Background: an optimization exercise with open tools, aiming at small area and a short achievable clock period. Do not read the settings as production practice.
At most, simulation tests tie the RTL to the original design; equivalence was not proved.
Not every run is shown, and edits may drop behaviour that the tests do not exercise.
The RTL of runs 2 to 9 and 14 to 16 was laid out without a check of its function.

**Run 1: signal routing as the flow saved it**

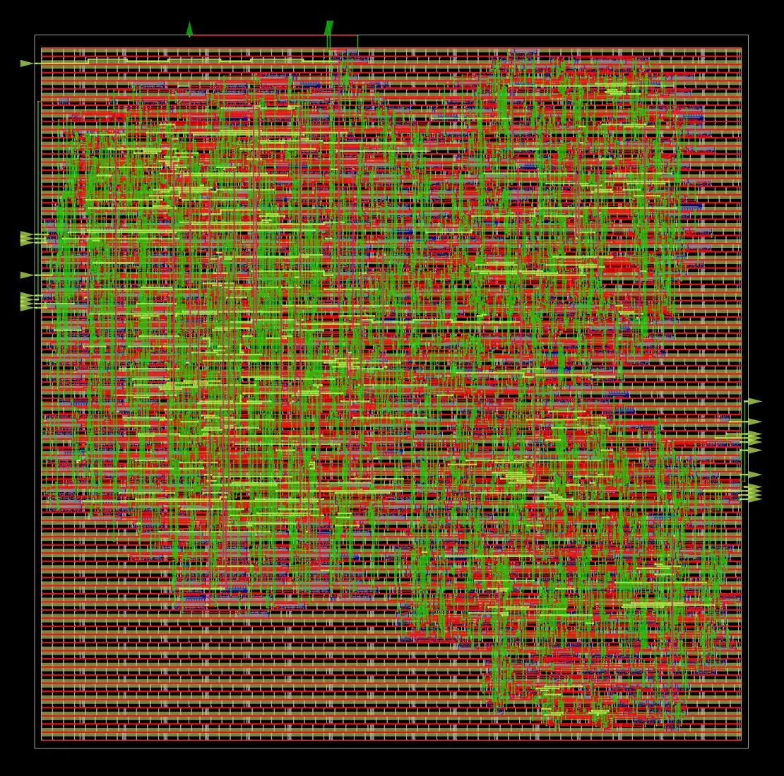
**Run 1: cells coloured by class**

The bar under the picture is 50 um long.
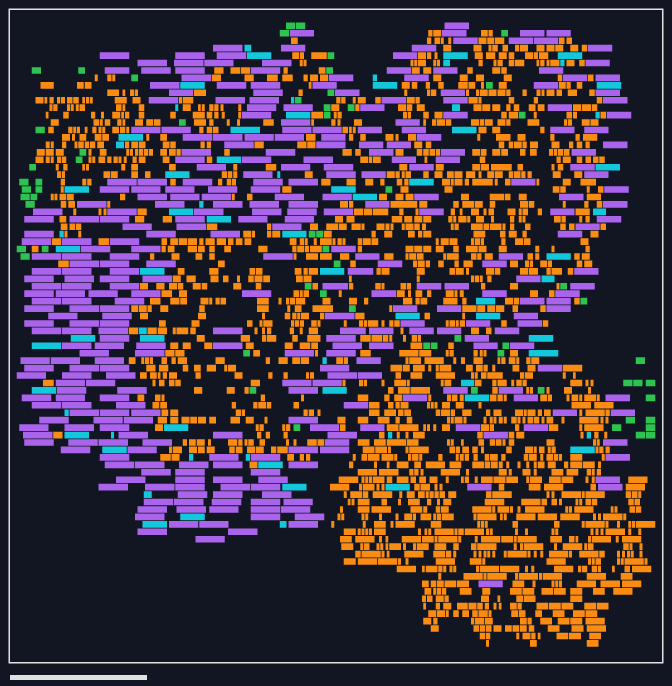
**Run 1: nets reached from selected ports**

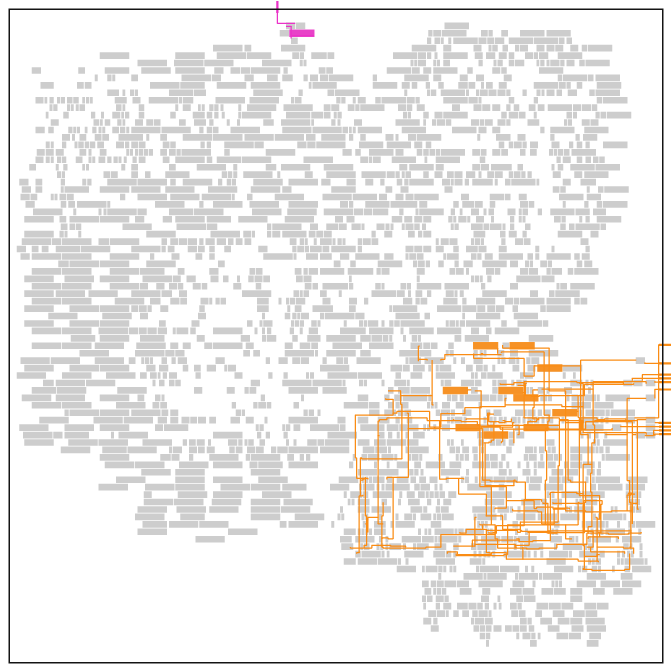
**Run 1: cell density map**

24 x 24 tiles, from dark purple (low) to yellow (high), 0 to 100% covered.
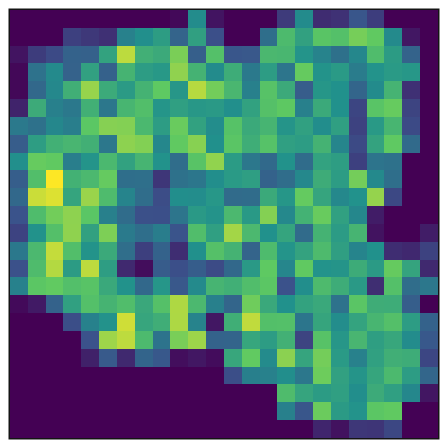
## design.v

```verilog
`timescale 1ns / 1ps
module lab4_2( 
              input wire      mode,
              input wire[2:0] opCode,
              input wire[3:0] value,
              input clk,
              input reset,
              output reg[9:0] result,
              output reg cacheFull,
              output reg invalidOp,
              output reg overflow);
    reg [2:0] opcodes[0:31];
    reg [3:0] values[0:31];
    reg [9:0] p1;
    reg [9:0] p0;
    integer opcode_count;
    integer start_index;
    integer i;
    integer temp;
    always @(posedge clk or posedge reset)
    begin
        if (reset)
        begin
            temp=0;
            overflow=0;
            cacheFull=0;
            invalidOp=0;
            result=0;
            opcode_count=0;
            start_index=0;
            p1=0;
            p0=0;
            i=start_index;
        end
        else
        begin
            if(!mode)
            begin
                if(opcode_count==32)    cacheFull=1;
                else
                begin
                    if(opCode==0)
                    begin
                        invalidOp=0; 
                        opcodes[opcode_count]=3'b000;
                        values[opcode_count]=value;
                        opcode_count=opcode_count+1;
                    end
                    else if (opCode==1)
                    begin
                        invalidOp=0;
                        opcodes[opcode_count]=3'b001;
                        values[opcode_count]=value;
                        opcode_count=opcode_count+1;
                    end
                    else if (opCode==2)
                    begin
                        invalidOp=0;
                        opcodes[opcode_count]=3'b010;
                        values[opcode_count]=value;
                        opcode_count=opcode_count+1;
                    end
                    else if (opCode==4)
                    begin
                        invalidOp=0;
                        opcodes[opcode_count]=3'b100;
                        values[opcode_count]=value;
                        opcode_count=opcode_count+1;
                    end
                    else if (opCode==5)
                    begin
                        invalidOp=0;
                        opcodes[opcode_count]=3'b101;
                        values[opcode_count]=value;
                        opcode_count=opcode_count+1;
                    end
                    else if (opCode==6)
                    begin
                        invalidOp=0;
                        opcodes[opcode_count]=3'b110;
                        values[opcode_count]=value;
                        opcode_count=opcode_count+1;
                    end
                    else invalidOp=1;
                end
            end
            else if(mode && opcode_count)
            begin
                if(opcodes[i]==0)
                begin
                    if(p0+values[i]>=1024)  overflow=1;
                    else overflow=0;
                    temp=p0;
                    result=p0+values[i];
                    p0=result;
                    p1=temp;
                end
                else if (opcodes[i]==1)
                begin
                    if(p0+values[i]+p1>=1024)  overflow=1;
                    else overflow=0;
                    temp=p0;
                    result=p0+values[i]+p1;
                    p0=result;
                    p1=temp;
                end
                else if (opcodes[i]==2)
                begin
                    if(p0*p1+values[i]>=1024)  overflow=1;
                    else overflow=0;
                    temp=p0;
                    result=p0*p1+values[i];
                    p0=result;
                    p1=temp;
                end
                else if (opcodes[i]==4)
                begin
                    temp=p0;
                    overflow=0;
                    result=p0[0]+p0[1]+p0[2]+p0[3]+p0[4]+p0[5]+p0[6]+p0[7]+p0[8]+p0[9];
                    p0=result;
                    p1=temp;
                end
                else if (opcodes[i]==5)
                begin
                    temp=p0;
                    overflow=0;
                    result={p0[0],p0[1],p0[2],p0[3],p0[4],p0[5],p0[6],p0[7],p0[8],p0[9]};
                    p0=result;
                    p1=temp;
                end
                else if (opcodes[i]==6)
                begin
                    start_index=values[i];
                end
                i=i+1;
                if(i==opcode_count) i=start_index;
            end
        end
    end
endmodule
```

## run.sh

```bash
#!/bin/bash
# synth_recipe.tcl (not shown) runs the flow's synth.tcl, then flattens the netlist and writes it again
# the make line also repeats each setting of config.mk as NAME=value (left out here)
make -C /OpenROAD-flow-scripts/flow DESIGN_CONFIG=/design/flow/config.mk WORK_HOME=/design/flow/orfs CLKGATE_MAP_FILE= SYNTH_SCRIPT=/design/flow/synth_recipe.tcl finish
```

## config.mk

```make
export PLATFORM = sky130hd
export DESIGN_NAME = lab4_2
export DESIGN_NICKNAME = lab4_2
export VERILOG_FILES = /design/flow/design.v
export SDC_FILE = /design/flow/constraint.sdc
export NUM_CORES = 4
export LEC_CHECK = 0
export CAP_MARGIN = 20
export CORE_MARGIN = 2
export CORE_UTILIZATION = 40
export SLEW_MARGIN = 20
```

## constraint.sdc

```tcl
create_clock -name core_clock -period 8.0 [get_ports {clk}]
set_input_delay 1.6000 -clock core_clock [delete_from_list [all_inputs] [get_ports {clk}]]
set_output_delay 1.6000 -clock core_clock [all_outputs]
set_load 0.01 [all_outputs]
```

==> flow_metrics.py, run 1 <==
metrics = {
    "clock_tree": {
        "clkSlewWorstSetupHoldPaths_ps": 60,
        "tritoncts": "done",
    },
    "die": {
        "die_x_um": 238,
        "die_area_sq_mm": 0.0568,
    },
    "route": {
        "first_pass_iters": 6,
        "wl_met1_mm": 29.0,
        "via_count": 16400,
        "finalWirelength_mm": 65.6,
    },
    "placement": {
        "gp_congestion": 0.955,
    },
    "yosys": {
        "synth_commonest_cells": "edfxtp_1, inv_1, nand2_1, dfrtp_1, nor2_1",
        "syn_avg_cell_area_sq_um": 10.7,
        "ys_ff_latch": 343,
        "yosys.area.top_type": "edfxtp_1",
        "synthDistinctLibCells": 101,
        "synth_edf_count": 224,
    },
    "global_routing": {
        "gr-usage-met2_pct": 37.2,
        "met1_usage_pct": 32.8,
    },
    "critical_path": {
        "r2r_start": "i[0]",
        "crit_family": "adder cells",
        "worst-path-stages": 21,
        "startpoint": "i[0]",
    },
    "final_layout": {
        "antenna_cells": 0,
        "final_common_cell": "edfxtp_1",
        "n_fill_cell": 5040,
        "postLayoutCellArea_sq_mm": 0.0241,
    },
    "run": {
        "drv_cap": 0,
    },
    "outcome": {
        "status": "finished clean",
    },
    "sta": {
        "clock_skew_ps": 23.8,
    },
}
About 'signal routing as the flow saved it':
Avg WL per Cell: 23.8 um
Tot GR Track Use: 23.2%
met2 WL post-DR: 30.6 mm

About 'cells coloured by class':
colour	class	cells
orange	remaining logic cells	1585
green	remaining buffers and delay cells	62
purple	registers	343
cyan	clock drivers and dummy loads	69
Core Region: 0.0540 sq mm
Core Util, Final: 44.5%

About 'nets reached from selected ports':
colour	port	direction	edge	end cells	buffers	wire
magenta	cacheFull	output	top	1	1	25.7 um
orange	result	output	right	10	13	2760 um
# IOs: 23
port bufs: 22

About 'cell density map':
fullest tile	100%
tiles over 75% full	9.9%
emptiest ninth of the die	bottom left
densest ninth of the die	left middle
Initial Util: 40.7%

==> inputs of run 2 (changes only) <==
==> design.v (replaced) <==
`timescale 1ns / 1ps
module lab4_2( 
              input wire      mode,
              input wire[2:0] opCode,
              input wire[3:0] value,
              input clk,
              input reset,
              output reg[9:0] result,
              output reg cacheFull,
              output reg invalidOp,
              output reg overflow);
    reg [6:0] mem[0:31];
    reg [9:0] p1;       
    reg [5:0] cnt;      
    reg [3:0] start;    
    reg [4:0] idx;      
    reg [6:0] cur;      
    wire [2:0] cop = cur[6:4];
    wire [3:0] cv  = cur[3:0];
    wire full   = cnt[5];
    wire empty  = (cnt == 6'd0);
    wire valid  = (opCode[1:0] != 2'b11);
    wire store  = !mode && !full && valid;
    wire exec   = mode && !empty;
    wire arith  = !(cop[2] & cop[1]);
    wire [11:0] sum  = result + cv + (cop[0] ? p1 : 10'd0);
    wire [20:0] prod = result * p1 + cv;
    wire [3:0]  pop  = result[0] + result[1] + result[2] + result[3] + result[4]
                     + result[5] + result[6] + result[7] + result[8] + result[9];
    wire [9:0]  rev  = {result[0], result[1], result[2], result[3], result[4],
                        result[5], result[6], result[7], result[8], result[9]};
    reg [9:0] nres;
    reg       novf;
    always @* begin
        case ({cop[2], cop[1]})
            2'b00: begin nres = sum[9:0];  novf = |sum[11:10]; end
            2'b01: begin nres = prod[9:0]; novf = |prod[20:10]; end
            default: begin
                nres = cop[0] ? rev : {6'd0, pop};
                novf = 1'b0;
            end
        endcase
    end
    wire [3:0] nstart = (cop == 3'd6) ? cv : start;
    wire [5:0] inc    = {1'b0, idx} + 6'd1;
    wire [4:0] nidx   = exec ? ((inc == cnt) ? {1'b0, nstart} : inc[4:0]) : idx;
    always @(posedge clk) begin
        if (store)
            mem[cnt[4:0]] <= {opCode, value};
        cur <= empty ? {opCode, value} : mem[nidx];
    end
    always @(posedge clk or posedge reset) begin
        if (reset) begin
            result    <= 10'd0;
            p1        <= 10'd0;
            overflow  <= 1'b0;
            cacheFull <= 1'b0;
            invalidOp <= 1'b0;
            cnt       <= 6'd0;
            start     <= 4'd0;
            idx       <= 5'd0;
        end else begin
            if (!mode) begin
                if (full)
                    cacheFull <= 1'b1;
                else begin
                    invalidOp <= !valid;
                    if (valid) cnt <= cnt + 6'd1;
                end
            end
            idx <= nidx;
            if (exec) begin
                start <= nstart;
                if (arith) begin
                    result   <= nres;
                    p1       <= result;
                    if (!cop[2]) overflow <= novf;
                    else overflow <= 1'b0;
                end
            end
        end
    end
endmodule
==> run 2 against run 1 <==
  * Non-clock buffer count decreased by 24
  * Routed wire length fell by 47%
  * First-iteration DRC count shrank 54%
==> flow_metrics.py, run 2 <==
metrics = {
    "route": {
        "first_pass_iters": 5,
        "wl_met1_mm": 17.0,
        "wl_met2_mm": 15.2,
        "wl_per_cell_um": 18.5,
        "routed_via_density": 5.29,
        "via_count": 9857,
        "finalWirelength_mm": 34.5,
    },
    "yosys": {
        "syn_avg_cell_area_sq_um": 11.7,
        "synth_mux_area_share_pct": 4.00,
        "synth_top_family_by_area": "adder cells",
        "synth_edf_count": 224,
        "synth_commonest_cells": "edfxtp_1, nand2_1, inv_1, ha_1, fa_1",
        "synthXorXnorAreaFrac_pct": 1.63,
        "synthDistinctLibCells": 68,
    },
    "critical_path": {
        "startpoint": "result[1]",
        "crit_family": "adder cells",
        "worst-path-stages": 18,
        "r2r_start": "result[1]",
        "crit_fanout": 16,
    },
    "global_routing": {
        "grt_use_total_pct": 17.4,
        "gr-usage-met2_pct": 26.5,
        "met1_usage_pct": 26.5,
        "grt_pass1_vias": 9845,
    },
    "run": {
        "drv_cap": 0,
    },
    "die": {
        "start_util_pct": 40.4,
        "die_x_um": 201,
        "io-pin-count": 23,
        "core-area_sq_mm": 0.0386,
    },
    "final_layout": {
        "postLayoutCellArea_sq_mm": 0.0171,
        "final_common_cell": "edfxtp_1",
        "utilization_pct": 44.3,
        "antenna_cells": 0,
    },
    "placement": {
        "dp_cells": 1811,
        "gp_congestion": 0.800,
        "port_buffers": 22,
    },
    "clock_tree": {
        "clkSlewWorstSetupHoldPaths_ps": 60,
        "cts_max_level": 1,
        "tritoncts": "done",
    },
    "sta": {
        "clock_skew_ps": 14.0,
    },
    "outcome": {
        "status": "finished clean",
    },
}
**Run 2: cell density map**

20 x 20 tiles, from dark purple (low) to yellow (high), 0 to 100% covered.
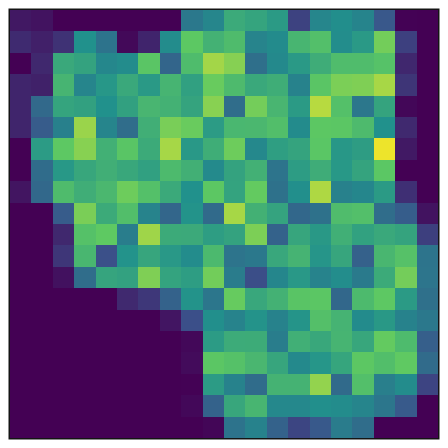
tiles over 75% full	7.7%
fullest tile	97%
nearly empty tiles	22%
mean over tiles	41%
emptiest ninth of the die	bottom left

**Run 2: cells coloured by class**

The bar under the picture is 50 um long.
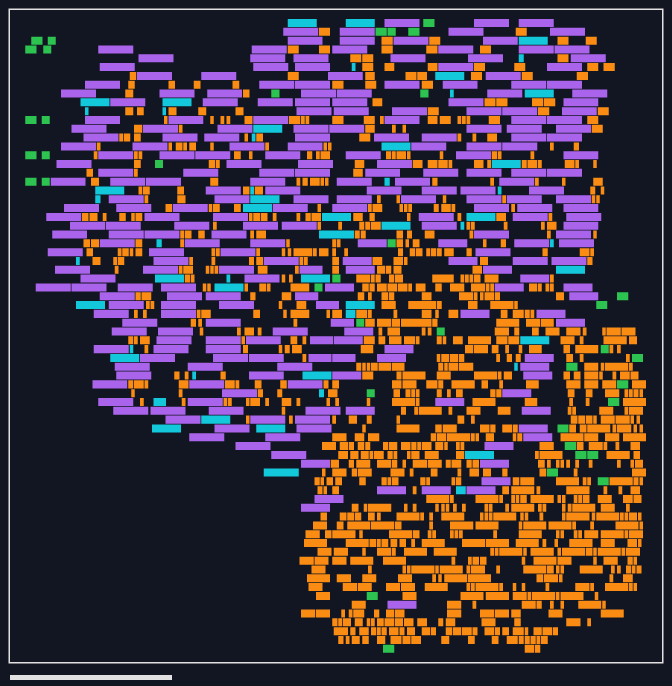
colour	class	cells
purple	registers	269
cyan	clock drivers and dummy loads	53
orange	remaining logic cells	986
green	remaining buffers and delay cells	38

**Run 2: nets reached from selected ports**

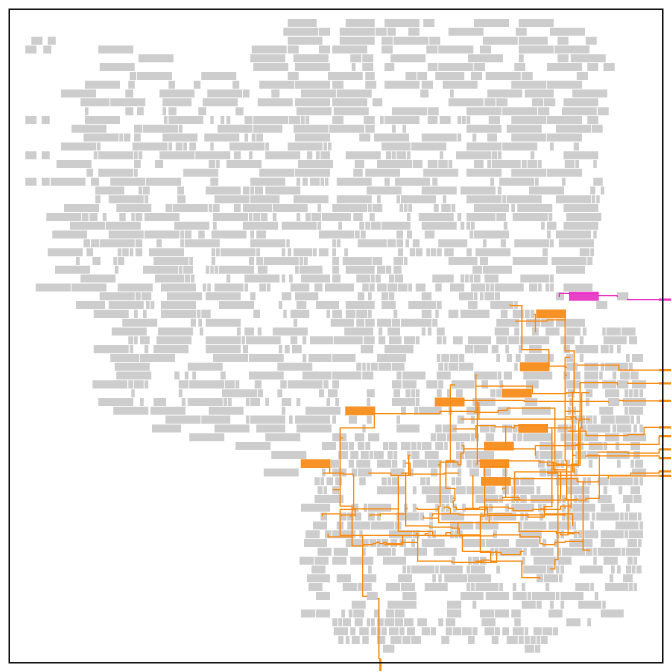
colour	port	direction	edge	end cells	buffers	wire
orange	result	output	9 right, 1 bottom	10	10	1910 um
magenta	cacheFull	output	right	1	1	29.8 um

==> inputs of run 3 (changes only) <==
--- a/design.v
+++ b/design.v
@@ -25,5 +25,21 @@
     wire arith  = !(cop[2] & cop[1]);
     wire [11:0] sum  = result + cv + (cop[0] ? p1 : 10'd0);
-    wire [20:0] prod = result * p1 + cv;
+    wire [13:0] plo = ({4'd0, result[0] ? p1        : 10'd0})
+                    + ({4'd0, result[1] ? p1[8:0]   :  9'd0, 1'b0})
+                    + ({4'd0, result[2] ? p1[7:0]   :  8'd0, 2'b0})
+                    + ({4'd0, result[3] ? p1[6:0]   :  7'd0, 3'b0})
+                    + ({4'd0, result[4] ? p1[5:0]   :  6'd0, 4'b0})
+                    + ({4'd0, result[5] ? p1[4:0]   :  5'd0, 5'b0})
+                    + ({4'd0, result[6] ? p1[3:0]   :  4'd0, 6'b0})
+                    + ({4'd0, result[7] ? p1[2:0]   :  3'd0, 7'b0})
+                    + ({4'd0, result[8] ? p1[1:0]   :  2'd0, 8'b0})
+                    + ({4'd0, result[9] ? p1[0]     :  1'd0, 9'b0})
+                    + cv;
+    wire [9:0] p1or = {p1[9], p1[9] | p1[8], p1[9] | p1[8] | p1[7],
+                       |p1[9:6], |p1[9:5], |p1[9:4], |p1[9:3], |p1[9:2], |p1[9:1], |p1[9:0]};
+    wire phi = (result[1] & p1or[9]) | (result[2] & p1or[8]) | (result[3] & p1or[7])
+             | (result[4] & p1or[6]) | (result[5] & p1or[5]) | (result[6] & p1or[4])
+             | (result[7] & p1or[3]) | (result[8] & p1or[2]) | (result[9] & p1or[1]);
+    wire [20:0] prod = {|plo[13:10] | phi, 10'd0, plo[9:0]};
     wire [3:0]  pop  = result[0] + result[1] + result[2] + result[3] + result[4]
                      + result[5] + result[6] + result[7] + result[8] + result[9];
@@ -35,5 +51,5 @@
         case ({cop[2], cop[1]})
             2'b00: begin nres = sum[9:0];  novf = |sum[11:10]; end
-            2'b01: begin nres = prod[9:0]; novf = |prod[20:10]; end
+            2'b01: begin nres = prod[9:0]; novf = prod[20]; end
             default: begin
                 nres = cop[0] ? rev : {6'd0, pop};
==> run 3 against run 2 <==
  * Still clean
  * Global-route usage shrank 0.25 points
  * Setup slack gained 1100 ps
  * Sequential share of layout area grew 4.7 points
  * Worst hold slack gained 23 ps
  * Design area shrank 9.3%
  * Core utilization grew 0.64 points
  * Via count shrank 20%
  * Register-to-register slack gained 1100 ps
  * Critical path type unchanged
==> flow_metrics.py, run 3 <==
metrics = {
    "route": {
        "wl_met2_mm": 14.1,
        "drc": 0,
        "wl_met1_mm": 14.1,
        "first_pass_iters": 5,
        "finalWirelength_mm": 30.3,
        "routed_via_density": 5.19,
    },
    "yosys": {
        "synth_commonest_cells": "edfxtp_1, mux2i_1, inv_1, nor2_1, nand2_1",
        "yosys.area.top_type": "edfxtp_1",
        "synth_mux_area_share_pct": 14.0,
        "synthDistinctLibCells": 60,
        "ys_ff_latch": 269,
        "synth_edf_count": 224,
        "synth_top_family_by_area": "multiplexers",
        "synthXorXnorAreaFrac_pct": 1.26,
        "syn_avg_cell_area_sq_um": 13.6,
    },
    "final_layout": {
        "syn2layout_area_growth_pct": 11.0,
        "n_fill_cell": 3116,
        "utilization_pct": 44.9,
        "inv_count": 71,
        "postLayoutCellArea_sq_mm": 0.0155,
        "nets": 1156,
        "final_common_cell": "edfxtp_1",
        "antenna_cells": 0,
    },
    "clock_tree": {
        "clkSlewWorstSetupHoldPaths_ps": 60,
        "tritoncts": "done",
        "cts_max_level": 1,
        "clkLatencyLatePin_ps": 530,
        "holdBufCountCts": 0,
    },
    "critical_path": {
        "crit_arrival_ps": 5330,
        "startpoint": "result[0]",
        "crit_family": "adder cells",
        "worst-path-stages": 16,
        "crit_fanout": 16,
        "r2r_start": "result[0]",
    },
    "die": {
        "die_area_sq_mm": 0.0364,
        "die_x_um": 191,
        "io-pin-count": 23,
        "core-area_sq_mm": 0.0345,
        "start_util_pct": 40.5,
    },
    "global_routing": {
        "met1_usage_pct": 24.2,
        "grt_pass1_vias": 8011,
        "grt_pass1_wl_mm": 47.2,
        "gr-usage-met2_pct": 27.7,
        "grt_use_total_pct": 17.1,
    },
    "run": {
        "drv_cap": 0,
    },
    "sta": {
        "max_freq_ghz": 0.202,
        "clock_skew_ps": 8.61,
    },
    "outcome": {
        "status": "finished clean",
    },
    "placement": {
        "dp_cells": 1468,
        "port_buffers": 22,
        "gp_congestion": 0.862,
    },
}
**Run 3: wiring heat map**

The bar under the picture is 50 um long. 38 x 38 tiles, from dark purple (low) to yellow (high), scaled to the fullest tile. Values are wire area over tile area, all layers added.
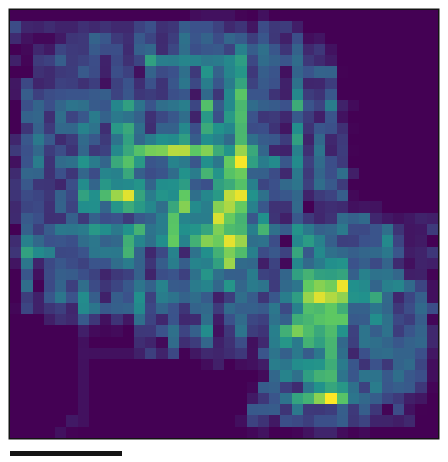
nearly empty tiles	26%
fullest tile	0.57
densest ninth of the die	middle
Avg WL per Cell: 20.0 um
via count: 7879

**Run 3: cell density map**

19 x 19 tiles, from dark purple (low) to yellow (high), 0 to 100% covered.
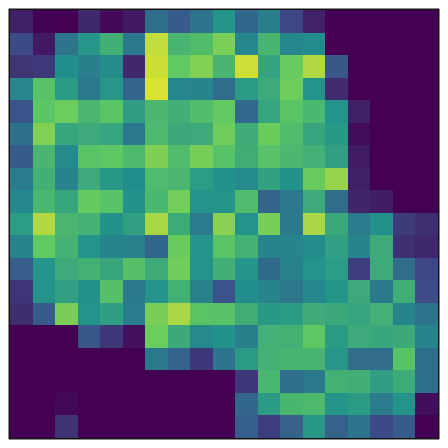
nearly empty tiles	20%
mean over tiles	41%
fullest tile	95%

**Run 3: worst path highlighted**

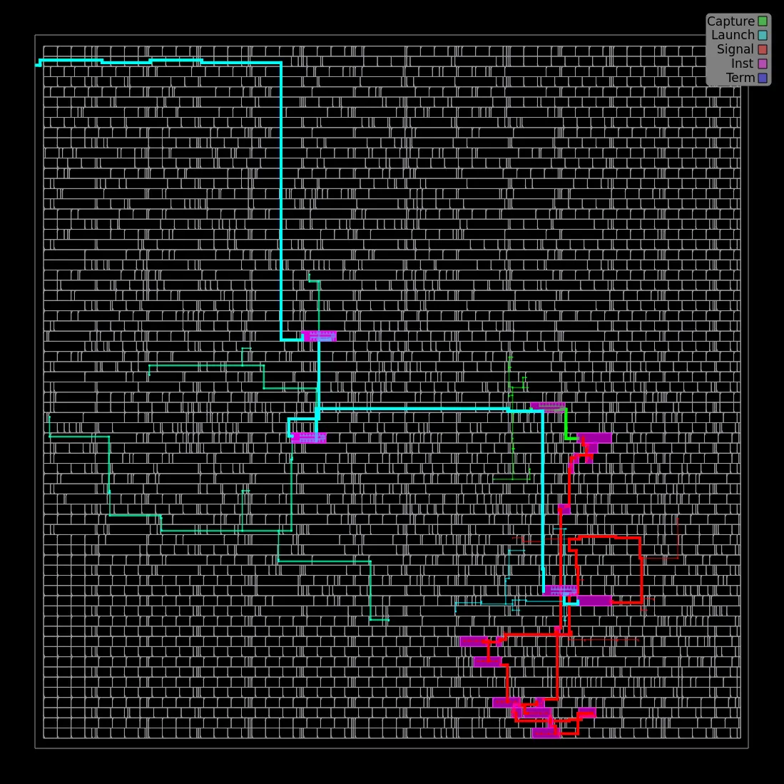
final setup margin: 3050 ps
non-filler cells, final: 1519
Final min period: 4950 ps

==> inputs of run 4 (changes only) <==
--- a/config.mk
+++ b/config.mk
@@ -9,3 +9,4 @@
 export CORE_MARGIN = 2
 export CORE_UTILIZATION = 40
+export SETUP_SLACK_MARGIN = 4
 export SLEW_MARGIN = 20
**Run 4: signal routing as the flow saved it**

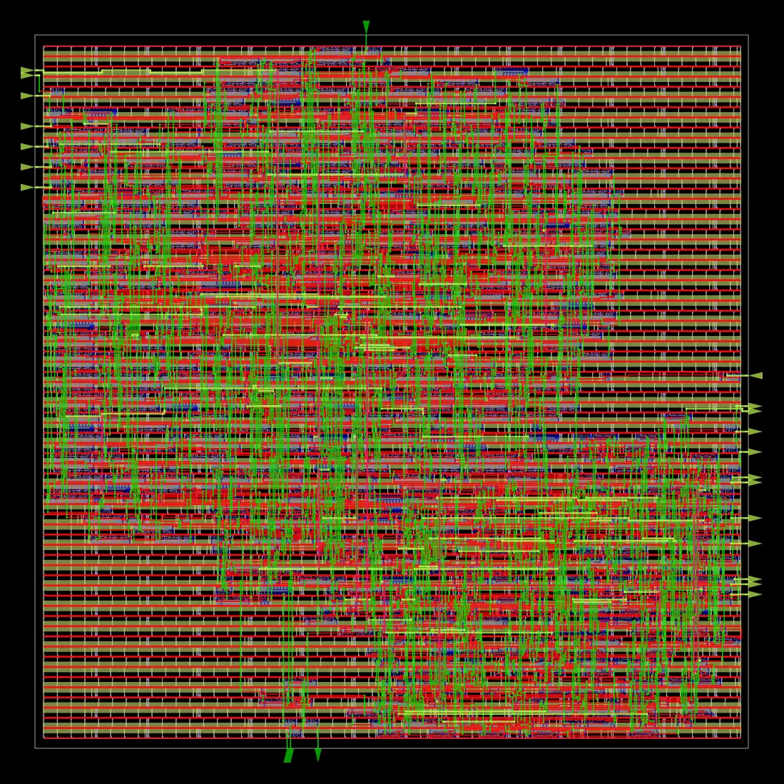
top layer reached by signal wires: met4
via count: 8249
Tot GR Track Use: 18.3%
Avg WL per Cell: 21.1 um
DR WL met3: 1.53 mm

**Run 4: cells coloured by class**

The bar under the picture is 50 um long.
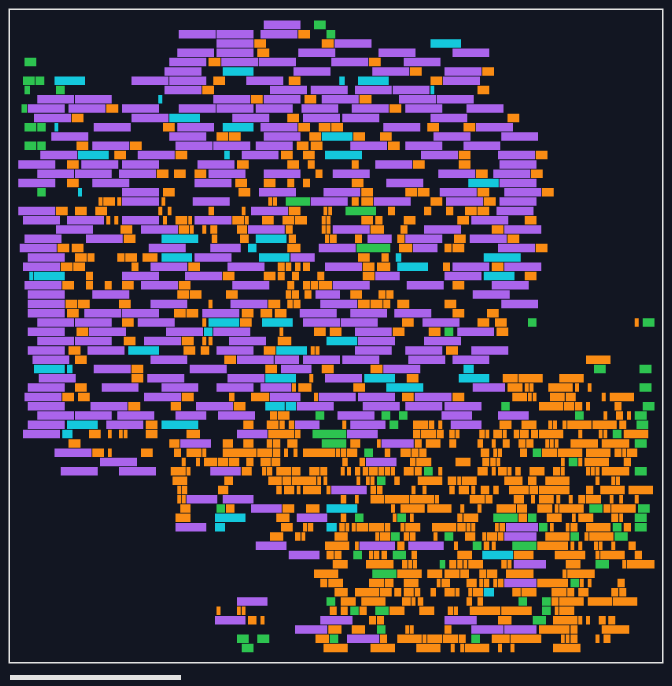
colour	class	cells
purple	registers	269
green	remaining buffers and delay cells	77
orange	remaining logic cells	708
cyan	clock drivers and dummy loads	51

==> run 4 against run 3 <==
  * Still clean
  * Sequential cell count unchanged
  * Die area unchanged
  * Final cell count increased by 2.7%
  * Largest cell class unchanged
  * Highest routed layer unchanged
==> flow_metrics.py, run 4 <==
metrics = {
    "outcome": {
        "status": "finished clean",
    },
    "run": {
        "drv_cap": 0,
    },
    "final_layout": {
        "syn2layout_area_growth_pct": 16.5,
        "postLayoutCellArea_sq_mm": 0.0162,
        "n_fill_cell": 3048,
    },
    "yosys": {
        "ys_ff_latch": 269,
        "yosys.area.top_type": "edfxtp_1",
        "synth_top_family_by_area": "multiplexers",
        "synth_commonest_cells": "edfxtp_1, mux2i_1, inv_1, nor2_1, nand2_1",
    },
    "route": {
        "routed_via_density": 5.29,
        "wl_met1_mm": 15.0,
        "finalWirelength_mm": 32.9,
        "first_pass_iters": 5,
        "drc": 0,
        "wl_met2_mm": 15.8,
    },
    "clock_tree": {
        "clkLatencyLatePin_ps": 550,
        "clkSlewWorstSetupHoldPaths_ps": 70,
        "holdBufCountCts": 0,
        "cts_max_level": 1,
        "tritoncts": "done",
    },
    "critical_path": {
        "crit_fanout": 5,
        "crit_family": "adder cells",
        "startpoint": "p1[2]",
        "worst-path-stages": 17,
    },
    "die": {
        "die_area_sq_mm": 0.0364,
    },
    "sta": {
        "layout_setup_ws_ps": 3410,
        "clock_skew_ps": 15.6,
    },
    "placement": {
        "port_buffers": 22,
    },
}
**Run 4: cell density map**

19 x 19 tiles, from dark purple (low) to yellow (high), 0 to 100% covered.
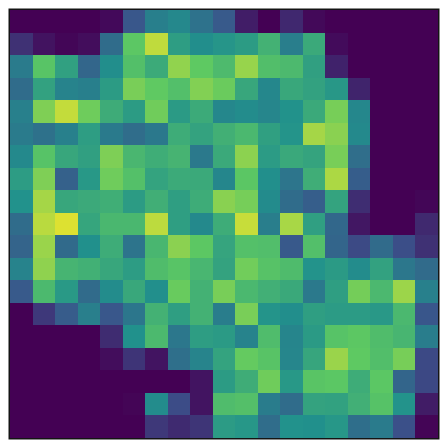
nearly empty tiles	19%
tiles over 75% full	11%
emptiest ninth of the die	bottom left
mean over tiles	43%
Core Region: 0.0345 sq mm
Initial Util: 40.5%
Core Util, Final: 47.1%

==> inputs of run 5 (changes only) <==
--- a/config.mk
+++ b/config.mk
@@ -9,4 +9,4 @@
 export CORE_MARGIN = 2
 export CORE_UTILIZATION = 40
-export SETUP_SLACK_MARGIN = 4
+export SETUP_SLACK_MARGIN = 2.5
 export SLEW_MARGIN = 20
**Run 5: nets reached from selected ports**

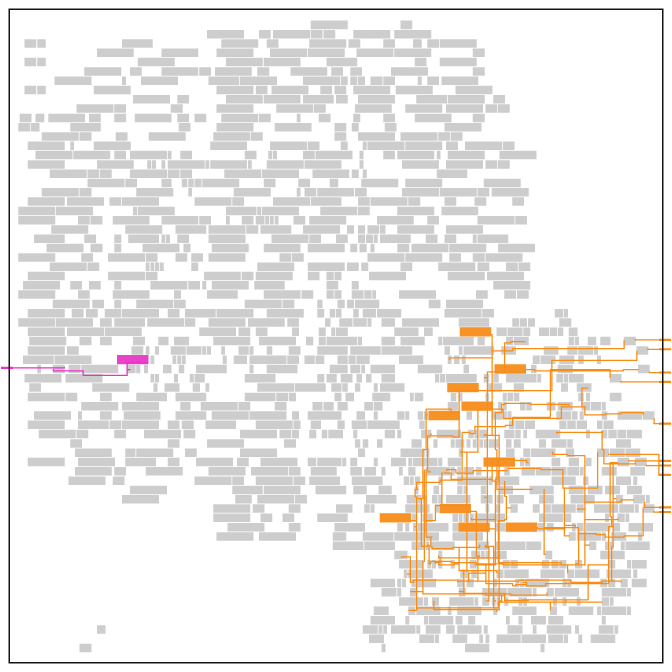
colour	port	direction	edge	end cells	buffers	wire
orange	result	output	right	10	10	1850 um
magenta	cacheFull	output	left	1	1	50.5 um

**Run 5: signal routing as the flow saved it**

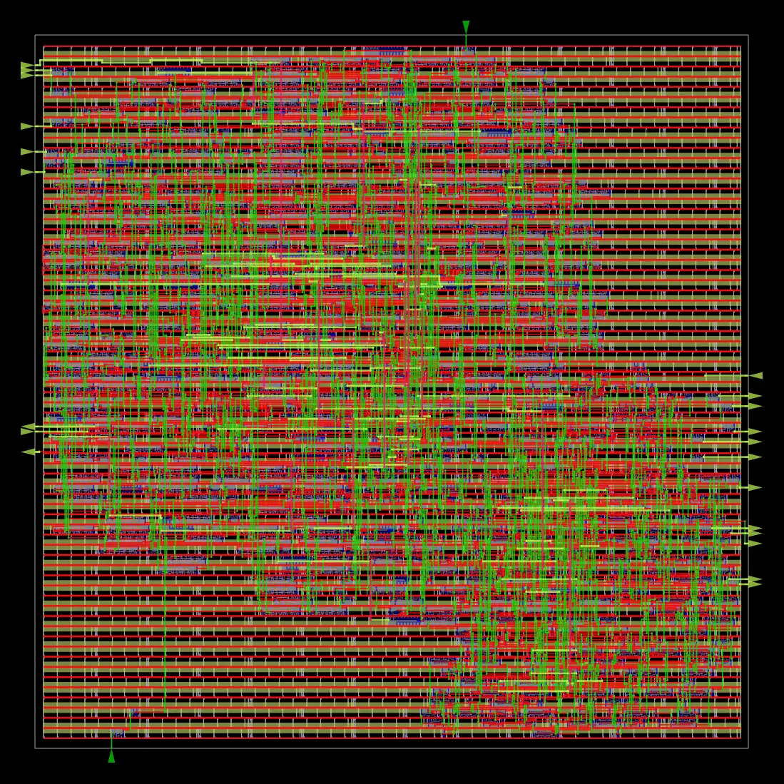
Avg WL per Cell: 20.0 um
DR WL met3: 1.54 mm
total wire length: 30.3 mm
Metal-1 WL: 14.1 mm
met2 WL post-DR: 14.1 mm

**Run 5: cells coloured by class**

The bar under the picture is 50 um long.
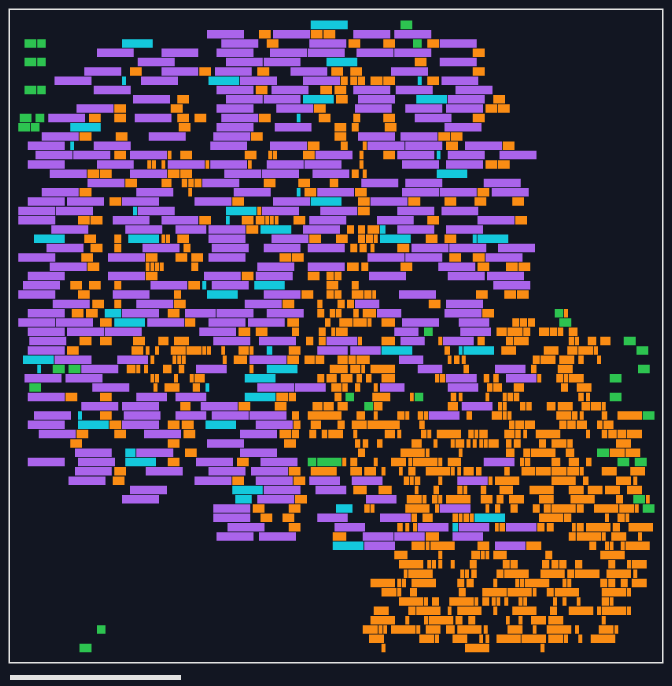
colour	class	cells
purple	registers	269
orange	remaining logic cells	708
green	remaining buffers and delay cells	36
cyan	clock drivers and dummy loads	51
Final Cell Area: 0.0155 sq mm
Rows: 68
sequential share of cell area: 50.5%
Core Util, Final: 44.9%

==> run 5 against run 4 <==
  * Design area decreased by 4.7%
  * Clock-buffer cell count increased by 11
  * Critical endpoint unchanged
  * Highest routed layer unchanged
==> flow_metrics.py, run 5 <==
metrics = {
    "die": {
        "io-pin-count": 23,
        "die_area_sq_mm": 0.0364,
        "start_util_pct": 40.5,
        "die_x_um": 191,
        "core-area_sq_mm": 0.0345,
    },
    "yosys": {
        "ys_ff_latch": 269,
        "synthXorXnorAreaFrac_pct": 1.26,
        "synth_top_family_by_area": "multiplexers",
        "synth_edf_count": 224,
        "yosys.area.top_type": "edfxtp_1",
        "synthDistinctLibCells": 60,
        "synth_mux_area_share_pct": 14.0,
        "ys_warn_count": 1,
    },
    "clock_tree": {
        "cts_max_level": 1,
        "holdBufCountCts": 0,
        "tritoncts": "done",
        "clkSlewWorstSetupHoldPaths_ps": 60,
        "clkLatencyLatePin_ps": 530,
    },
    "critical_path": {
        "r2r_start": "result[0]",
        "startpoint": "result[0]",
        "crit_family": "adder cells",
        "worst-path-stages": 16,
    },
    "final_layout": {
        "final_common_cell": "edfxtp_1",
        "nets": 1156,
        "finalNonFillerCells": 1519,
        "antenna_cells": 0,
        "n_fill_cell": 3116,
        "syn2layout_area_growth_pct": 11.0,
        "inv_count": 71,
    },
    "route": {
        "via_count": 7879,
        "highest_layer": "met4",
        "drc": 0,
        "ant_nets": 0,
        "routed_via_density": 5.19,
    },
    "global_routing": {
        "grt_pass1_wl_mm": 47.2,
        "met1_usage_pct": 24.2,
        "grt_pass1_vias": 8011,
        "gr-usage-met2_pct": 27.7,
        "grt_use_total_pct": 17.1,
    },
    "sta": {
        "clock_skew_ps": 8.61,
        "max_freq_ghz": 0.202,
        "finalCriticalPeriod_ps": 4950,
    },
    "placement": {
        "port_buffers": 22,
        "dp_cells": 1468,
        "gp_congestion": 0.862,
    },
    "min_path": {
        "hold_path_class": "reg2reg",
    },
    "outcome": {
        "status": "finished clean",
    },
    "run": {
        "drv_cap": 0,
    },
}
==> inputs of run 6 (changes only) <==
--- a/design.v
+++ b/design.v
@@ -12,4 +12,5 @@
     reg [6:0] mem[0:31];
     reg [9:0] p1;       
+    reg [11:0] p1x3;    
     reg [5:0] cnt;      
     reg [3:0] start;    
@@ -25,14 +26,25 @@
     wire arith  = !(cop[2] & cop[1]);
     wire [11:0] sum  = result + cv + (cop[0] ? p1 : 10'd0);
-    wire [13:0] plo = ({4'd0, result[0] ? p1        : 10'd0})
-                    + ({4'd0, result[1] ? p1[8:0]   :  9'd0, 1'b0})
-                    + ({4'd0, result[2] ? p1[7:0]   :  8'd0, 2'b0})
-                    + ({4'd0, result[3] ? p1[6:0]   :  7'd0, 3'b0})
-                    + ({4'd0, result[4] ? p1[5:0]   :  6'd0, 4'b0})
-                    + ({4'd0, result[5] ? p1[4:0]   :  5'd0, 5'b0})
-                    + ({4'd0, result[6] ? p1[3:0]   :  4'd0, 6'b0})
-                    + ({4'd0, result[7] ? p1[2:0]   :  3'd0, 7'b0})
-                    + ({4'd0, result[8] ? p1[1:0]   :  2'd0, 8'b0})
-                    + ({4'd0, result[9] ? p1[0]     :  1'd0, 9'b0})
+    function [9:0] row;
+        input [1:0] d;
+        input [9:0] b;
+        input [9:0] b3;
+        case (d)
+            2'd0: row = 10'd0;
+            2'd1: row = b;
+            2'd2: row = {b[8:0], 1'b0};
+            default: row = b3;
+        endcase
+    endfunction
+    wire [9:0] r0 = row(result[1:0], p1, p1x3[9:0]);
+    wire [9:0] r1 = row(result[3:2], p1, p1x3[9:0]);
+    wire [9:0] r2 = row(result[5:4], p1, p1x3[9:0]);
+    wire [9:0] r3 = row(result[7:6], p1, p1x3[9:0]);
+    wire [9:0] r4 = row(result[9:8], p1, p1x3[9:0]);
+    wire [12:0] plo = {3'd0, r0}
+                    + {3'd0, r1[7:0], 2'd0}
+                    + {3'd0, r2[5:0], 4'd0}
+                    + {3'd0, r3[3:0], 6'd0}
+                    + {3'd0, r4[1:0], 8'd0}
                     + cv;
     wire [9:0] p1or = {p1[9], p1[9] | p1[8], p1[9] | p1[8] | p1[7],
@@ -41,5 +53,10 @@
              | (result[4] & p1or[6]) | (result[5] & p1or[5]) | (result[6] & p1or[4])
              | (result[7] & p1or[3]) | (result[8] & p1or[2]) | (result[9] & p1or[1]);
-    wire [20:0] prod = {|plo[13:10] | phi, 10'd0, plo[9:0]};
+    wire thi = (result[1:0] == 2'd3 && p1x3[11:10] != 2'd0)
+             | (result[3:2] == 2'd3 && p1x3[11:8]  != 4'd0)
+             | (result[5:4] == 2'd3 && p1x3[11:6]  != 6'd0)
+             | (result[7:6] == 2'd3 && p1x3[11:4]  != 8'd0)
+             | (result[9:8] == 2'd3 && p1x3[11:2]  != 10'd0);
+    wire [20:0] prod = {|plo[12:10] | phi | thi, 10'd0, plo[9:0]};
     wire [3:0]  pop  = result[0] + result[1] + result[2] + result[3] + result[4]
                      + result[5] + result[6] + result[7] + result[8] + result[9];
@@ -61,8 +78,15 @@
     wire [5:0] inc    = {1'b0, idx} + 6'd1;
     wire [4:0] nidx   = exec ? ((inc == cnt) ? {1'b0, nstart} : inc[4:0]) : idx;
+    reg [6:0] rdat;
+    integer k;
+    always @* begin
+        rdat = 7'd0;
+        for (k = 0; k < 32; k = k + 1)
+            rdat = rdat | (mem[k] & {7{nidx == k}});
+    end
     always @(posedge clk) begin
         if (store)
             mem[cnt[4:0]] <= {opCode, value};
-        cur <= empty ? {opCode, value} : mem[nidx];
+        cur <= empty ? {opCode, value} : rdat;
     end
     always @(posedge clk or posedge reset) begin
@@ -70,4 +94,5 @@
             result    <= 10'd0;
             p1        <= 10'd0;
+            p1x3      <= 12'd0;
             overflow  <= 1'b0;
             cacheFull <= 1'b0;
@@ -91,4 +116,5 @@
                     result   <= nres;
                     p1       <= result;
+                    p1x3     <= {2'd0, result} + {1'b0, result, 1'b0};
                     if (!cop[2]) overflow <= novf;
                     else overflow <= 1'b0;
--- a/config.mk
+++ b/config.mk
@@ -9,4 +9,4 @@
 export CORE_MARGIN = 2
 export CORE_UTILIZATION = 40
-export SETUP_SLACK_MARGIN = 2.5
+export SETUP_SLACK_MARGIN = 4.5
 export SLEW_MARGIN = 20
**Run 6: cell density map**

19 x 19 tiles, from dark purple (low) to yellow (high), 0 to 100% covered.
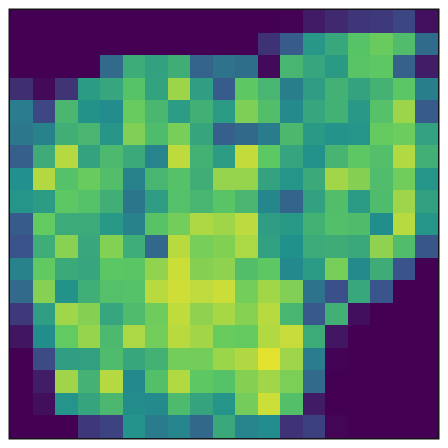
emptiest ninth of the die	bottom right
tiles over 75% full	22%
nearly empty tiles	18%
mean over tiles	49%
fullest tile	96%

**Run 6: wiring heat map**

The bar under the picture is 50 um long. 39 x 39 tiles, from dark purple (low) to yellow (high), scaled to the fullest tile. Values are wire area over tile area, all layers added.
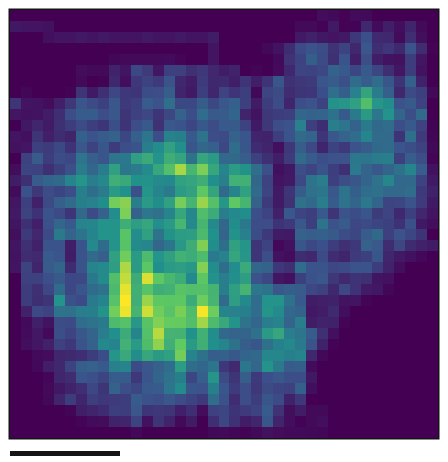
mean over tiles	0.23
densest ninth of the die	middle
emptiest ninth of the die	bottom right
nearly empty tiles	23%
fullest tile	1.0
tiles over half the peak	12%

==> run 6 against run 5 <==
  * Clock-buffer cell count decreased by 3
  * Worst hold slack got worse by 12 ps
  * Die area increased by 4.4%
  * Final cell count increased by 24%
  * Non-clock buffer count increased by 148
  * Via count increased by 48%
  * Global-route usage increased by 8.5 points
==> flow_metrics.py, run 6 <==
metrics = {
    "outcome": {
        "status": "finished clean",
    },
    "die": {
        "start_util_pct": 40.7,
        "io-pin-count": 23,
        "row_count": 69,
        "core-area_sq_mm": 0.0357,
        "die_area_sq_mm": 0.0380,
    },
    "global_routing": {
        "gr-usage-met2_pct": 41.5,
        "grt_use_total_pct": 25.6,
        "grt_pass1_wl_mm": 72.6,
    },
    "yosys": {
        "synth_edf_count": 224,
        "synth_commonest_cells": "edfxtp_1, nand2_1, nor2_1, o21ai_0, a21oi_1",
        "synthXorXnorAreaFrac_pct": 1.92,
        "ys_warn_count": 1,
        "ys_ff_latch": 280,
        "syn_avg_cell_area_sq_um": 11.7,
        "synth_top_family_by_area": "compound AO/OA/AOI/OAI gates",
        "synth_mux_area_share_pct": 3.10,
        "yosys.area.top_type": "edfxtp_1",
    },
    "final_layout": {
        "postLayoutCellArea_sq_mm": 0.0192,
        "nets": 1501,
        "antenna_cells": 0,
        "syn2layout_area_growth_pct": 32.2,
        "sh_seq_area_pct": 42.2,
        "inv_count": 55,
    },
    "sta": {
        "clock_skew_ps": 17.5,
        "max_freq_ghz": 0.243,
    },
    "critical_path": {
        "crit_family": "compound AO/OA/AOI/OAI gates",
        "worst-path-stages": 19,
        "crit_arrival_ps": 4610,
        "startpoint": "result[0]",
        "r2r_start": "result[0]",
        "crit_fanout": 7,
    },
    "route": {
        "wl_met2_mm": 23.6,
        "finalWirelength_mm": 50.9,
        "highest_layer": "met4",
        "routed_via_density": 6.19,
        "wl_met1_mm": 19.7,
        "first_pass_iters": 5,
        "wl_met3_mm": 4.94,
        "drc": 0,
        "ant_nets": 0,
        "wl_per_cell_um": 27.0,
    },
    "clock_tree": {
        "clkLatencyLatePin_ps": 590,
        "clkSlewWorstSetupHoldPaths_ps": 70,
        "holdBufCountCts": 0,
        "cts_max_level": 1,
        "tritoncts": "done",
    },
    "min_path": {
        "hold_path_class": "reg2reg",
    },
    "placement": {
        "dp_cells": 1687,
        "gp_congestion": 0.992,
    },
    "run": {
        "drv_cap": 0,
    },
}
**Run 6: worst path highlighted**

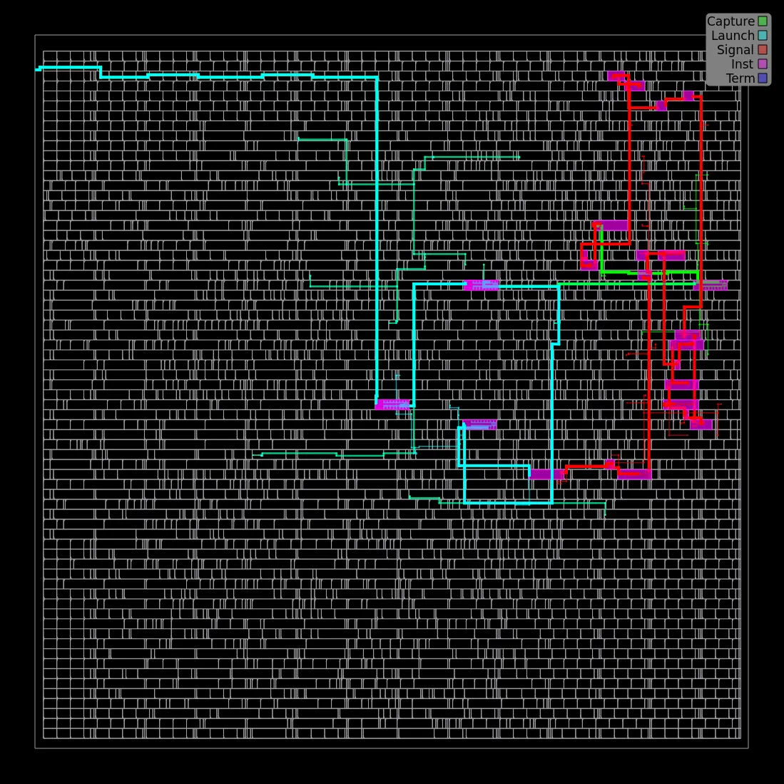
Final min period: 4120 ps
setup TNS: 0 ps
final setup margin: 3880 ps
non-filler cells, final: 1884
Core Util, Final: 53.9%

==> inputs of run 7 (changes only) <==
--- a/config.mk
+++ b/config.mk
@@ -9,4 +9,3 @@
 export CORE_MARGIN = 2
 export CORE_UTILIZATION = 40
-export SETUP_SLACK_MARGIN = 4.5
 export SLEW_MARGIN = 20
**Run 7: wiring heat map**

The bar under the picture is 50 um long. 39 x 39 tiles, from dark purple (low) to yellow (high), scaled to the fullest tile. Values are wire area over tile area, all layers added.
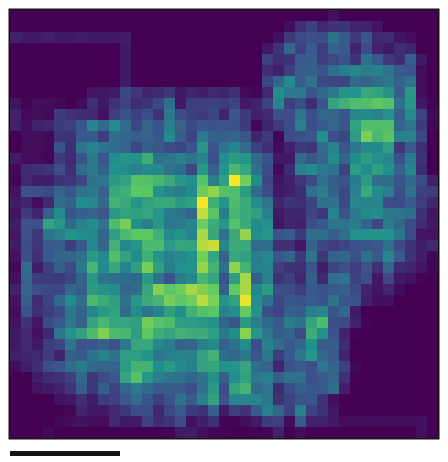
emptiest ninth of the die	top left
densest ninth of the die	middle
mean over tiles	0.20
tiles over half the peak	16%
Tot GR Track Use: 24.7%
Avg WL per Cell: 26.7 um

**Run 7: cells coloured by class**

The bar under the picture is 50 um long.
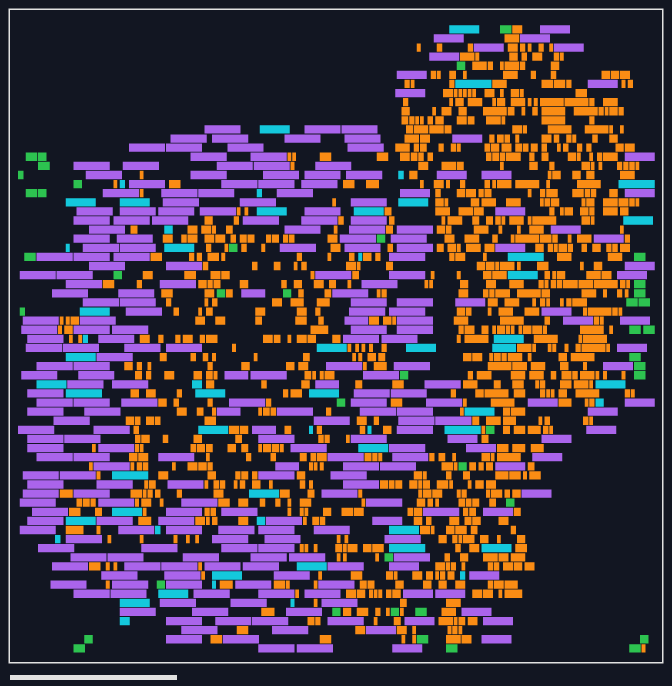
colour	class	cells
green	remaining buffers and delay cells	42
cyan	clock drivers and dummy loads	57
purple	registers	280
orange	remaining logic cells	899

**Run 7: cell density map**

19 x 19 tiles, from dark purple (low) to yellow (high), 0 to 100% covered.
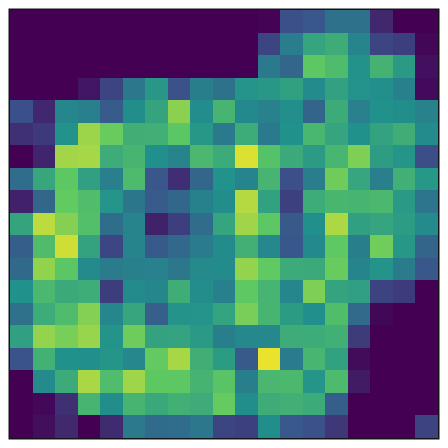
emptiest ninth of the die	top left
mean over tiles	42%
tiles over 75% full	9.4%
nearly empty tiles	18%
fullest tile	97%

==> run 7 against run 6 <==
  * Still clean on timing, DRC and antenna
  * Routed wire length shrank 8.7%
  * Clock-buffer cell count shrank 2
  * Worst hold slack worse by 6.9 ps
  * Clock skew is 3.5 ps lower
  * First-iteration DRC count fell by 7.0%
  * Critical path type is now in2reg
==> flow_metrics.py, run 7 <==
metrics = {
    "die": {
        "io-pin-count": 23,
        "start_util_pct": 40.7,
        "row_count": 69,
    },
    "final_layout": {
        "final_common_cell": "edfxtp_1",
        "finalNonFillerCells": 1741,
        "utilization_pct": 45.7,
        "syn2layout_area_growth_pct": 12.1,
        "sh_seq_area_pct": 49.6,
        "antenna_cells": 2,
    },
    "placement": {
        "dp_cells": 1682,
        "port_buffers": 22,
        "gp_congestion": 0.968,
    },
    "critical_path": {
        "r2r_start": "idx[0]",
        "startpoint": "mode",
        "crit_arrival_ps": 6080,
        "worst-path-stages": 12,
    },
    "global_routing": {
        "met1_usage_pct": 34.5,
        "gr-usage-met2_pct": 39.6,
        "grt_pass1_wl_mm": 69.8,
    },
    "route": {
        "ant_nets": 0,
        "routed_via_density": 6.13,
        "wl_met1_mm": 19.9,
        "drc": 0,
        "first_pass_iters": 5,
    },
    "yosys": {
        "synth_mux_area_share_pct": 3.10,
        "ys_warn_count": 1,
        "synth_top_family_by_area": "compound AO/OA/AOI/OAI gates",
        "synth_commonest_cells": "edfxtp_1, nand2_1, nor2_1, o21ai_0, a21oi_1",
        "syn_avg_cell_area_sq_um": 11.7,
        "synthXorXnorAreaFrac_pct": 1.92,
    },
    "sta": {
        "clock_skew_ps": 13.9,
        "max_freq_ghz": 0.178,
        "finalCriticalPeriod_ps": 5610,
        "layout_setup_ws_ps": 2390,
    },
    "run": {
        "drv_cap": 0,
    },
    "min_path": {
        "hold_path_class": "reg2reg",
    },
    "outcome": {
        "status": "finished clean",
    },
}
==> inputs of run 8 (changes only) <==
--- a/design.v
+++ b/design.v
@@ -11,19 +11,20 @@
               output reg overflow);
     reg [6:0] mem[0:31];
-    reg [9:0] p1;       
+    reg [9:0]  p1;      
     reg [11:0] p1x3;    
-    reg [5:0] cnt;      
-    reg [3:0] start;    
-    reg [4:0] idx;      
-    reg [6:0] cur;      
+    reg [5:0]  cnt;     
+    reg [3:0]  start;   
+    reg [4:0]  idx;     
+    reg        last;    
+    reg [6:0]  cur;     
     wire [2:0] cop = cur[6:4];
     wire [3:0] cv  = cur[3:0];
-    wire full   = cnt[5];
-    wire empty  = (cnt == 6'd0);
-    wire valid  = (opCode[1:0] != 2'b11);
-    wire store  = !mode && !full && valid;
-    wire exec   = mode && !empty;
-    wire arith  = !(cop[2] & cop[1]);
-    wire [11:0] sum  = result + cv + (cop[0] ? p1 : 10'd0);
+    wire full  = cnt[5];
+    wire empty = (cnt == 6'd0);
+    wire valid = (opCode[1:0] != 2'b11);
+    wire store = !mode && !full && valid;
+    wire exec  = mode && !empty;
+    wire jump  = cop[2] & cop[1];
+    wire [11:0] sum = result + cv + (cop[0] ? p1 : 10'd0);
     function [9:0] row;
         input [1:0] d;
@@ -58,25 +59,22 @@
              | (result[7:6] == 2'd3 && p1x3[11:4]  != 8'd0)
              | (result[9:8] == 2'd3 && p1x3[11:2]  != 10'd0);
-    wire [20:0] prod = {|plo[12:10] | phi | thi, 10'd0, plo[9:0]};
-    wire [3:0]  pop  = result[0] + result[1] + result[2] + result[3] + result[4]
-                     + result[5] + result[6] + result[7] + result[8] + result[9];
-    wire [9:0]  rev  = {result[0], result[1], result[2], result[3], result[4],
-                        result[5], result[6], result[7], result[8], result[9]};
+    wire movf = (plo[12:10] != 3'd0) | phi | thi;
+    wire [3:0] pop = result[0] + result[1] + result[2] + result[3] + result[4]
+                   + result[5] + result[6] + result[7] + result[8] + result[9];
+    wire [9:0] rev = {result[0], result[1], result[2], result[3], result[4],
+                      result[5], result[6], result[7], result[8], result[9]};
     reg [9:0] nres;
     reg       novf;
     always @* begin
-        case ({cop[2], cop[1]})
-            2'b00: begin nres = sum[9:0];  novf = |sum[11:10]; end
-            2'b01: begin nres = prod[9:0]; novf = prod[20]; end
-            default: begin
-                nres = cop[0] ? rev : {6'd0, pop};
-                novf = 1'b0;
-            end
+        case (cop[2:1])
+            2'b00:   begin nres = sum[9:0]; novf = sum[11:10] != 2'd0; end
+            2'b01:   begin nres = plo[9:0]; novf = movf; end
+            default: begin nres = cop[0] ? rev : {6'd0, pop}; novf = 1'b0; end
         endcase
     end
-    wire [3:0] nstart = (cop == 3'd6) ? cv : start;
-    wire [5:0] inc    = {1'b0, idx} + 6'd1;
-    wire [4:0] nidx   = exec ? ((inc == cnt) ? {1'b0, nstart} : inc[4:0]) : idx;
-    reg [6:0] rdat;
+    wire [3:0] nstart = jump ? cv : start;
+    wire [4:0] inc    = idx + 5'd1;
+    wire [4:0] nidx   = last ? {1'b0, nstart} : inc;    
+    reg [6:0] rdat;                                      
     integer k;
     always @* begin
@@ -88,5 +86,8 @@
         if (store)
             mem[cnt[4:0]] <= {opCode, value};
-        cur <= empty ? {opCode, value} : rdat;
+        if (empty)
+            cur <= {opCode, value};
+        else if (mode)
+            cur <= rdat;
     end
     always @(posedge clk or posedge reset) begin
@@ -101,4 +102,5 @@
             start     <= 4'd0;
             idx       <= 5'd0;
+            last      <= 1'b0;
         end else begin
             if (!mode) begin
@@ -107,16 +109,18 @@
                 else begin
                     invalidOp <= !valid;
-                    if (valid) cnt <= cnt + 6'd1;
+                    if (valid) begin
+                        cnt  <= cnt + 6'd1;
+                        last <= empty;
+                    end
                 end
-            end
-            idx <= nidx;
-            if (exec) begin
+            end else if (!empty) begin
+                idx   <= nidx;
+                last  <= ({1'b0, nidx} + 6'd1 == cnt);
                 start <= nstart;
-                if (arith) begin
+                if (!jump) begin
                     result   <= nres;
                     p1       <= result;
                     p1x3     <= {2'd0, result} + {1'b0, result, 1'b0};
-                    if (!cop[2]) overflow <= novf;
-                    else overflow <= 1'b0;
+                    overflow <= novf;
                 end
             end
==> run 8 against run 7 <==
  * Global-route usage down 3.1 points
  * Critical endpoint is now cur[0]
  * Non-clock buffer count unchanged
  * Synthesized cell count down 4.1%
  * Design area down 1.9%
  * Sequential cell count up 1
  * Register-to-register slack better by 430 ps
  * Routed wire length down 13%
  * Worst hold slack better by 31 ps
  * Critical path type is now reg2reg
==> flow_metrics.py, run 8 <==
metrics = {
    "route": {
        "via_count": 10000,
        "wl_met1_mm": 18.0,
        "wl_met3_mm": 2.76,
        "finalWirelength_mm": 40.6,
        "wl_met2_mm": 18.8,
        "ant_nets": 0,
        "first_pass_iters": 6,
        "routed_via_density": 5.98,
        "drc": 0,
        "wl_per_cell_um": 24.1,
    },
    "critical_path": {
        "r2r_start": "cur[5]",
        "crit_family": "compound AO/OA/AOI/OAI gates",
        "crit_fanout": 34,
        "worst-path-stages": 12,
        "startpoint": "cur[5]",
        "crit_arrival_ps": 5300,
    },
    "yosys": {
        "synth_edf_count": 231,
        "ys_ff_latch": 281,
        "synth_mux_area_share_pct": 1.09,
        "synth_commonest_cells": "edfxtp_1, nand3_1, nand2_1, o21ai_0, ha_1",
        "syn_avg_cell_area_sq_um": 12.0,
        "yosys.area.top_type": "edfxtp_1",
        "synth_top_family_by_area": "compound AO/OA/AOI/OAI gates",
    },
    "min_path": {
        "hold_path_class": "reg2reg",
    },
    "die": {
        "tapCellCount": 461,
        "die_x_um": 194,
        "start_util_pct": 40.5,
        "row_count": 69,
    },
    "global_routing": {
        "grt_pass1_vias": 9849,
        "grt_pass1_wl_mm": 62.3,
        "grt_use_total_pct": 21.5,
        "met1_usage_pct": 31.1,
        "gr-usage-met2_pct": 34.2,
    },
    "outcome": {
        "status": "finished clean",
    },
    "sta": {
        "layout_setup_ws_ps": 3000,
        "finalSetupTns_ps": 0,
        "finalCriticalPeriod_ps": 5000,
        "clock_skew_ps": 10.2,
        "max_freq_ghz": 0.200,
    },
    "final_layout": {
        "postLayoutCellArea_sq_mm": 0.0160,
        "nets": 1308,
        "n_fill_cell": 3207,
        "inv_count": 53,
        "final_common_cell": "edfxtp_1",
        "antenna_cells": 0,
        "finalNonFillerCells": 1681,
    },
    "clock_tree": {
        "holdBufCountCts": 0,
        "clkSlewWorstSetupHoldPaths_ps": 60,
        "tritoncts": "done",
    },
    "run": {
        "drv_cap": 0,
    },
    "placement": {
        "port_buffers": 22,
        "dp_cells": 1630,
    },
}
**Run 8: nets reached from selected ports**

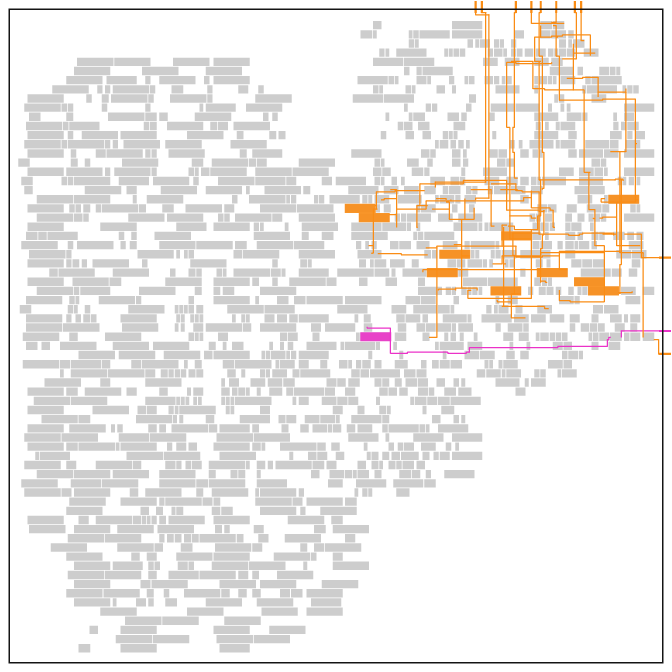
colour	port	direction	edge	end cells	buffers	wire
magenta	cacheFull	output	right	1	1	99.0 um
orange	result	output	8 top, 2 right	10	10	1590 um

**Run 8: wiring heat map**

The bar under the picture is 50 um long. 39 x 39 tiles, from dark purple (low) to yellow (high), scaled to the fullest tile. Values are wire area over tile area, all layers added.
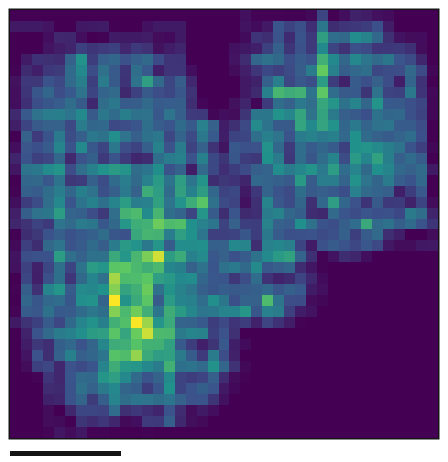
mean over tiles	0.17
tiles over half the peak	9.3%
fullest tile	0.77
emptiest ninth of the die	bottom right
nearly empty tiles	27%

**Run 8: cells coloured by class**

The bar under the picture is 50 um long.
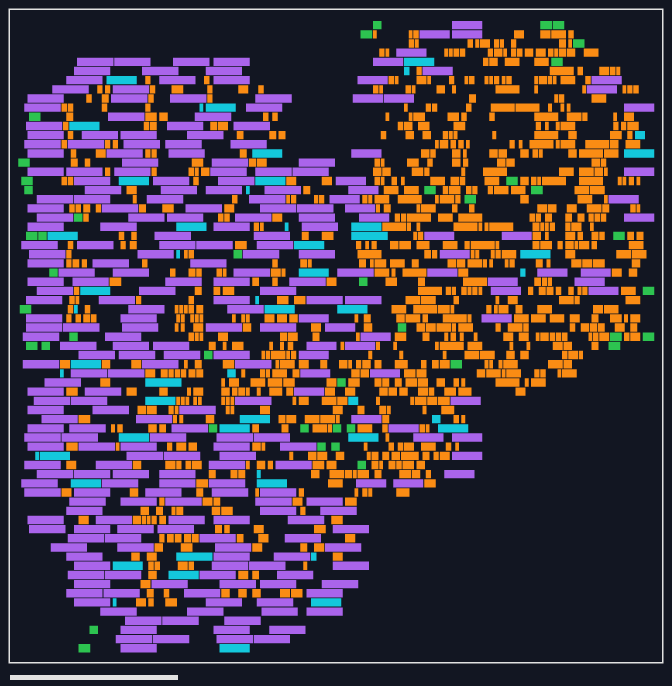
colour	class	cells
purple	registers	281
orange	remaining logic cells	846
green	remaining buffers and delay cells	42
cyan	clock drivers and dummy loads	51
sequential share of cell area: 51.1%
Core Region: 0.0355 sq mm
Core Util, Final: 45.1%

==> inputs of run 9 (changes only) <==
--- a/config.mk
+++ b/config.mk
@@ -9,3 +9,4 @@
 export CORE_MARGIN = 2
 export CORE_UTILIZATION = 40
+export CTS_BUF_LIST = sky130_fd_sc_hd__clkbuf_8
 export SLEW_MARGIN = 20
**Run 9: cell density map**

19 x 19 tiles, from dark purple (low) to yellow (high), 0 to 100% covered.
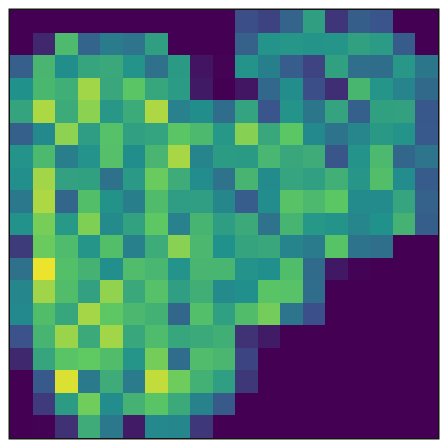
mean over tiles	41%
fullest tile	97%
tiles over 75% full	7.5%
nearly empty tiles	22%
emptiest ninth of the die	bottom right

**Run 9: cells coloured by class**

The bar under the picture is 50 um long.
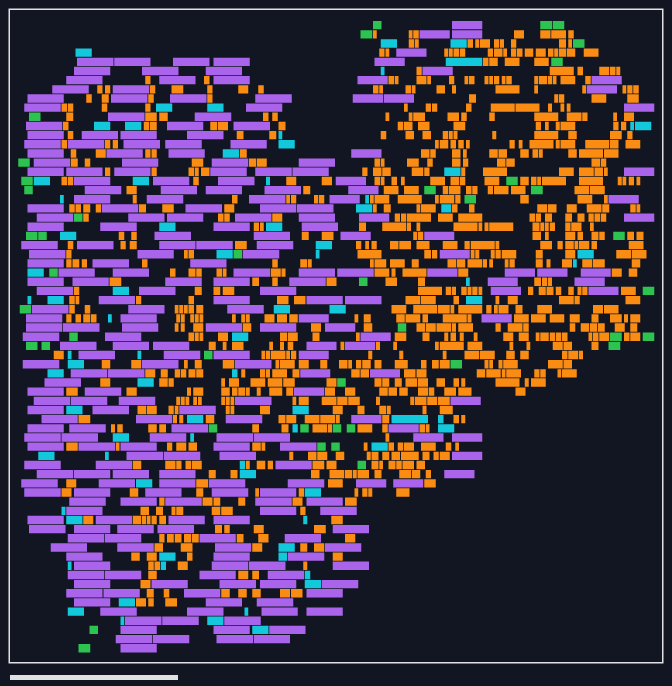
colour	class	cells
green	remaining buffers and delay cells	42
orange	remaining logic cells	846
cyan	clock drivers and dummy loads	78
purple	registers	281

**Run 9: signal routing as the flow saved it**

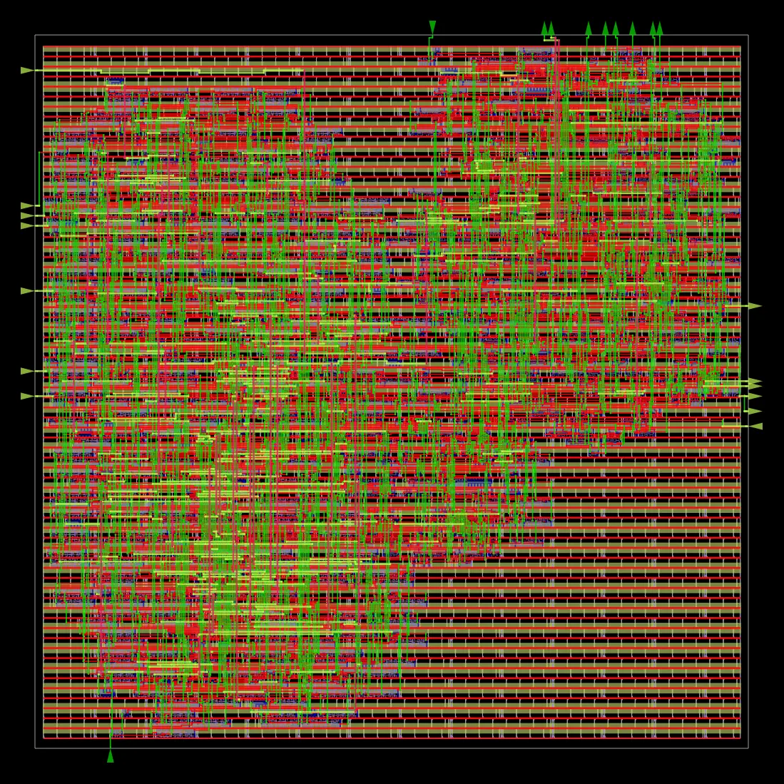
via count: 10200
Metal-1 WL: 17.8 mm
total wire length: 40.9 mm
met2 WL post-DR: 18.6 mm

==> run 9 against run 8 <==
  * Synthesized cell count stayed put
  * Non-clock buffer count stayed put
  * Design area is 0.68% lower
  * Clock-buffer cell count is 11 higher
  * Sequential share of layout area is 0.35 points higher
  * Highest routed layer unchanged
==> flow_metrics.py, run 9 <==
metrics = {
    "route": {
        "routed_via_density": 5.96,
        "ant_nets": 0,
        "drc": 0,
        "wl_met3_mm": 3.14,
        "wl_per_cell_um": 23.9,
    },
    "yosys": {
        "synthDistinctLibCells": 71,
        "synth_mux_area_share_pct": 1.09,
        "synth_commonest_cells": "edfxtp_1, nand3_1, nand2_1, o21ai_0, ha_1",
        "ys_warn_count": 1,
        "ys_ff_latch": 281,
    },
    "global_routing": {
        "grt_pass1_wl_mm": 63.1,
        "grt_use_total_pct": 22.1,
        "gr-usage-met2_pct": 34.1,
        "grt_pass1_vias": 10000,
        "met1_usage_pct": 30.8,
    },
    "final_layout": {
        "finalNonFillerCells": 1708,
        "n_fill_cell": 3253,
        "nets": 1326,
        "final_common_cell": "edfxtp_1",
        "sh_seq_area_pct": 51.5,
        "postLayoutCellArea_sq_mm": 0.0159,
        "inv_count": 53,
        "utilization_pct": 44.8,
    },
    "outcome": {
        "status": "finished clean",
    },
    "critical_path": {
        "startpoint": "result[1]",
        "crit_family": "adder cells",
        "crit_arrival_ps": 5500,
        "worst-path-stages": 15,
    },
    "clock_tree": {
        "clkSlewWorstSetupHoldPaths_ps": 70,
        "clkLatencyLatePin_ps": 620,
        "tritoncts": "done",
        "cts_max_level": 2,
    },
    "die": {
        "core-area_sq_mm": 0.0355,
        "tapCellCount": 461,
    },
    "placement": {
        "dp_cells": 1630,
        "gp_congestion": 0.891,
    },
    "sta": {
        "finalCriticalPeriod_ps": 5050,
        "finalSetupTns_ps": 0,
        "layout_setup_ws_ps": 2950,
        "clock_skew_ps": 28.8,
    },
    "min_path": {
        "hold_path_class": "reg2reg",
    },
}
==> inputs of run 10 (changes only) <==
--- a/design.v
+++ b/design.v
@@ -15,7 +15,8 @@
     reg [5:0]  cnt;     
     reg [3:0]  start;   
-    reg [4:0]  idx;     
+    reg [4:0]  nxt;     
     reg        last;    
     reg [6:0]  cur;     
+    reg [3:0]  tgt;     
     wire [2:0] cop = cur[6:4];
     wire [3:0] cv  = cur[3:0];
@@ -26,4 +27,8 @@
     wire exec  = mode && !empty;
     wire jump  = cop[2] & cop[1];
+    function isjump;
+        input [6:0] e;
+        isjump = e[6] & e[5];
+    endfunction
     wire [11:0] sum = result + cv + (cop[0] ? p1 : 10'd0);
     function [9:0] row;
@@ -73,7 +78,6 @@
         endcase
     end
-    wire [3:0] nstart = jump ? cv : start;
-    wire [4:0] inc    = idx + 5'd1;
-    wire [4:0] nidx   = last ? {1'b0, nstart} : inc;    
+    wire [4:0] nidx = last ? {1'b0, tgt} : nxt;        
+    wire [5:0] nidx1 = nidx + 6'd1;
     reg [6:0] rdat;                                      
     integer k;
@@ -83,11 +87,21 @@
             rdat = rdat | (mem[k] & {7{nidx == k}});
     end
+    reg [6:0] ncur;
+    reg [3:0] nst;
+    always @* begin
+        ncur = cur;
+        nst  = start;
+        if (empty)
+            ncur = {opCode, value};
+        else if (mode) begin
+            ncur = rdat;
+            nst  = tgt;
+        end
+    end
     always @(posedge clk) begin
         if (store)
             mem[cnt[4:0]] <= {opCode, value};
-        if (empty)
-            cur <= {opCode, value};
-        else if (mode)
-            cur <= rdat;
+        cur <= ncur;
+        tgt <= isjump(ncur) ? ncur[3:0] : nst;
     end
     always @(posedge clk or posedge reset) begin
@@ -101,5 +115,5 @@
             cnt       <= 6'd0;
             start     <= 4'd0;
-            idx       <= 5'd0;
+            nxt       <= 5'd1;
             last      <= 1'b0;
         end else begin
@@ -115,7 +129,7 @@
                 end
             end else if (!empty) begin
-                idx   <= nidx;
-                last  <= ({1'b0, nidx} + 6'd1 == cnt);
-                start <= nstart;
+                nxt   <= nidx1[4:0];
+                last  <= (nidx1 == cnt);
+                start <= tgt;
                 if (!jump) begin
                     result   <= nres;
--- a/config.mk
+++ b/config.mk
@@ -9,4 +9,3 @@
 export CORE_MARGIN = 2
 export CORE_UTILIZATION = 40
-export CTS_BUF_LIST = sky130_fd_sc_hd__clkbuf_8
 export SLEW_MARGIN = 20
==> run 10 against run 9 <==
  * Still clean
  * Synthesized cell count is 0.33% lower
  * Sequential share of layout area is 0.62 points lower
  * Design area is 2.0% higher
  * Non-clock buffer count is 2 higher
  * Via count is 0.25% lower
  * Setup slack better by 83 ps
  * Core utilization is 0.66 points higher
  * Worst hold slack worse by 46 ps
  * First-iteration DRC count is 11% higher
  * Highest routed layer unchanged
==> flow_metrics.py, run 10 <==
metrics = {
    "sta": {
        "layout_setup_ws_ps": 3040,
        "finalSetupTns_ps": 0,
        "finalCriticalPeriod_ps": 4960,
    },
    "clock_tree": {
        "clkLatencyLatePin_ps": 530,
    },
    "global_routing": {
        "grt_pass1_vias": 10100,
    },
    "die": {
        "core-area_sq_mm": 0.0357,
    },
    "critical_path": {
        "crit_family": "adder cells",
        "r2r_start": "result[1]",
        "startpoint": "result[1]",
        "worst-path-stages": 14,
    },
    "final_layout": {
        "sh_seq_area_pct": 50.9,
        "final_common_cell": "edfxtp_1",
        "finalNonFillerCells": 1687,
        "postLayoutCellArea_sq_mm": 0.0162,
    },
    "route": {
        "highest_layer": "met4",
        "first_pass_iters": 21,
        "routed_via_density": 6.02,
    },
    "outcome": {
        "status": "finished clean",
    },
    "placement": {
        "gp_congestion": 0.972,
    },
    "run": {
        "drv_cap": 0,
    },
    "yosys": {
        "synth_mux_area_share_pct": 3.39,
        "synth_edf_count": 229,
        "ys_ff_latch": 285,
        "synth_top_family_by_area": "compound AO/OA/AOI/OAI gates",
    },
}
**Run 10: wiring heat map**

The bar under the picture is 50 um long. 39 x 39 tiles, from dark purple (low) to yellow (high), scaled to the fullest tile. Values are wire area over tile area, all layers added.
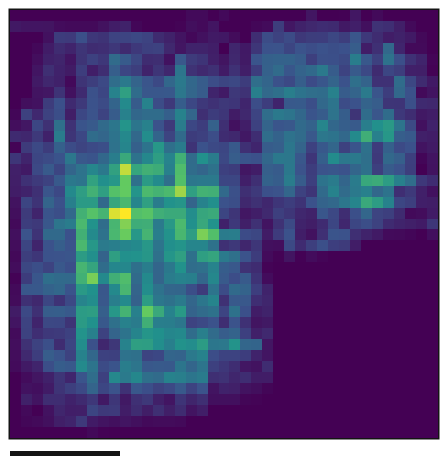
nearly empty tiles	25%
mean over tiles	0.20
tiles over half the peak	7.6%
via count: 10200
total wire length: 44.6 mm
Tot GR Track Use: 23.9%
Avg WL per Cell: 26.4 um

**Run 10: signal routing as the flow saved it**

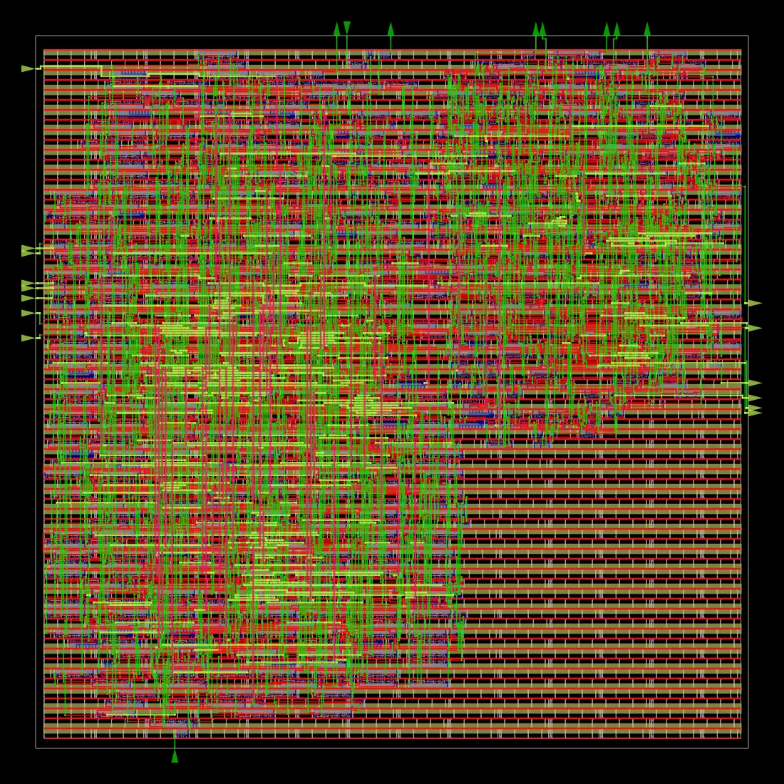
DR WL met3: 3.67 mm
met2 WL post-DR: 21.2 mm
Metal-1 WL: 17.5 mm

**Run 10: cells coloured by class**

The bar under the picture is 50 um long.
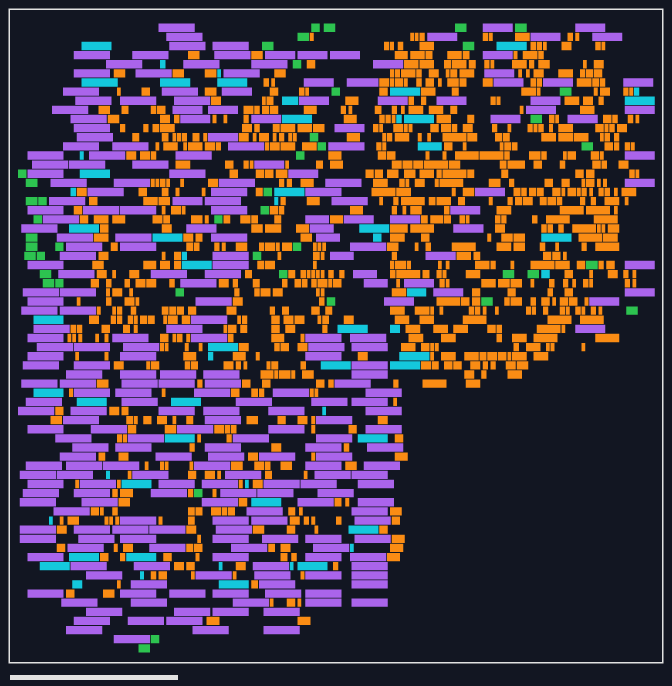
colour	class	cells
orange	remaining logic cells	838
green	remaining buffers and delay cells	44
purple	registers	285
cyan	clock drivers and dummy loads	59

**Run 10: nets reached from selected ports**

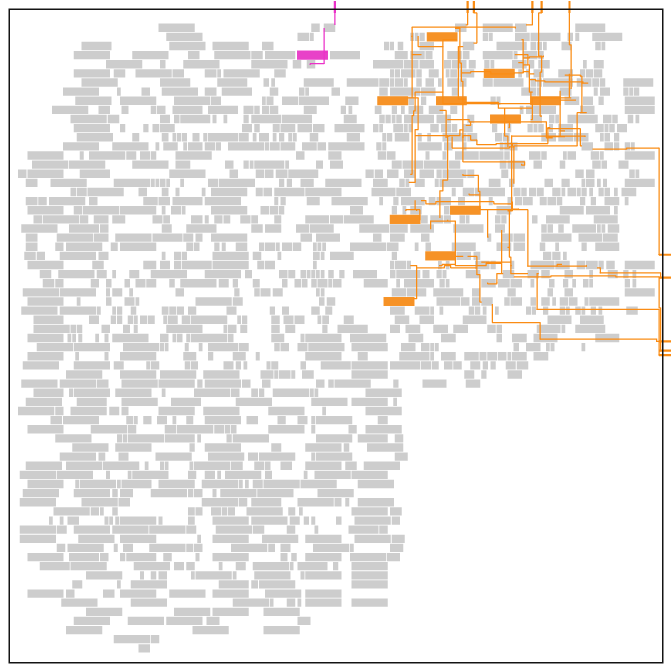

==> inputs of run 11 (changes only) <==
--- a/config.mk
+++ b/config.mk
@@ -9,3 +9,4 @@
 export CORE_MARGIN = 2
 export CORE_UTILIZATION = 40
+export SETUP_SLACK_MARGIN = 4.6
 export SLEW_MARGIN = 20
**Run 11: nets reached from selected ports**

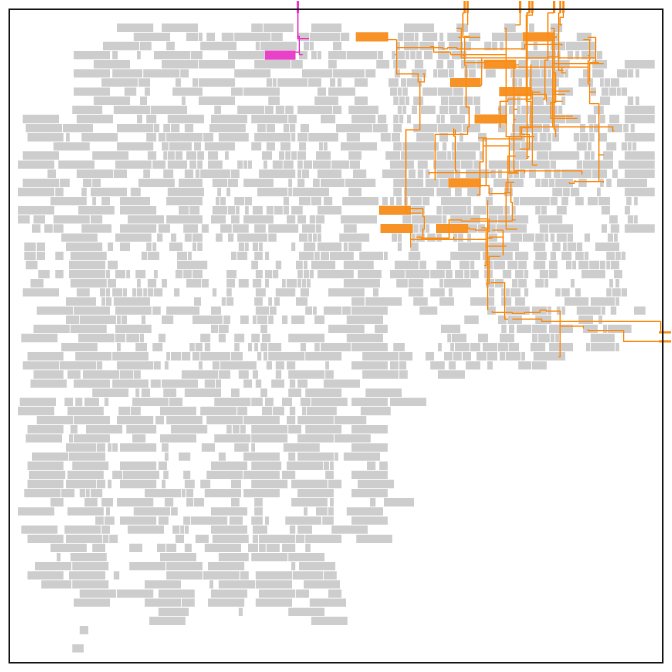
colour	port	direction	edge	end cells	buffers	wire
magenta	cacheFull	output	top	1	1	19.8 um
orange	result	output	8 top, 2 right	10	19	1360 um

**Run 11: wiring heat map**

The bar under the picture is 50 um long. 39 x 39 tiles, from dark purple (low) to yellow (high), scaled to the fullest tile. Values are wire area over tile area, all layers added.
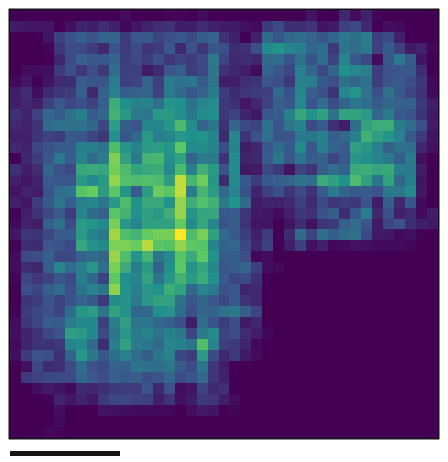
tiles over half the peak	12%
fullest tile	0.90
emptiest ninth of the die	bottom right

==> run 11 against run 10 <==
  * Die area did not move
  * Clock-buffer cell count is 6 lower
  * Register-to-register slack improved by 600 ps
  * Sequential share of layout area is 3.5 points lower
  * Sequential cell count unchanged
  * Critical path type unchanged
  * Highest routed layer unchanged
==> flow_metrics.py, run 11 <==
metrics = {
    "route": {
        "ant_nets": 0,
        "wl_met2_mm": 21.7,
        "highest_layer": "met4",
    },
    "clock_tree": {
        "cts_max_level": 1,
        "clkSlewWorstSetupHoldPaths_ps": 60,
        "clkLatencyLatePin_ps": 620,
        "tritoncts": "done",
    },
    "outcome": {
        "status": "finished clean",
    },
    "global_routing": {
        "gr-usage-met2_pct": 38.9,
        "met1_usage_pct": 31.7,
    },
    "final_layout": {
        "finalNonFillerCells": 1737,
        "nets": 1358,
    },
    "critical_path": {
        "crit_family": "adder cells",
        "crit_fanout": 5,
        "r2r_start": "result[0]",
    },
    "die": {
        "die_area_sq_mm": 0.0378,
    },
    "run": {
        "drv_cap": 0,
    },
    "yosys": {
        "synth_edf_count": 229,
        "syn_avg_cell_area_sq_um": 12.2,
        "ys_ff_latch": 285,
        "yosys.area.top_type": "edfxtp_1",
    },
    "sta": {
        "finalSetupTns_ps": 0,
        "finalCriticalPeriod_ps": 4360,
        "clock_skew_ps": 56.2,
        "max_freq_ghz": 0.229,
    },
    "placement": {
        "gp_congestion": 0.969,
        "port_buffers": 22,
    },
}
**Run 11: cells coloured by class**

The bar under the picture is 50 um long.
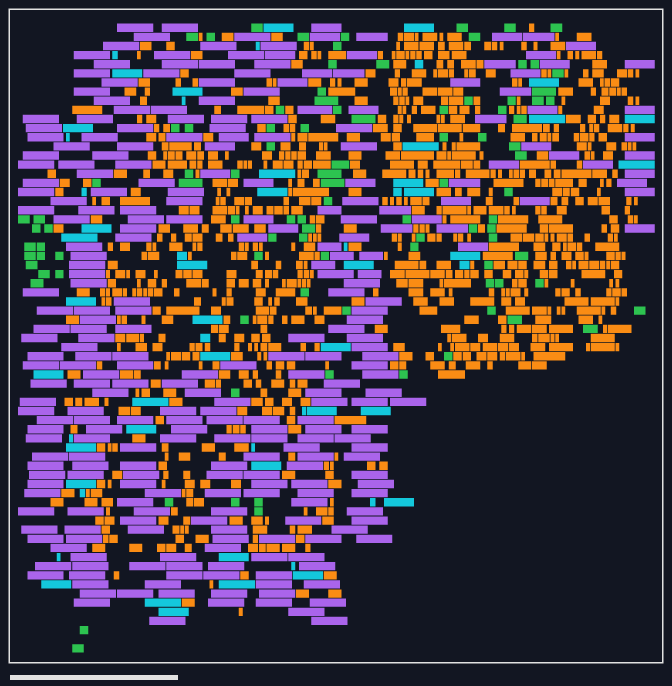
colour	class	cells
green	remaining buffers and delay cells	97
cyan	clock drivers and dummy loads	56
orange	remaining logic cells	838
purple	registers	285

==> inputs of run 12 (changes only) <==
--- a/config.mk
+++ b/config.mk
@@ -9,4 +9,4 @@
 export CORE_MARGIN = 2
 export CORE_UTILIZATION = 40
-export SETUP_SLACK_MARGIN = 4.6
+export SETUP_SLACK_MARGIN = 4.0
 export SLEW_MARGIN = 20
==> run 12 against run 11 <==
  * Clock-buffer cell count is 4 higher
  * Core utilization is 1.4 points lower
  * Die area stayed put
  * Critical path type unchanged
  * Clock skew is 24 ps lower
  * First-iteration DRC count is 5.5% higher
==> flow_metrics.py, run 12 <==
metrics = {
    "clock_tree": {
        "holdBufCountCts": 0,
        "clkSlewWorstSetupHoldPaths_ps": 60,
        "cts_max_level": 2,
    },
    "critical_path": {
        "crit_fanout": 7,
        "startpoint": "result[3]",
        "r2r_start": "result[3]",
        "crit_arrival_ps": 4720,
    },
    "final_layout": {
        "sh_seq_area_pct": 48.8,
        "postLayoutCellArea_sq_mm": 0.0169,
    },
    "yosys": {
        "yosys.area.top_type": "edfxtp_1",
        "syn_avg_cell_area_sq_um": 12.2,
        "ys_warn_count": 1,
        "synthDistinctLibCells": 76,
        "synth_top_family_by_area": "compound AO/OA/AOI/OAI gates",
    },
    "global_routing": {
        "gr-usage-met2_pct": 36.9,
        "grt_pass1_vias": 10100,
    },
    "die": {
        "die_x_um": 194,
        "die_area_sq_mm": 0.0378,
        "row_count": 69,
        "tapCellCount": 461,
        "start_util_pct": 40.6,
        "core-area_sq_mm": 0.0357,
    },
    "placement": {
        "port_buffers": 22,
        "gp_congestion": 0.979,
    },
    "route": {
        "routed_via_density": 6.08,
    },
    "sta": {
        "finalSetupTns_ps": 0,
        "clock_skew_ps": 32.0,
    },
    "outcome": {
        "status": "finished clean",
    },
    "run": {
        "drv_cap": 0,
    },
    "min_path": {
        "hold_path_class": "reg2reg",
    },
}
**Run 12: signal routing as the flow saved it**

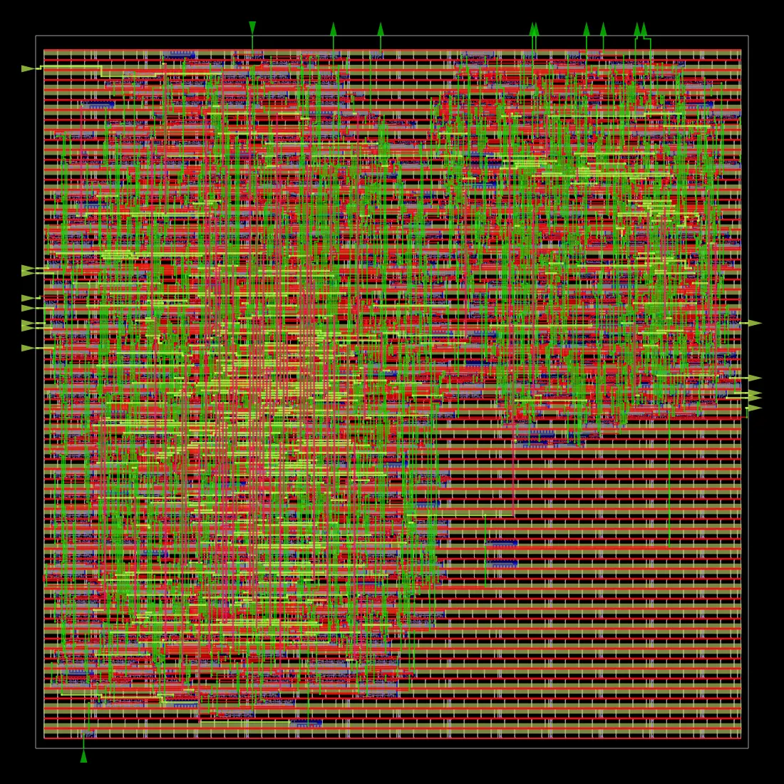
via count: 10400
Avg WL per Cell: 26.2 um
DR WL met3: 3.51 mm
Metal-1 WL: 17.8 mm

**Run 12: worst path highlighted**

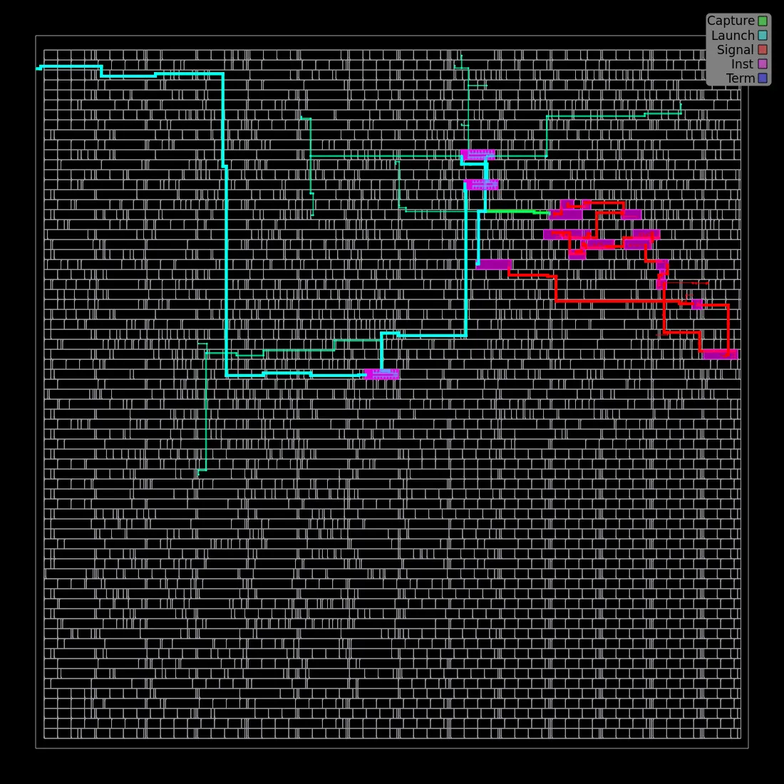
non-filler cells, final: 1718
Core Util, Final: 47.5%
Final min period: 4310 ps
final setup margin: 3690 ps

**Run 12: nets reached from selected ports**

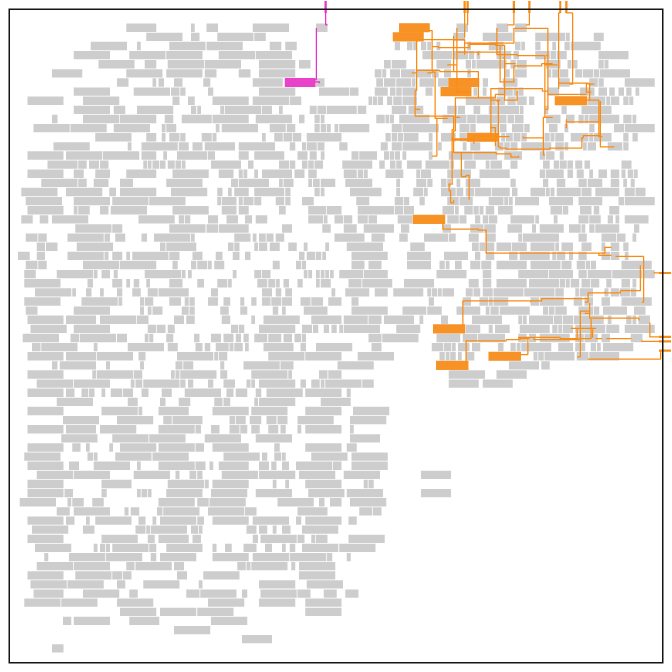
colour	port	direction	edge	end cells	buffers	wire
orange	result	output	6 top, 4 right	10	18	1090 um
magenta	cacheFull	output	top	1	1	22.2 um

==> inputs of run 13 (changes only) <==
--- a/config.mk
+++ b/config.mk
@@ -9,4 +9,4 @@
 export CORE_MARGIN = 2
 export CORE_UTILIZATION = 40
-export SETUP_SLACK_MARGIN = 4.0
+export SETUP_SLACK_MARGIN = 3.5
 export SLEW_MARGIN = 20
==> run 13 against run 12 <==
  * Global-route usage fell by 0.074 points
  * Register-to-register slack worse by 50 ps
  * Die area unchanged
  * Non-clock buffer count fell by 8
  * Sequential share of layout area grew 0.83 points
  * Clock-buffer cell count shrank 8
  * Sequential cell count is the same
  * Critical path type unchanged
  * Critical endpoint unchanged
==> flow_metrics.py, run 13 <==
metrics = {
    "route": {
        "first_pass_iters": 20,
        "ant_nets": 0,
        "routed_via_density": 6.07,
        "drc": 0,
    },
    "final_layout": {
        "nets": 1327,
        "utilization_pct": 46.7,
        "postLayoutCellArea_sq_mm": 0.0166,
        "final_common_cell": "edfxtp_1",
        "antenna_cells": 0,
    },
    "placement": {
        "port_buffers": 22,
        "dp_cells": 1629,
        "gp_congestion": 1.01,
    },
    "die": {
        "die_area_sq_mm": 0.0378,
        "core-area_sq_mm": 0.0357,
        "io-pin-count": 23,
        "die_x_um": 194,
        "tapCellCount": 461,
    },
    "min_path": {
        "hold_path_class": "reg2reg",
    },
    "sta": {
        "finalCriticalPeriod_ps": 4360,
        "finalSetupTns_ps": 0,
    },
    "yosys": {
        "synthDistinctLibCells": 76,
        "syn_avg_cell_area_sq_um": 12.2,
        "synth_edf_count": 229,
    },
    "clock_tree": {
        "cts_max_level": 1,
        "clkSlewWorstSetupHoldPaths_ps": 70,
        "tritoncts": "done",
    },
    "critical_path": {
        "crit_family": "adder cells",
        "startpoint": "result[0]",
        "r2r_start": "result[0]",
        "worst-path-stages": 15,
    },
    "outcome": {
        "status": "finished clean",
    },
    "global_routing": {
        "met1_usage_pct": 31.8,
        "gr-usage-met2_pct": 37.5,
    },
    "run": {
        "drv_cap": 0,
    },
}
**Run 13: nets reached from selected ports**

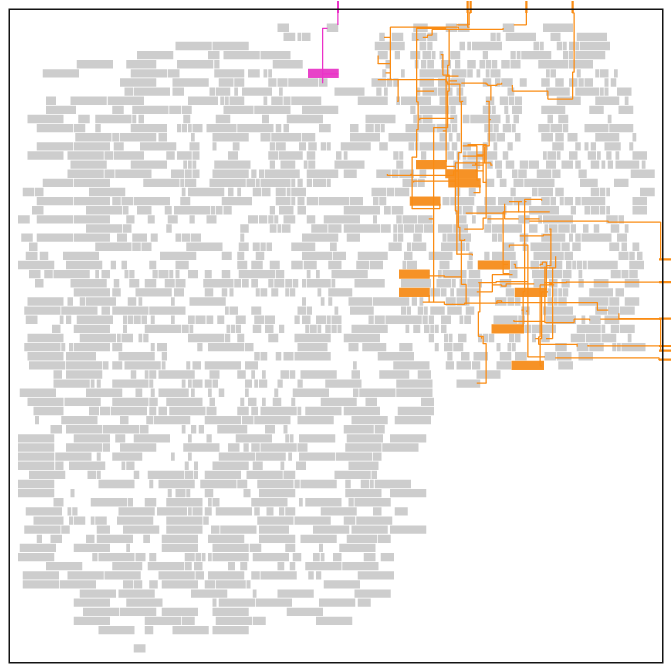
colour	port	direction	edge	end cells	buffers	wire
orange	result	output	6 right, 4 top	10	17	1340 um
magenta	cacheFull	output	top	1	1	26.6 um

**Run 13: wiring heat map**

The bar under the picture is 50 um long. 39 x 39 tiles, from dark purple (low) to yellow (high), scaled to the fullest tile. Values are wire area over tile area, all layers added.
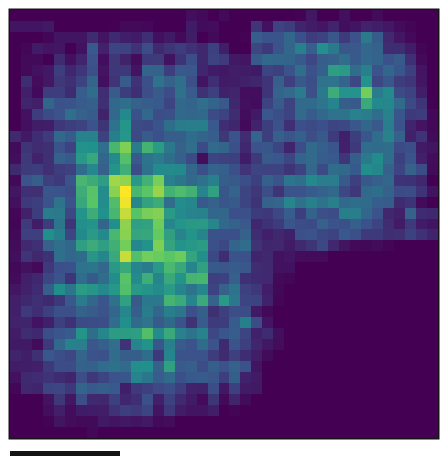
nearly empty tiles	25%
mean over tiles	0.20
tiles over half the peak	8.0%
emptiest ninth of the die	bottom right
Avg WL per Cell: 26.1 um
total wire length: 44.6 mm
via count: 10400
Tot GR Track Use: 23.4%

**Run 13: cell density map**

19 x 19 tiles, from dark purple (low) to yellow (high), 0 to 100% covered.
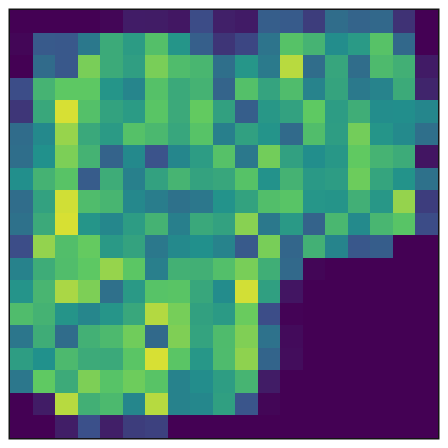
emptiest ninth of the die	bottom right
nearly empty tiles	20%
tiles over 75% full	10%
fullest tile	94%

==> inputs of run 14 (changes only) <==
--- a/design.v
+++ b/design.v
@@ -48,10 +48,31 @@
     wire [9:0] r3 = row(result[7:6], p1, p1x3[9:0]);
     wire [9:0] r4 = row(result[9:8], p1, p1x3[9:0]);
-    wire [12:0] plo = {3'd0, r0}
-                    + {3'd0, r1[7:0], 2'd0}
-                    + {3'd0, r2[5:0], 4'd0}
-                    + {3'd0, r3[3:0], 6'd0}
-                    + {3'd0, r4[1:0], 8'd0}
-                    + cv;
+    function [1:0] fa;
+        input a, b, c;
+        fa = {(a & b) | (a & c) | (b & c), a ^ b ^ c};
+    endfunction
+    function [1:0] ha;
+        input a, b;
+        ha = {a & b, a ^ b};
+    endfunction
+    wire t1, t2, t3, t4, t5, t6, t7, t8, t9, t10, t11, t12, t13, t14, t15, t16, t17, t18, t19, t20, t21, t22, t23, t24, t25, t26, t27, t28;
+    assign {t2, t1} = ha(r0[8], r1[6]);
+    assign {t4, t3} = fa(r0[9], r1[7], r2[5]);
+    assign {t6, t5} = ha(r0[6], r1[4]);
+    assign {t8, t7} = fa(r0[7], r1[5], r2[3]);
+    assign {t10, t9} = fa(t1, r2[4], r3[2]);
+    assign {t12, t11} = fa(t3, r3[3], r4[1]);
+    assign {t14, t13} = ha(cv[2], r0[2]);
+    assign {t16, t15} = fa(cv[3], r0[3], r1[1]);
+    assign {t18, t17} = fa(r0[4], r1[2], r2[0]);
+    assign {t20, t19} = fa(r0[5], r1[3], r2[1]);
+    assign {t22, t21} = fa(t5, r2[2], r3[0]);
+    assign {t24, t23} = fa(t7, r3[1], t6);
+    assign {t26, t25} = fa(t9, r4[0], t8);
+    assign {t28, t27} = fa(t11, t2, t10);
+    wire [9:0] mx = {t27, t25, t23, t21, t19, t17, t15, t13, cv[1], cv[0]};
+    wire [9:0] my = {t26, t24, t22, t20, t18, t16, t14, r1[0], r0[1], r0[0]};
+    wire mcout = t4 | t12 | t28;
+    wire [10:0] plo = mx + my;
     wire [9:0] p1or = {p1[9], p1[9] | p1[8], p1[9] | p1[8] | p1[7],
                        |p1[9:6], |p1[9:5], |p1[9:4], |p1[9:3], |p1[9:2], |p1[9:1], |p1[9:0]};
@@ -64,5 +85,5 @@
              | (result[7:6] == 2'd3 && p1x3[11:4]  != 8'd0)
              | (result[9:8] == 2'd3 && p1x3[11:2]  != 10'd0);
-    wire movf = (plo[12:10] != 3'd0) | phi | thi;
+    wire movf = plo[10] | mcout | phi | thi;
     wire [3:0] pop = result[0] + result[1] + result[2] + result[3] + result[4]
                    + result[5] + result[6] + result[7] + result[8] + result[9];
--- a/config.mk
+++ b/config.mk
@@ -9,4 +9,6 @@
 export CORE_MARGIN = 2
 export CORE_UTILIZATION = 40
+export CTS_CLUSTER_DIAMETER = 150
+export CTS_CLUSTER_SIZE = 25
 export SETUP_SLACK_MARGIN = 3.5
 export SLEW_MARGIN = 20
**Run 14: signal routing as the flow saved it**

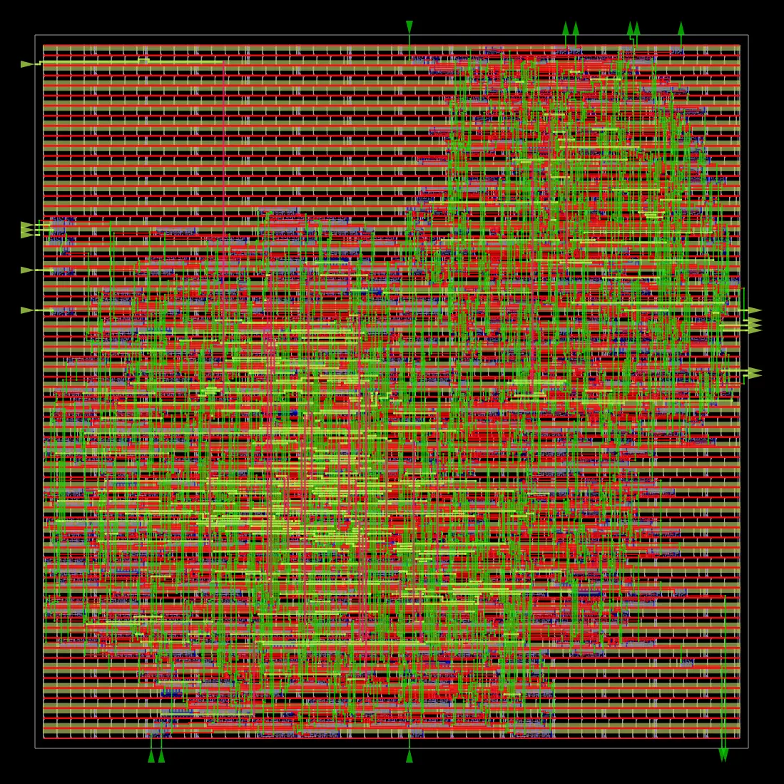
total wire length: 41.8 mm
Metal-1 WL: 18.8 mm
Tot GR Track Use: 22.1%
via count: 9905
met2 WL post-DR: 18.5 mm

**Run 14: wiring heat map**

The bar under the picture is 50 um long. 39 x 39 tiles, from dark purple (low) to yellow (high), scaled to the fullest tile. Values are wire area over tile area, all layers added.
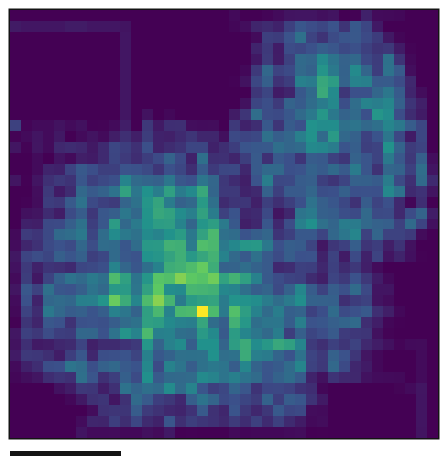
nearly empty tiles	25%
emptiest ninth of the die	top left
densest ninth of the die	middle
tiles over half the peak	7.0%
fullest tile	0.92
Avg WL per Cell: 25.1 um

==> run 14 against run 13 <==
  * Still clean on timing, DRC and antenna
  * First-iteration DRC count is 12% lower
  * Via count is 4.4% lower
  * Global-route usage is 1.3 points lower
  * Worst hold slack better by 28 ps
  * Final cell count is 2.7% lower
  * Die area is 1.1% lower
  * Sequential cell count stayed put
  * Largest cell class unchanged
==> flow_metrics.py, run 14 <==
metrics = {
    "route": {
        "drc": 0,
        "first_pass_iters": 5,
        "routed_via_density": 5.96,
        "wl_met3_mm": 3.36,
    },
    "clock_tree": {
        "clkSlewWorstSetupHoldPaths_ps": 120,
        "holdBufCountCts": 0,
    },
    "sta": {
        "clock_skew_ps": 27.0,
        "max_freq_ghz": 0.232,
        "layout_setup_ws_ps": 3700,
    },
    "die": {
        "start_util_pct": 40.5,
        "die_area_sq_mm": 0.0373,
        "tapCellCount": 461,
    },
    "yosys": {
        "synthXorXnorAreaFrac_pct": 1.96,
        "synth_mux_area_share_pct": 2.99,
        "synth_commonest_cells": "edfxtp_1, nand2_1, o21ai_0, nor2_1, ha_1",
        "synth_top_family_by_area": "compound AO/OA/AOI/OAI gates",
        "syn_avg_cell_area_sq_um": 12.1,
        "synthDistinctLibCells": 75,
        "ys_warn_count": 1,
    },
    "final_layout": {
        "n_fill_cell": 3275,
        "final_common_cell": "edfxtp_1",
        "sh_seq_area_pct": 52.9,
        "postLayoutCellArea_sq_mm": 0.0156,
        "utilization_pct": 44.2,
    },
    "global_routing": {
        "gr-usage-met2_pct": 34.0,
    },
    "min_path": {
        "hold_path_class": "reg2reg",
    },
    "critical_path": {
        "crit_fanout": 6,
        "worst-path-stages": 17,
        "r2r_start": "result[4]",
    },
    "run": {
        "drv_cap": 0,
    },
    "outcome": {
        "status": "finished clean",
    },
    "placement": {
        "gp_congestion": 0.937,
    },
}
**Run 14: nets reached from selected ports**

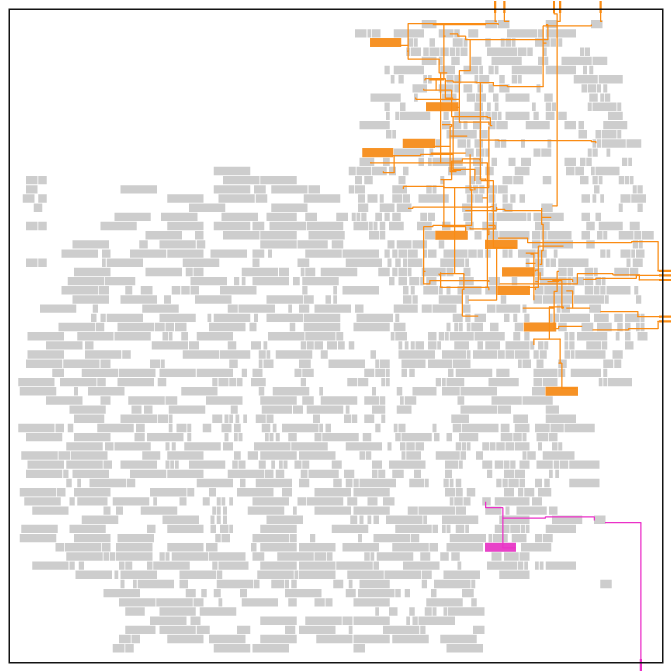
colour	port	direction	edge	end cells	buffers	wire
magenta	cacheFull	output	bottom	1	1	102 um
orange	result	output	5 right, 5 top	10	15	1340 um

==> inputs of run 15 (changes only) <==
--- a/config.mk
+++ b/config.mk
@@ -9,5 +9,5 @@
 export CORE_MARGIN = 2
 export CORE_UTILIZATION = 40
-export CTS_CLUSTER_DIAMETER = 150
+export CTS_CLUSTER_DIAMETER = 70
 export CTS_CLUSTER_SIZE = 25
 export SETUP_SLACK_MARGIN = 3.5
==> run 15 against run 14 <==
  * Sequential share of layout area shrank 1.3 points
  * Non-clock buffer count grew 1
  * Die area is the same
  * Sequential cell count is the same
  * Synthesized cell count is the same
  * First-iteration DRC count shrank 0.33%
  * Critical path depth is the same
  * Critical path type unchanged
  * Largest cell class unchanged
  * Highest routed layer is now met5
==> flow_metrics.py, run 15 <==
metrics = {
    "yosys": {
        "synth_edf_count": 229,
        "yosys.area.top_type": "edfxtp_1",
        "synth_top_family_by_area": "compound AO/OA/AOI/OAI gates",
        "ys_warn_count": 1,
        "ys_ff_latch": 285,
        "synthDistinctLibCells": 75,
    },
    "global_routing": {
        "met1_usage_pct": 32.1,
        "grt_pass1_wl_mm": 63.2,
        "gr-usage-met2_pct": 33.3,
    },
    "final_layout": {
        "syn2layout_area_growth_pct": 11.9,
        "nets": 1293,
        "inv_count": 51,
        "antenna_cells": 0,
        "n_fill_cell": 3247,
        "final_common_cell": "edfxtp_1",
    },
    "sta": {
        "clock_skew_ps": 41.6,
        "finalSetupTns_ps": 0,
        "finalCriticalPeriod_ps": 4350,
    },
    "placement": {
        "dp_cells": 1622,
        "port_buffers": 22,
        "gp_congestion": 0.937,
    },
    "route": {
        "routed_via_density": 5.91,
        "finalWirelength_mm": 41.9,
        "via_count": 9910,
        "first_pass_iters": 7,
        "wl_met1_mm": 18.3,
    },
    "die": {
        "die_area_sq_mm": 0.0373,
        "start_util_pct": 40.5,
        "die_x_um": 193,
    },
    "critical_path": {
        "crit_family": "adder cells",
        "startpoint": "result[4]",
        "crit_fanout": 6,
    },
    "clock_tree": {
        "holdBufCountCts": 0,
    },
    "outcome": {
        "status": "finished clean",
    },
}
**Run 15: nets reached from selected ports**

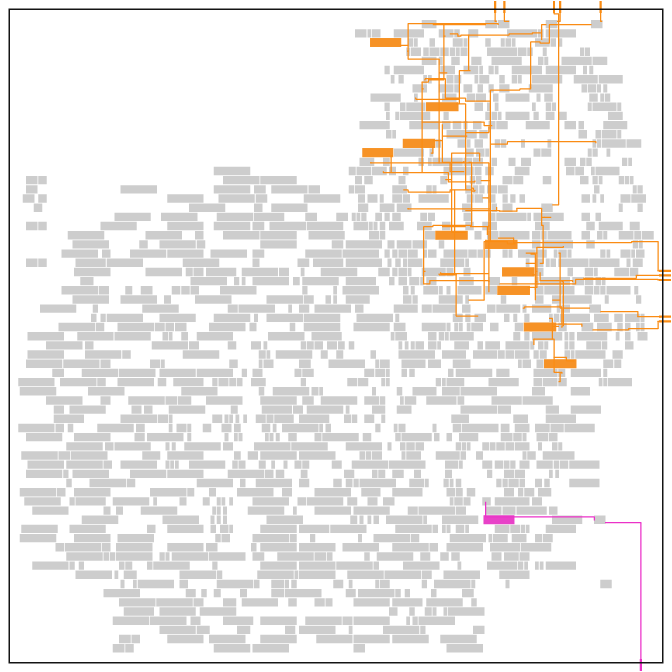
colour	port	direction	edge	end cells	buffers	wire
magenta	cacheFull	output	bottom	1	1	89.2 um
orange	result	output	5 right, 5 top	10	15	1320 um

**Run 15: signal routing as the flow saved it**

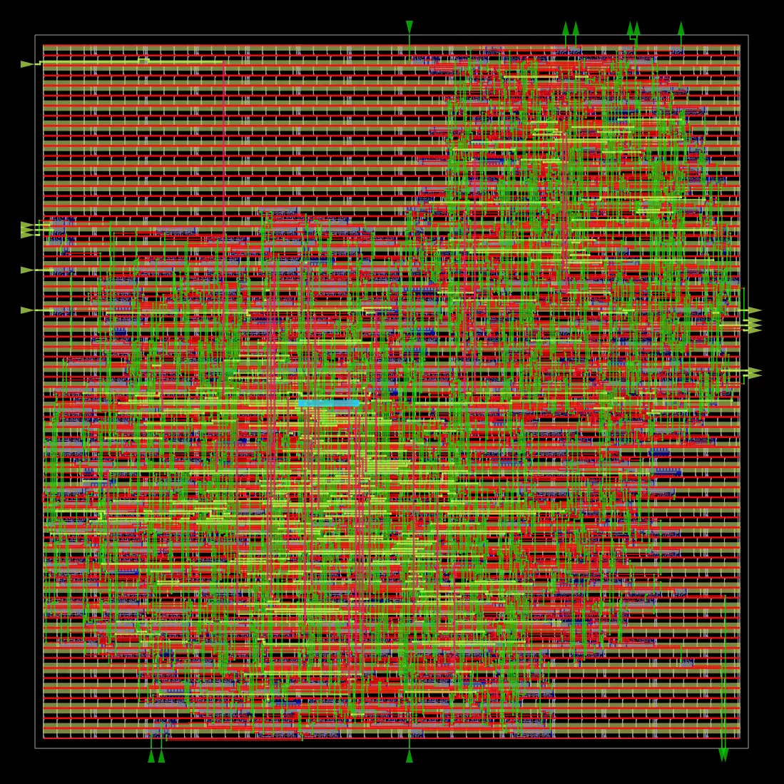
Avg WL per Cell: 25.0 um
Tot GR Track Use: 22.3%
met2 WL post-DR: 18.4 mm
top layer reached by signal wires: met5

**Run 15: cells coloured by class**

The bar under the picture is 50 um long.
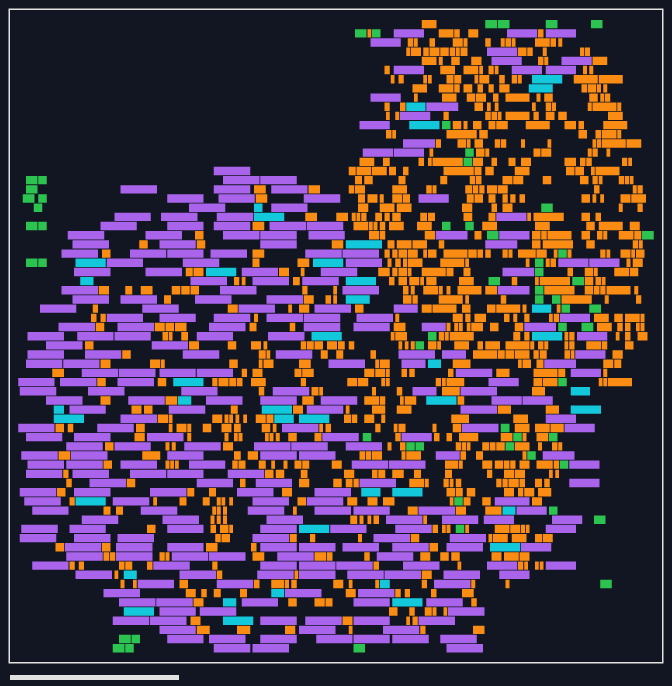
colour	class	cells
cyan	clock drivers and dummy loads	40
purple	registers	285
orange	remaining logic cells	832
green	remaining buffers and delay cells	58
Rows: 69
sequential share of cell area: 51.5%
Core Util, Final: 45.3%
Core Region: 0.0354 sq mm
Final Cell Area: 0.0160 sq mm

==> inputs of run 16 (changes only) <==
--- a/config.mk
+++ b/config.mk
@@ -9,6 +9,6 @@
 export CORE_MARGIN = 2
 export CORE_UTILIZATION = 40
-export CTS_CLUSTER_DIAMETER = 70
-export CTS_CLUSTER_SIZE = 25
+export CTS_CLUSTER_DIAMETER = 150
+export CTS_CLUSTER_SIZE = 20
 export SETUP_SLACK_MARGIN = 3.5
 export SLEW_MARGIN = 20
**Run 16: signal routing as the flow saved it**

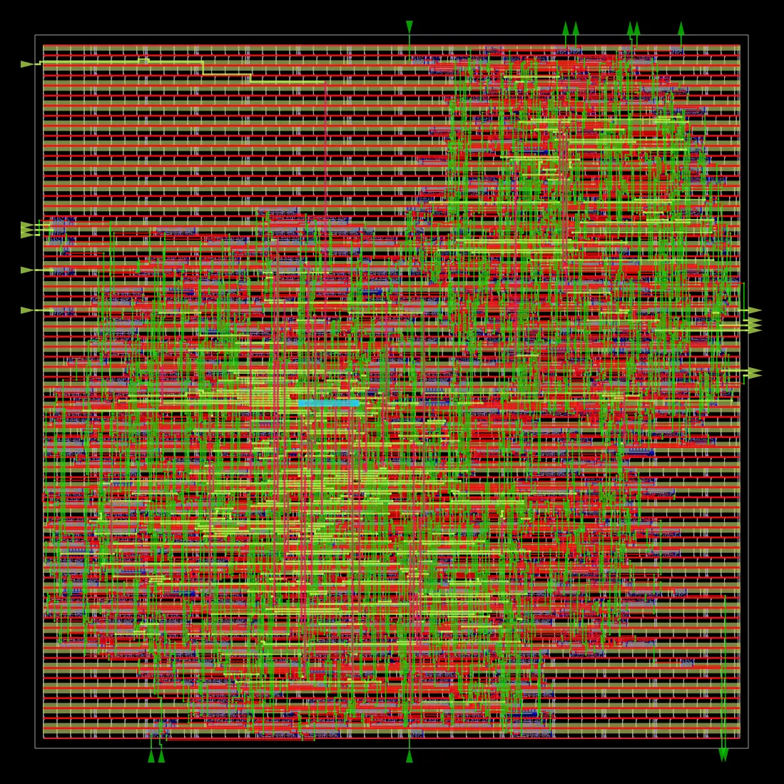
Avg WL per Cell: 25.1 um
Metal-1 WL: 18.3 mm
Tot GR Track Use: 22.1%
via count: 9875

**Run 16: wiring heat map**

The bar under the picture is 50 um long. 39 x 39 tiles, from dark purple (low) to yellow (high), scaled to the fullest tile. Values are wire area over tile area, all layers added.
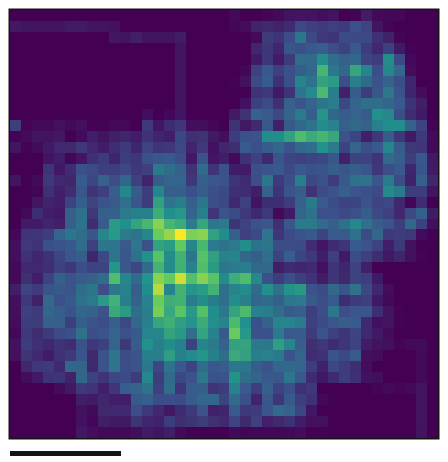
nearly empty tiles	25%
emptiest ninth of the die	top left
mean over tiles	0.19
fullest tile	0.97
tiles over half the peak	6.1%

==> run 16 against run 15 <==
  * First-iteration DRC count shrank 13%
  * Area after synthesis unchanged
  * Worst hold slack about the same
  * Final cell count decreased by 0.89%
  * Fmax rose by 0.82%
  * Via count down 0.35%
  * Critical path type unchanged
==> flow_metrics.py, run 16 <==
metrics = {
    "yosys": {
        "ys_ff_latch": 285,
        "ys_warn_count": 1,
        "synth_top_family_by_area": "compound AO/OA/AOI/OAI gates",
        "synth_edf_count": 229,
        "synthDistinctLibCells": 75,
        "yosys.area.top_type": "edfxtp_1",
        "synth_mux_area_share_pct": 2.99,
        "synthXorXnorAreaFrac_pct": 1.96,
        "syn_avg_cell_area_sq_um": 12.1,
    },
    "route": {
        "highest_layer": "met5",
        "drc": 0,
        "wl_met2_mm": 18.3,
    },
    "die": {
        "die_area_sq_mm": 0.0373,
        "io-pin-count": 23,
        "row_count": 69,
        "start_util_pct": 40.5,
        "tapCellCount": 461,
    },
    "final_layout": {
        "utilization_pct": 44.4,
        "inv_count": 51,
        "antenna_cells": 0,
        "final_common_cell": "edfxtp_1",
        "nets": 1289,
        "sh_seq_area_pct": 52.6,
        "n_fill_cell": 3259,
    },
    "global_routing": {
        "grt_pass1_wl_mm": 62.7,
        "gr-usage-met2_pct": 33.2,
        "met1_usage_pct": 31.9,
    },
    "run": {
        "drv_cap": 0,
    },
    "outcome": {
        "status": "finished clean",
    },
    "clock_tree": {
        "clkLatencyLatePin_ps": 530,
        "holdBufCountCts": 0,
        "cts_max_level": 1,
    },
    "critical_path": {
        "startpoint": "result[5]",
        "r2r_start": "result[5]",
        "crit_family": "adder cells",
    },
    "sta": {
        "clock_skew_ps": 32.0,
        "max_freq_ghz": 0.232,
    },
    "placement": {
        "gp_congestion": 0.937,
        "dp_cells": 1622,
    },
}
**Run 16: cells coloured by class**

The bar under the picture is 50 um long.
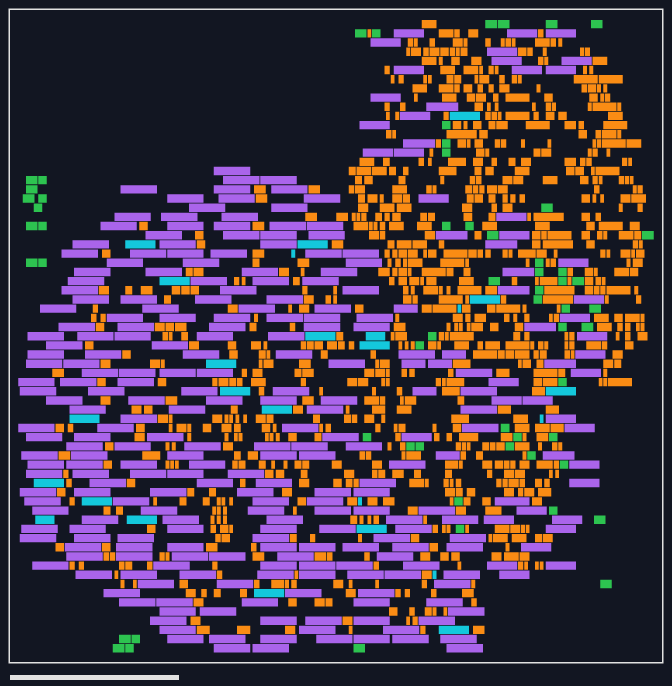
colour	class	cells
green	remaining buffers and delay cells	58
purple	registers	285
cyan	clock drivers and dummy loads	25
orange	remaining logic cells	832


==> gallery <==
Worst path highlighted.
picture 1
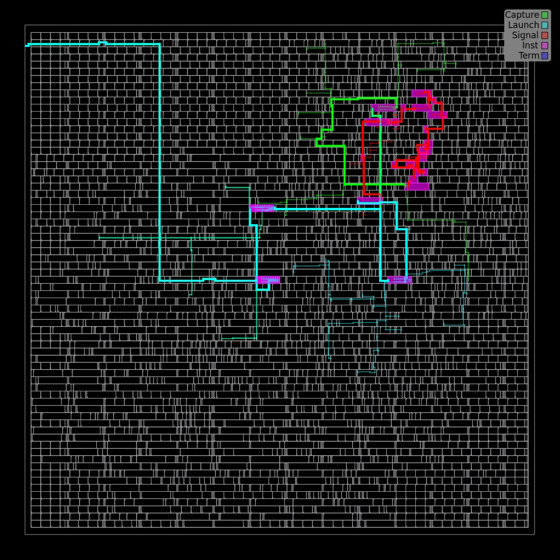
picture 2
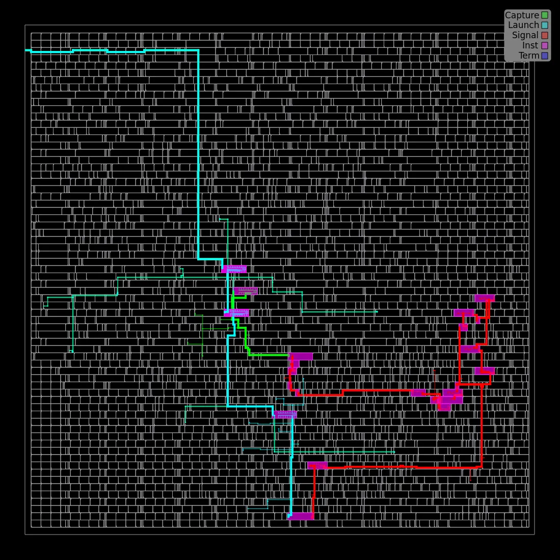
picture 3
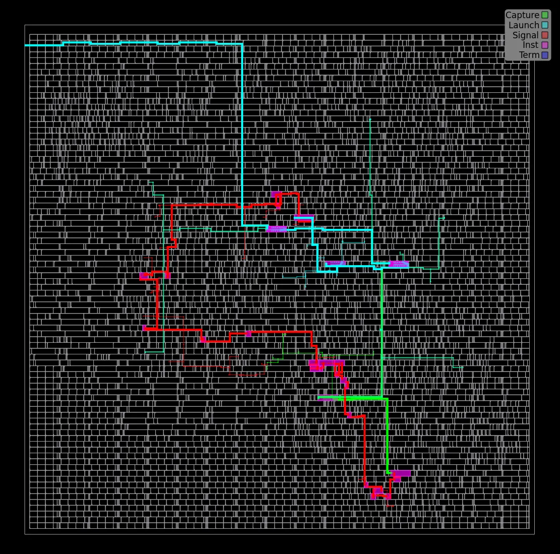
run 14 -> picture 1
run 1 -> picture 3
run 4 -> picture 2


==> layout pictures side by side <==
Wiring heat map.
Plate I
The bar under the picture is 50 um long. 20 x 20 tiles, from dark purple (low) to yellow (high), scaled to the fullest tile. Values are wire area over tile area, all layers added.
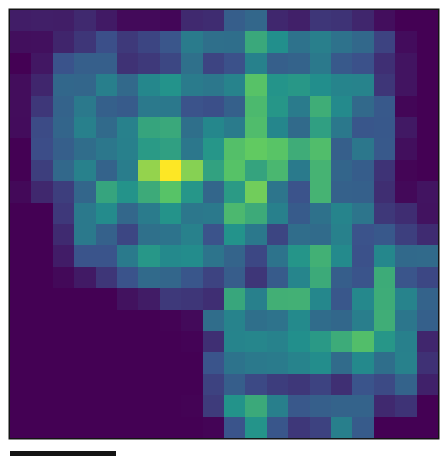
Plate II
The bar under the picture is 50 um long. 24 x 24 tiles, from dark purple (low) to yellow (high), scaled to the fullest tile. Values are wire area over tile area, all layers added.
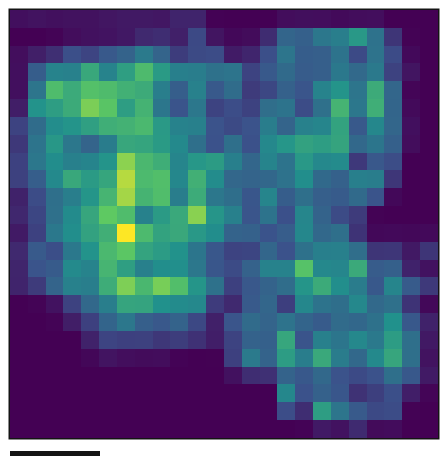
Plate III
The bar under the picture is 50 um long. 39 x 39 tiles, from dark purple (low) to yellow (high), scaled to the fullest tile. Values are wire area over tile area, all layers added.
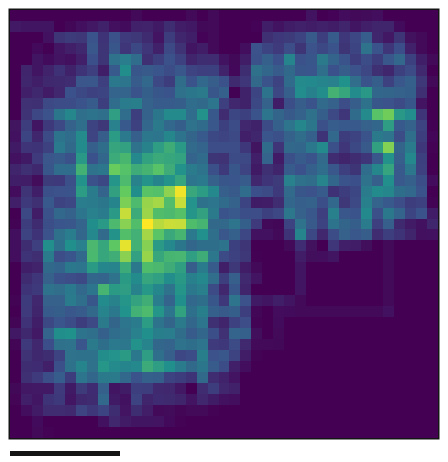
Plate IV
The bar under the picture is 50 um long. 39 x 39 tiles, from dark purple (low) to yellow (high), scaled to the fullest tile. Values are wire area over tile area, all layers added.
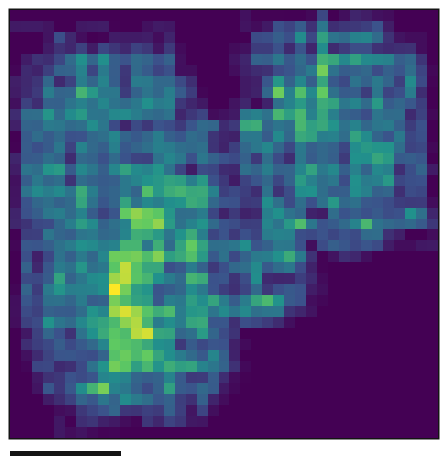
The one with the largest die is Plate II.
Plate II comes from run 1.
Plate I comes from run 2.
Plate IV comes from run 9.
Plate III comes from run 12.

[re-timing with driven ports]
The flow's constraints put no driver on any port. The routed layouts listed below were extracted and timed again, unchanged, in two steps. Step 1: set_driving_cell puts a clkbuf_16 on clk and a buf_2 on each other input, an assumption about the parent block. Step 2 adds t to the input delays and takes it off the output delays; t is the mean of the earliest and latest rising clock arrival at the registers after step 1. Input paths then give back, and output paths get back, about the clock's delay inside the block. Three values: no drivers, after step 1, after step 2; two values: the first two.
| run | t (ns) | slack for setup (ns) | hold WS [ns] | latest minus earliest clock arrival (ns) |
|---|---|---|---|---|
| run 1 | 0.608 | 1.548 / 1.548 / 1.548 | 0.479 / 0.479 / 0.479 | 0.024 / 0.024 |
| run 2 | 0.589 | 1.961 / 1.961 / 1.961 | 0.474 / 0.474 / 0.474 | 0.014 / 0.015 |
| run 3 | 0.574 | 3.051 / 3.051 / 3.051 | 0.496 / 0.496 / 0.496 | 0.010 / 0.010 |
| run 4 | 0.587 | 3.413 / 3.413 / 3.413 | 0.476 / 0.476 / 0.476 | 0.017 / 0.017 |
| run 5 | 0.574 | 3.051 / 3.051 / 3.051 | 0.496 / 0.496 / 0.496 | 0.010 / 0.010 |
| run 6 | 0.629 | 3.883 / 3.883 / 3.656 | 0.484 / 0.484 / 0.484 | 0.018 / 0.017 |
| run 7 | 0.636 | 2.388 / 2.410 / 1.774 | 0.477 / 0.477 / 0.477 | 0.014 / 0.014 |
| run 8 | 0.605 | 3.005 / 3.005 / 3.005 | 0.508 / 0.508 / 0.508 | 0.011 / 0.011 |
| run 9 | 0.649 | 2.955 / 2.955 / 2.955 | 0.505 / 0.505 / 0.505 | 0.029 / 0.029 |
| run 10 | 0.577 | 3.037 / 3.037 / 2.994 | 0.459 / 0.459 / 0.459 | 0.023 / 0.022 |
| run 11 | 0.646 | 3.636 / 3.636 / 3.636 | 0.461 / 0.461 / 0.461 | 0.057 / 0.058 |
| run 12 | 0.583 | 3.693 / 3.693 / 3.480 | 0.464 / 0.464 / 0.464 | 0.036 / 0.036 |
| run 13 | 0.643 | 3.641 / 3.641 / 3.339 | 0.468 / 0.468 / 0.468 | 0.031 / 0.031 |
| run 14 | 0.565 | 3.695 / 3.695 / 3.284 | 0.496 / 0.496 / 0.496 | 0.035 / 0.035 |
| run 15 | 0.600 | 3.648 / 3.648 / 3.123 | 0.494 / 0.494 / 0.494 | 0.044 / 0.044 |
| run 16 | 0.559 | 3.684 / 3.684 / 3.188 | 0.495 / 0.495 / 0.495 | 0.032 / 0.033 |
After both steps every run listed still meets setup and hold. The setup slack of run 7, which loses most, moves by +0.022 ns with the drivers and by -0.614 ns with both steps.
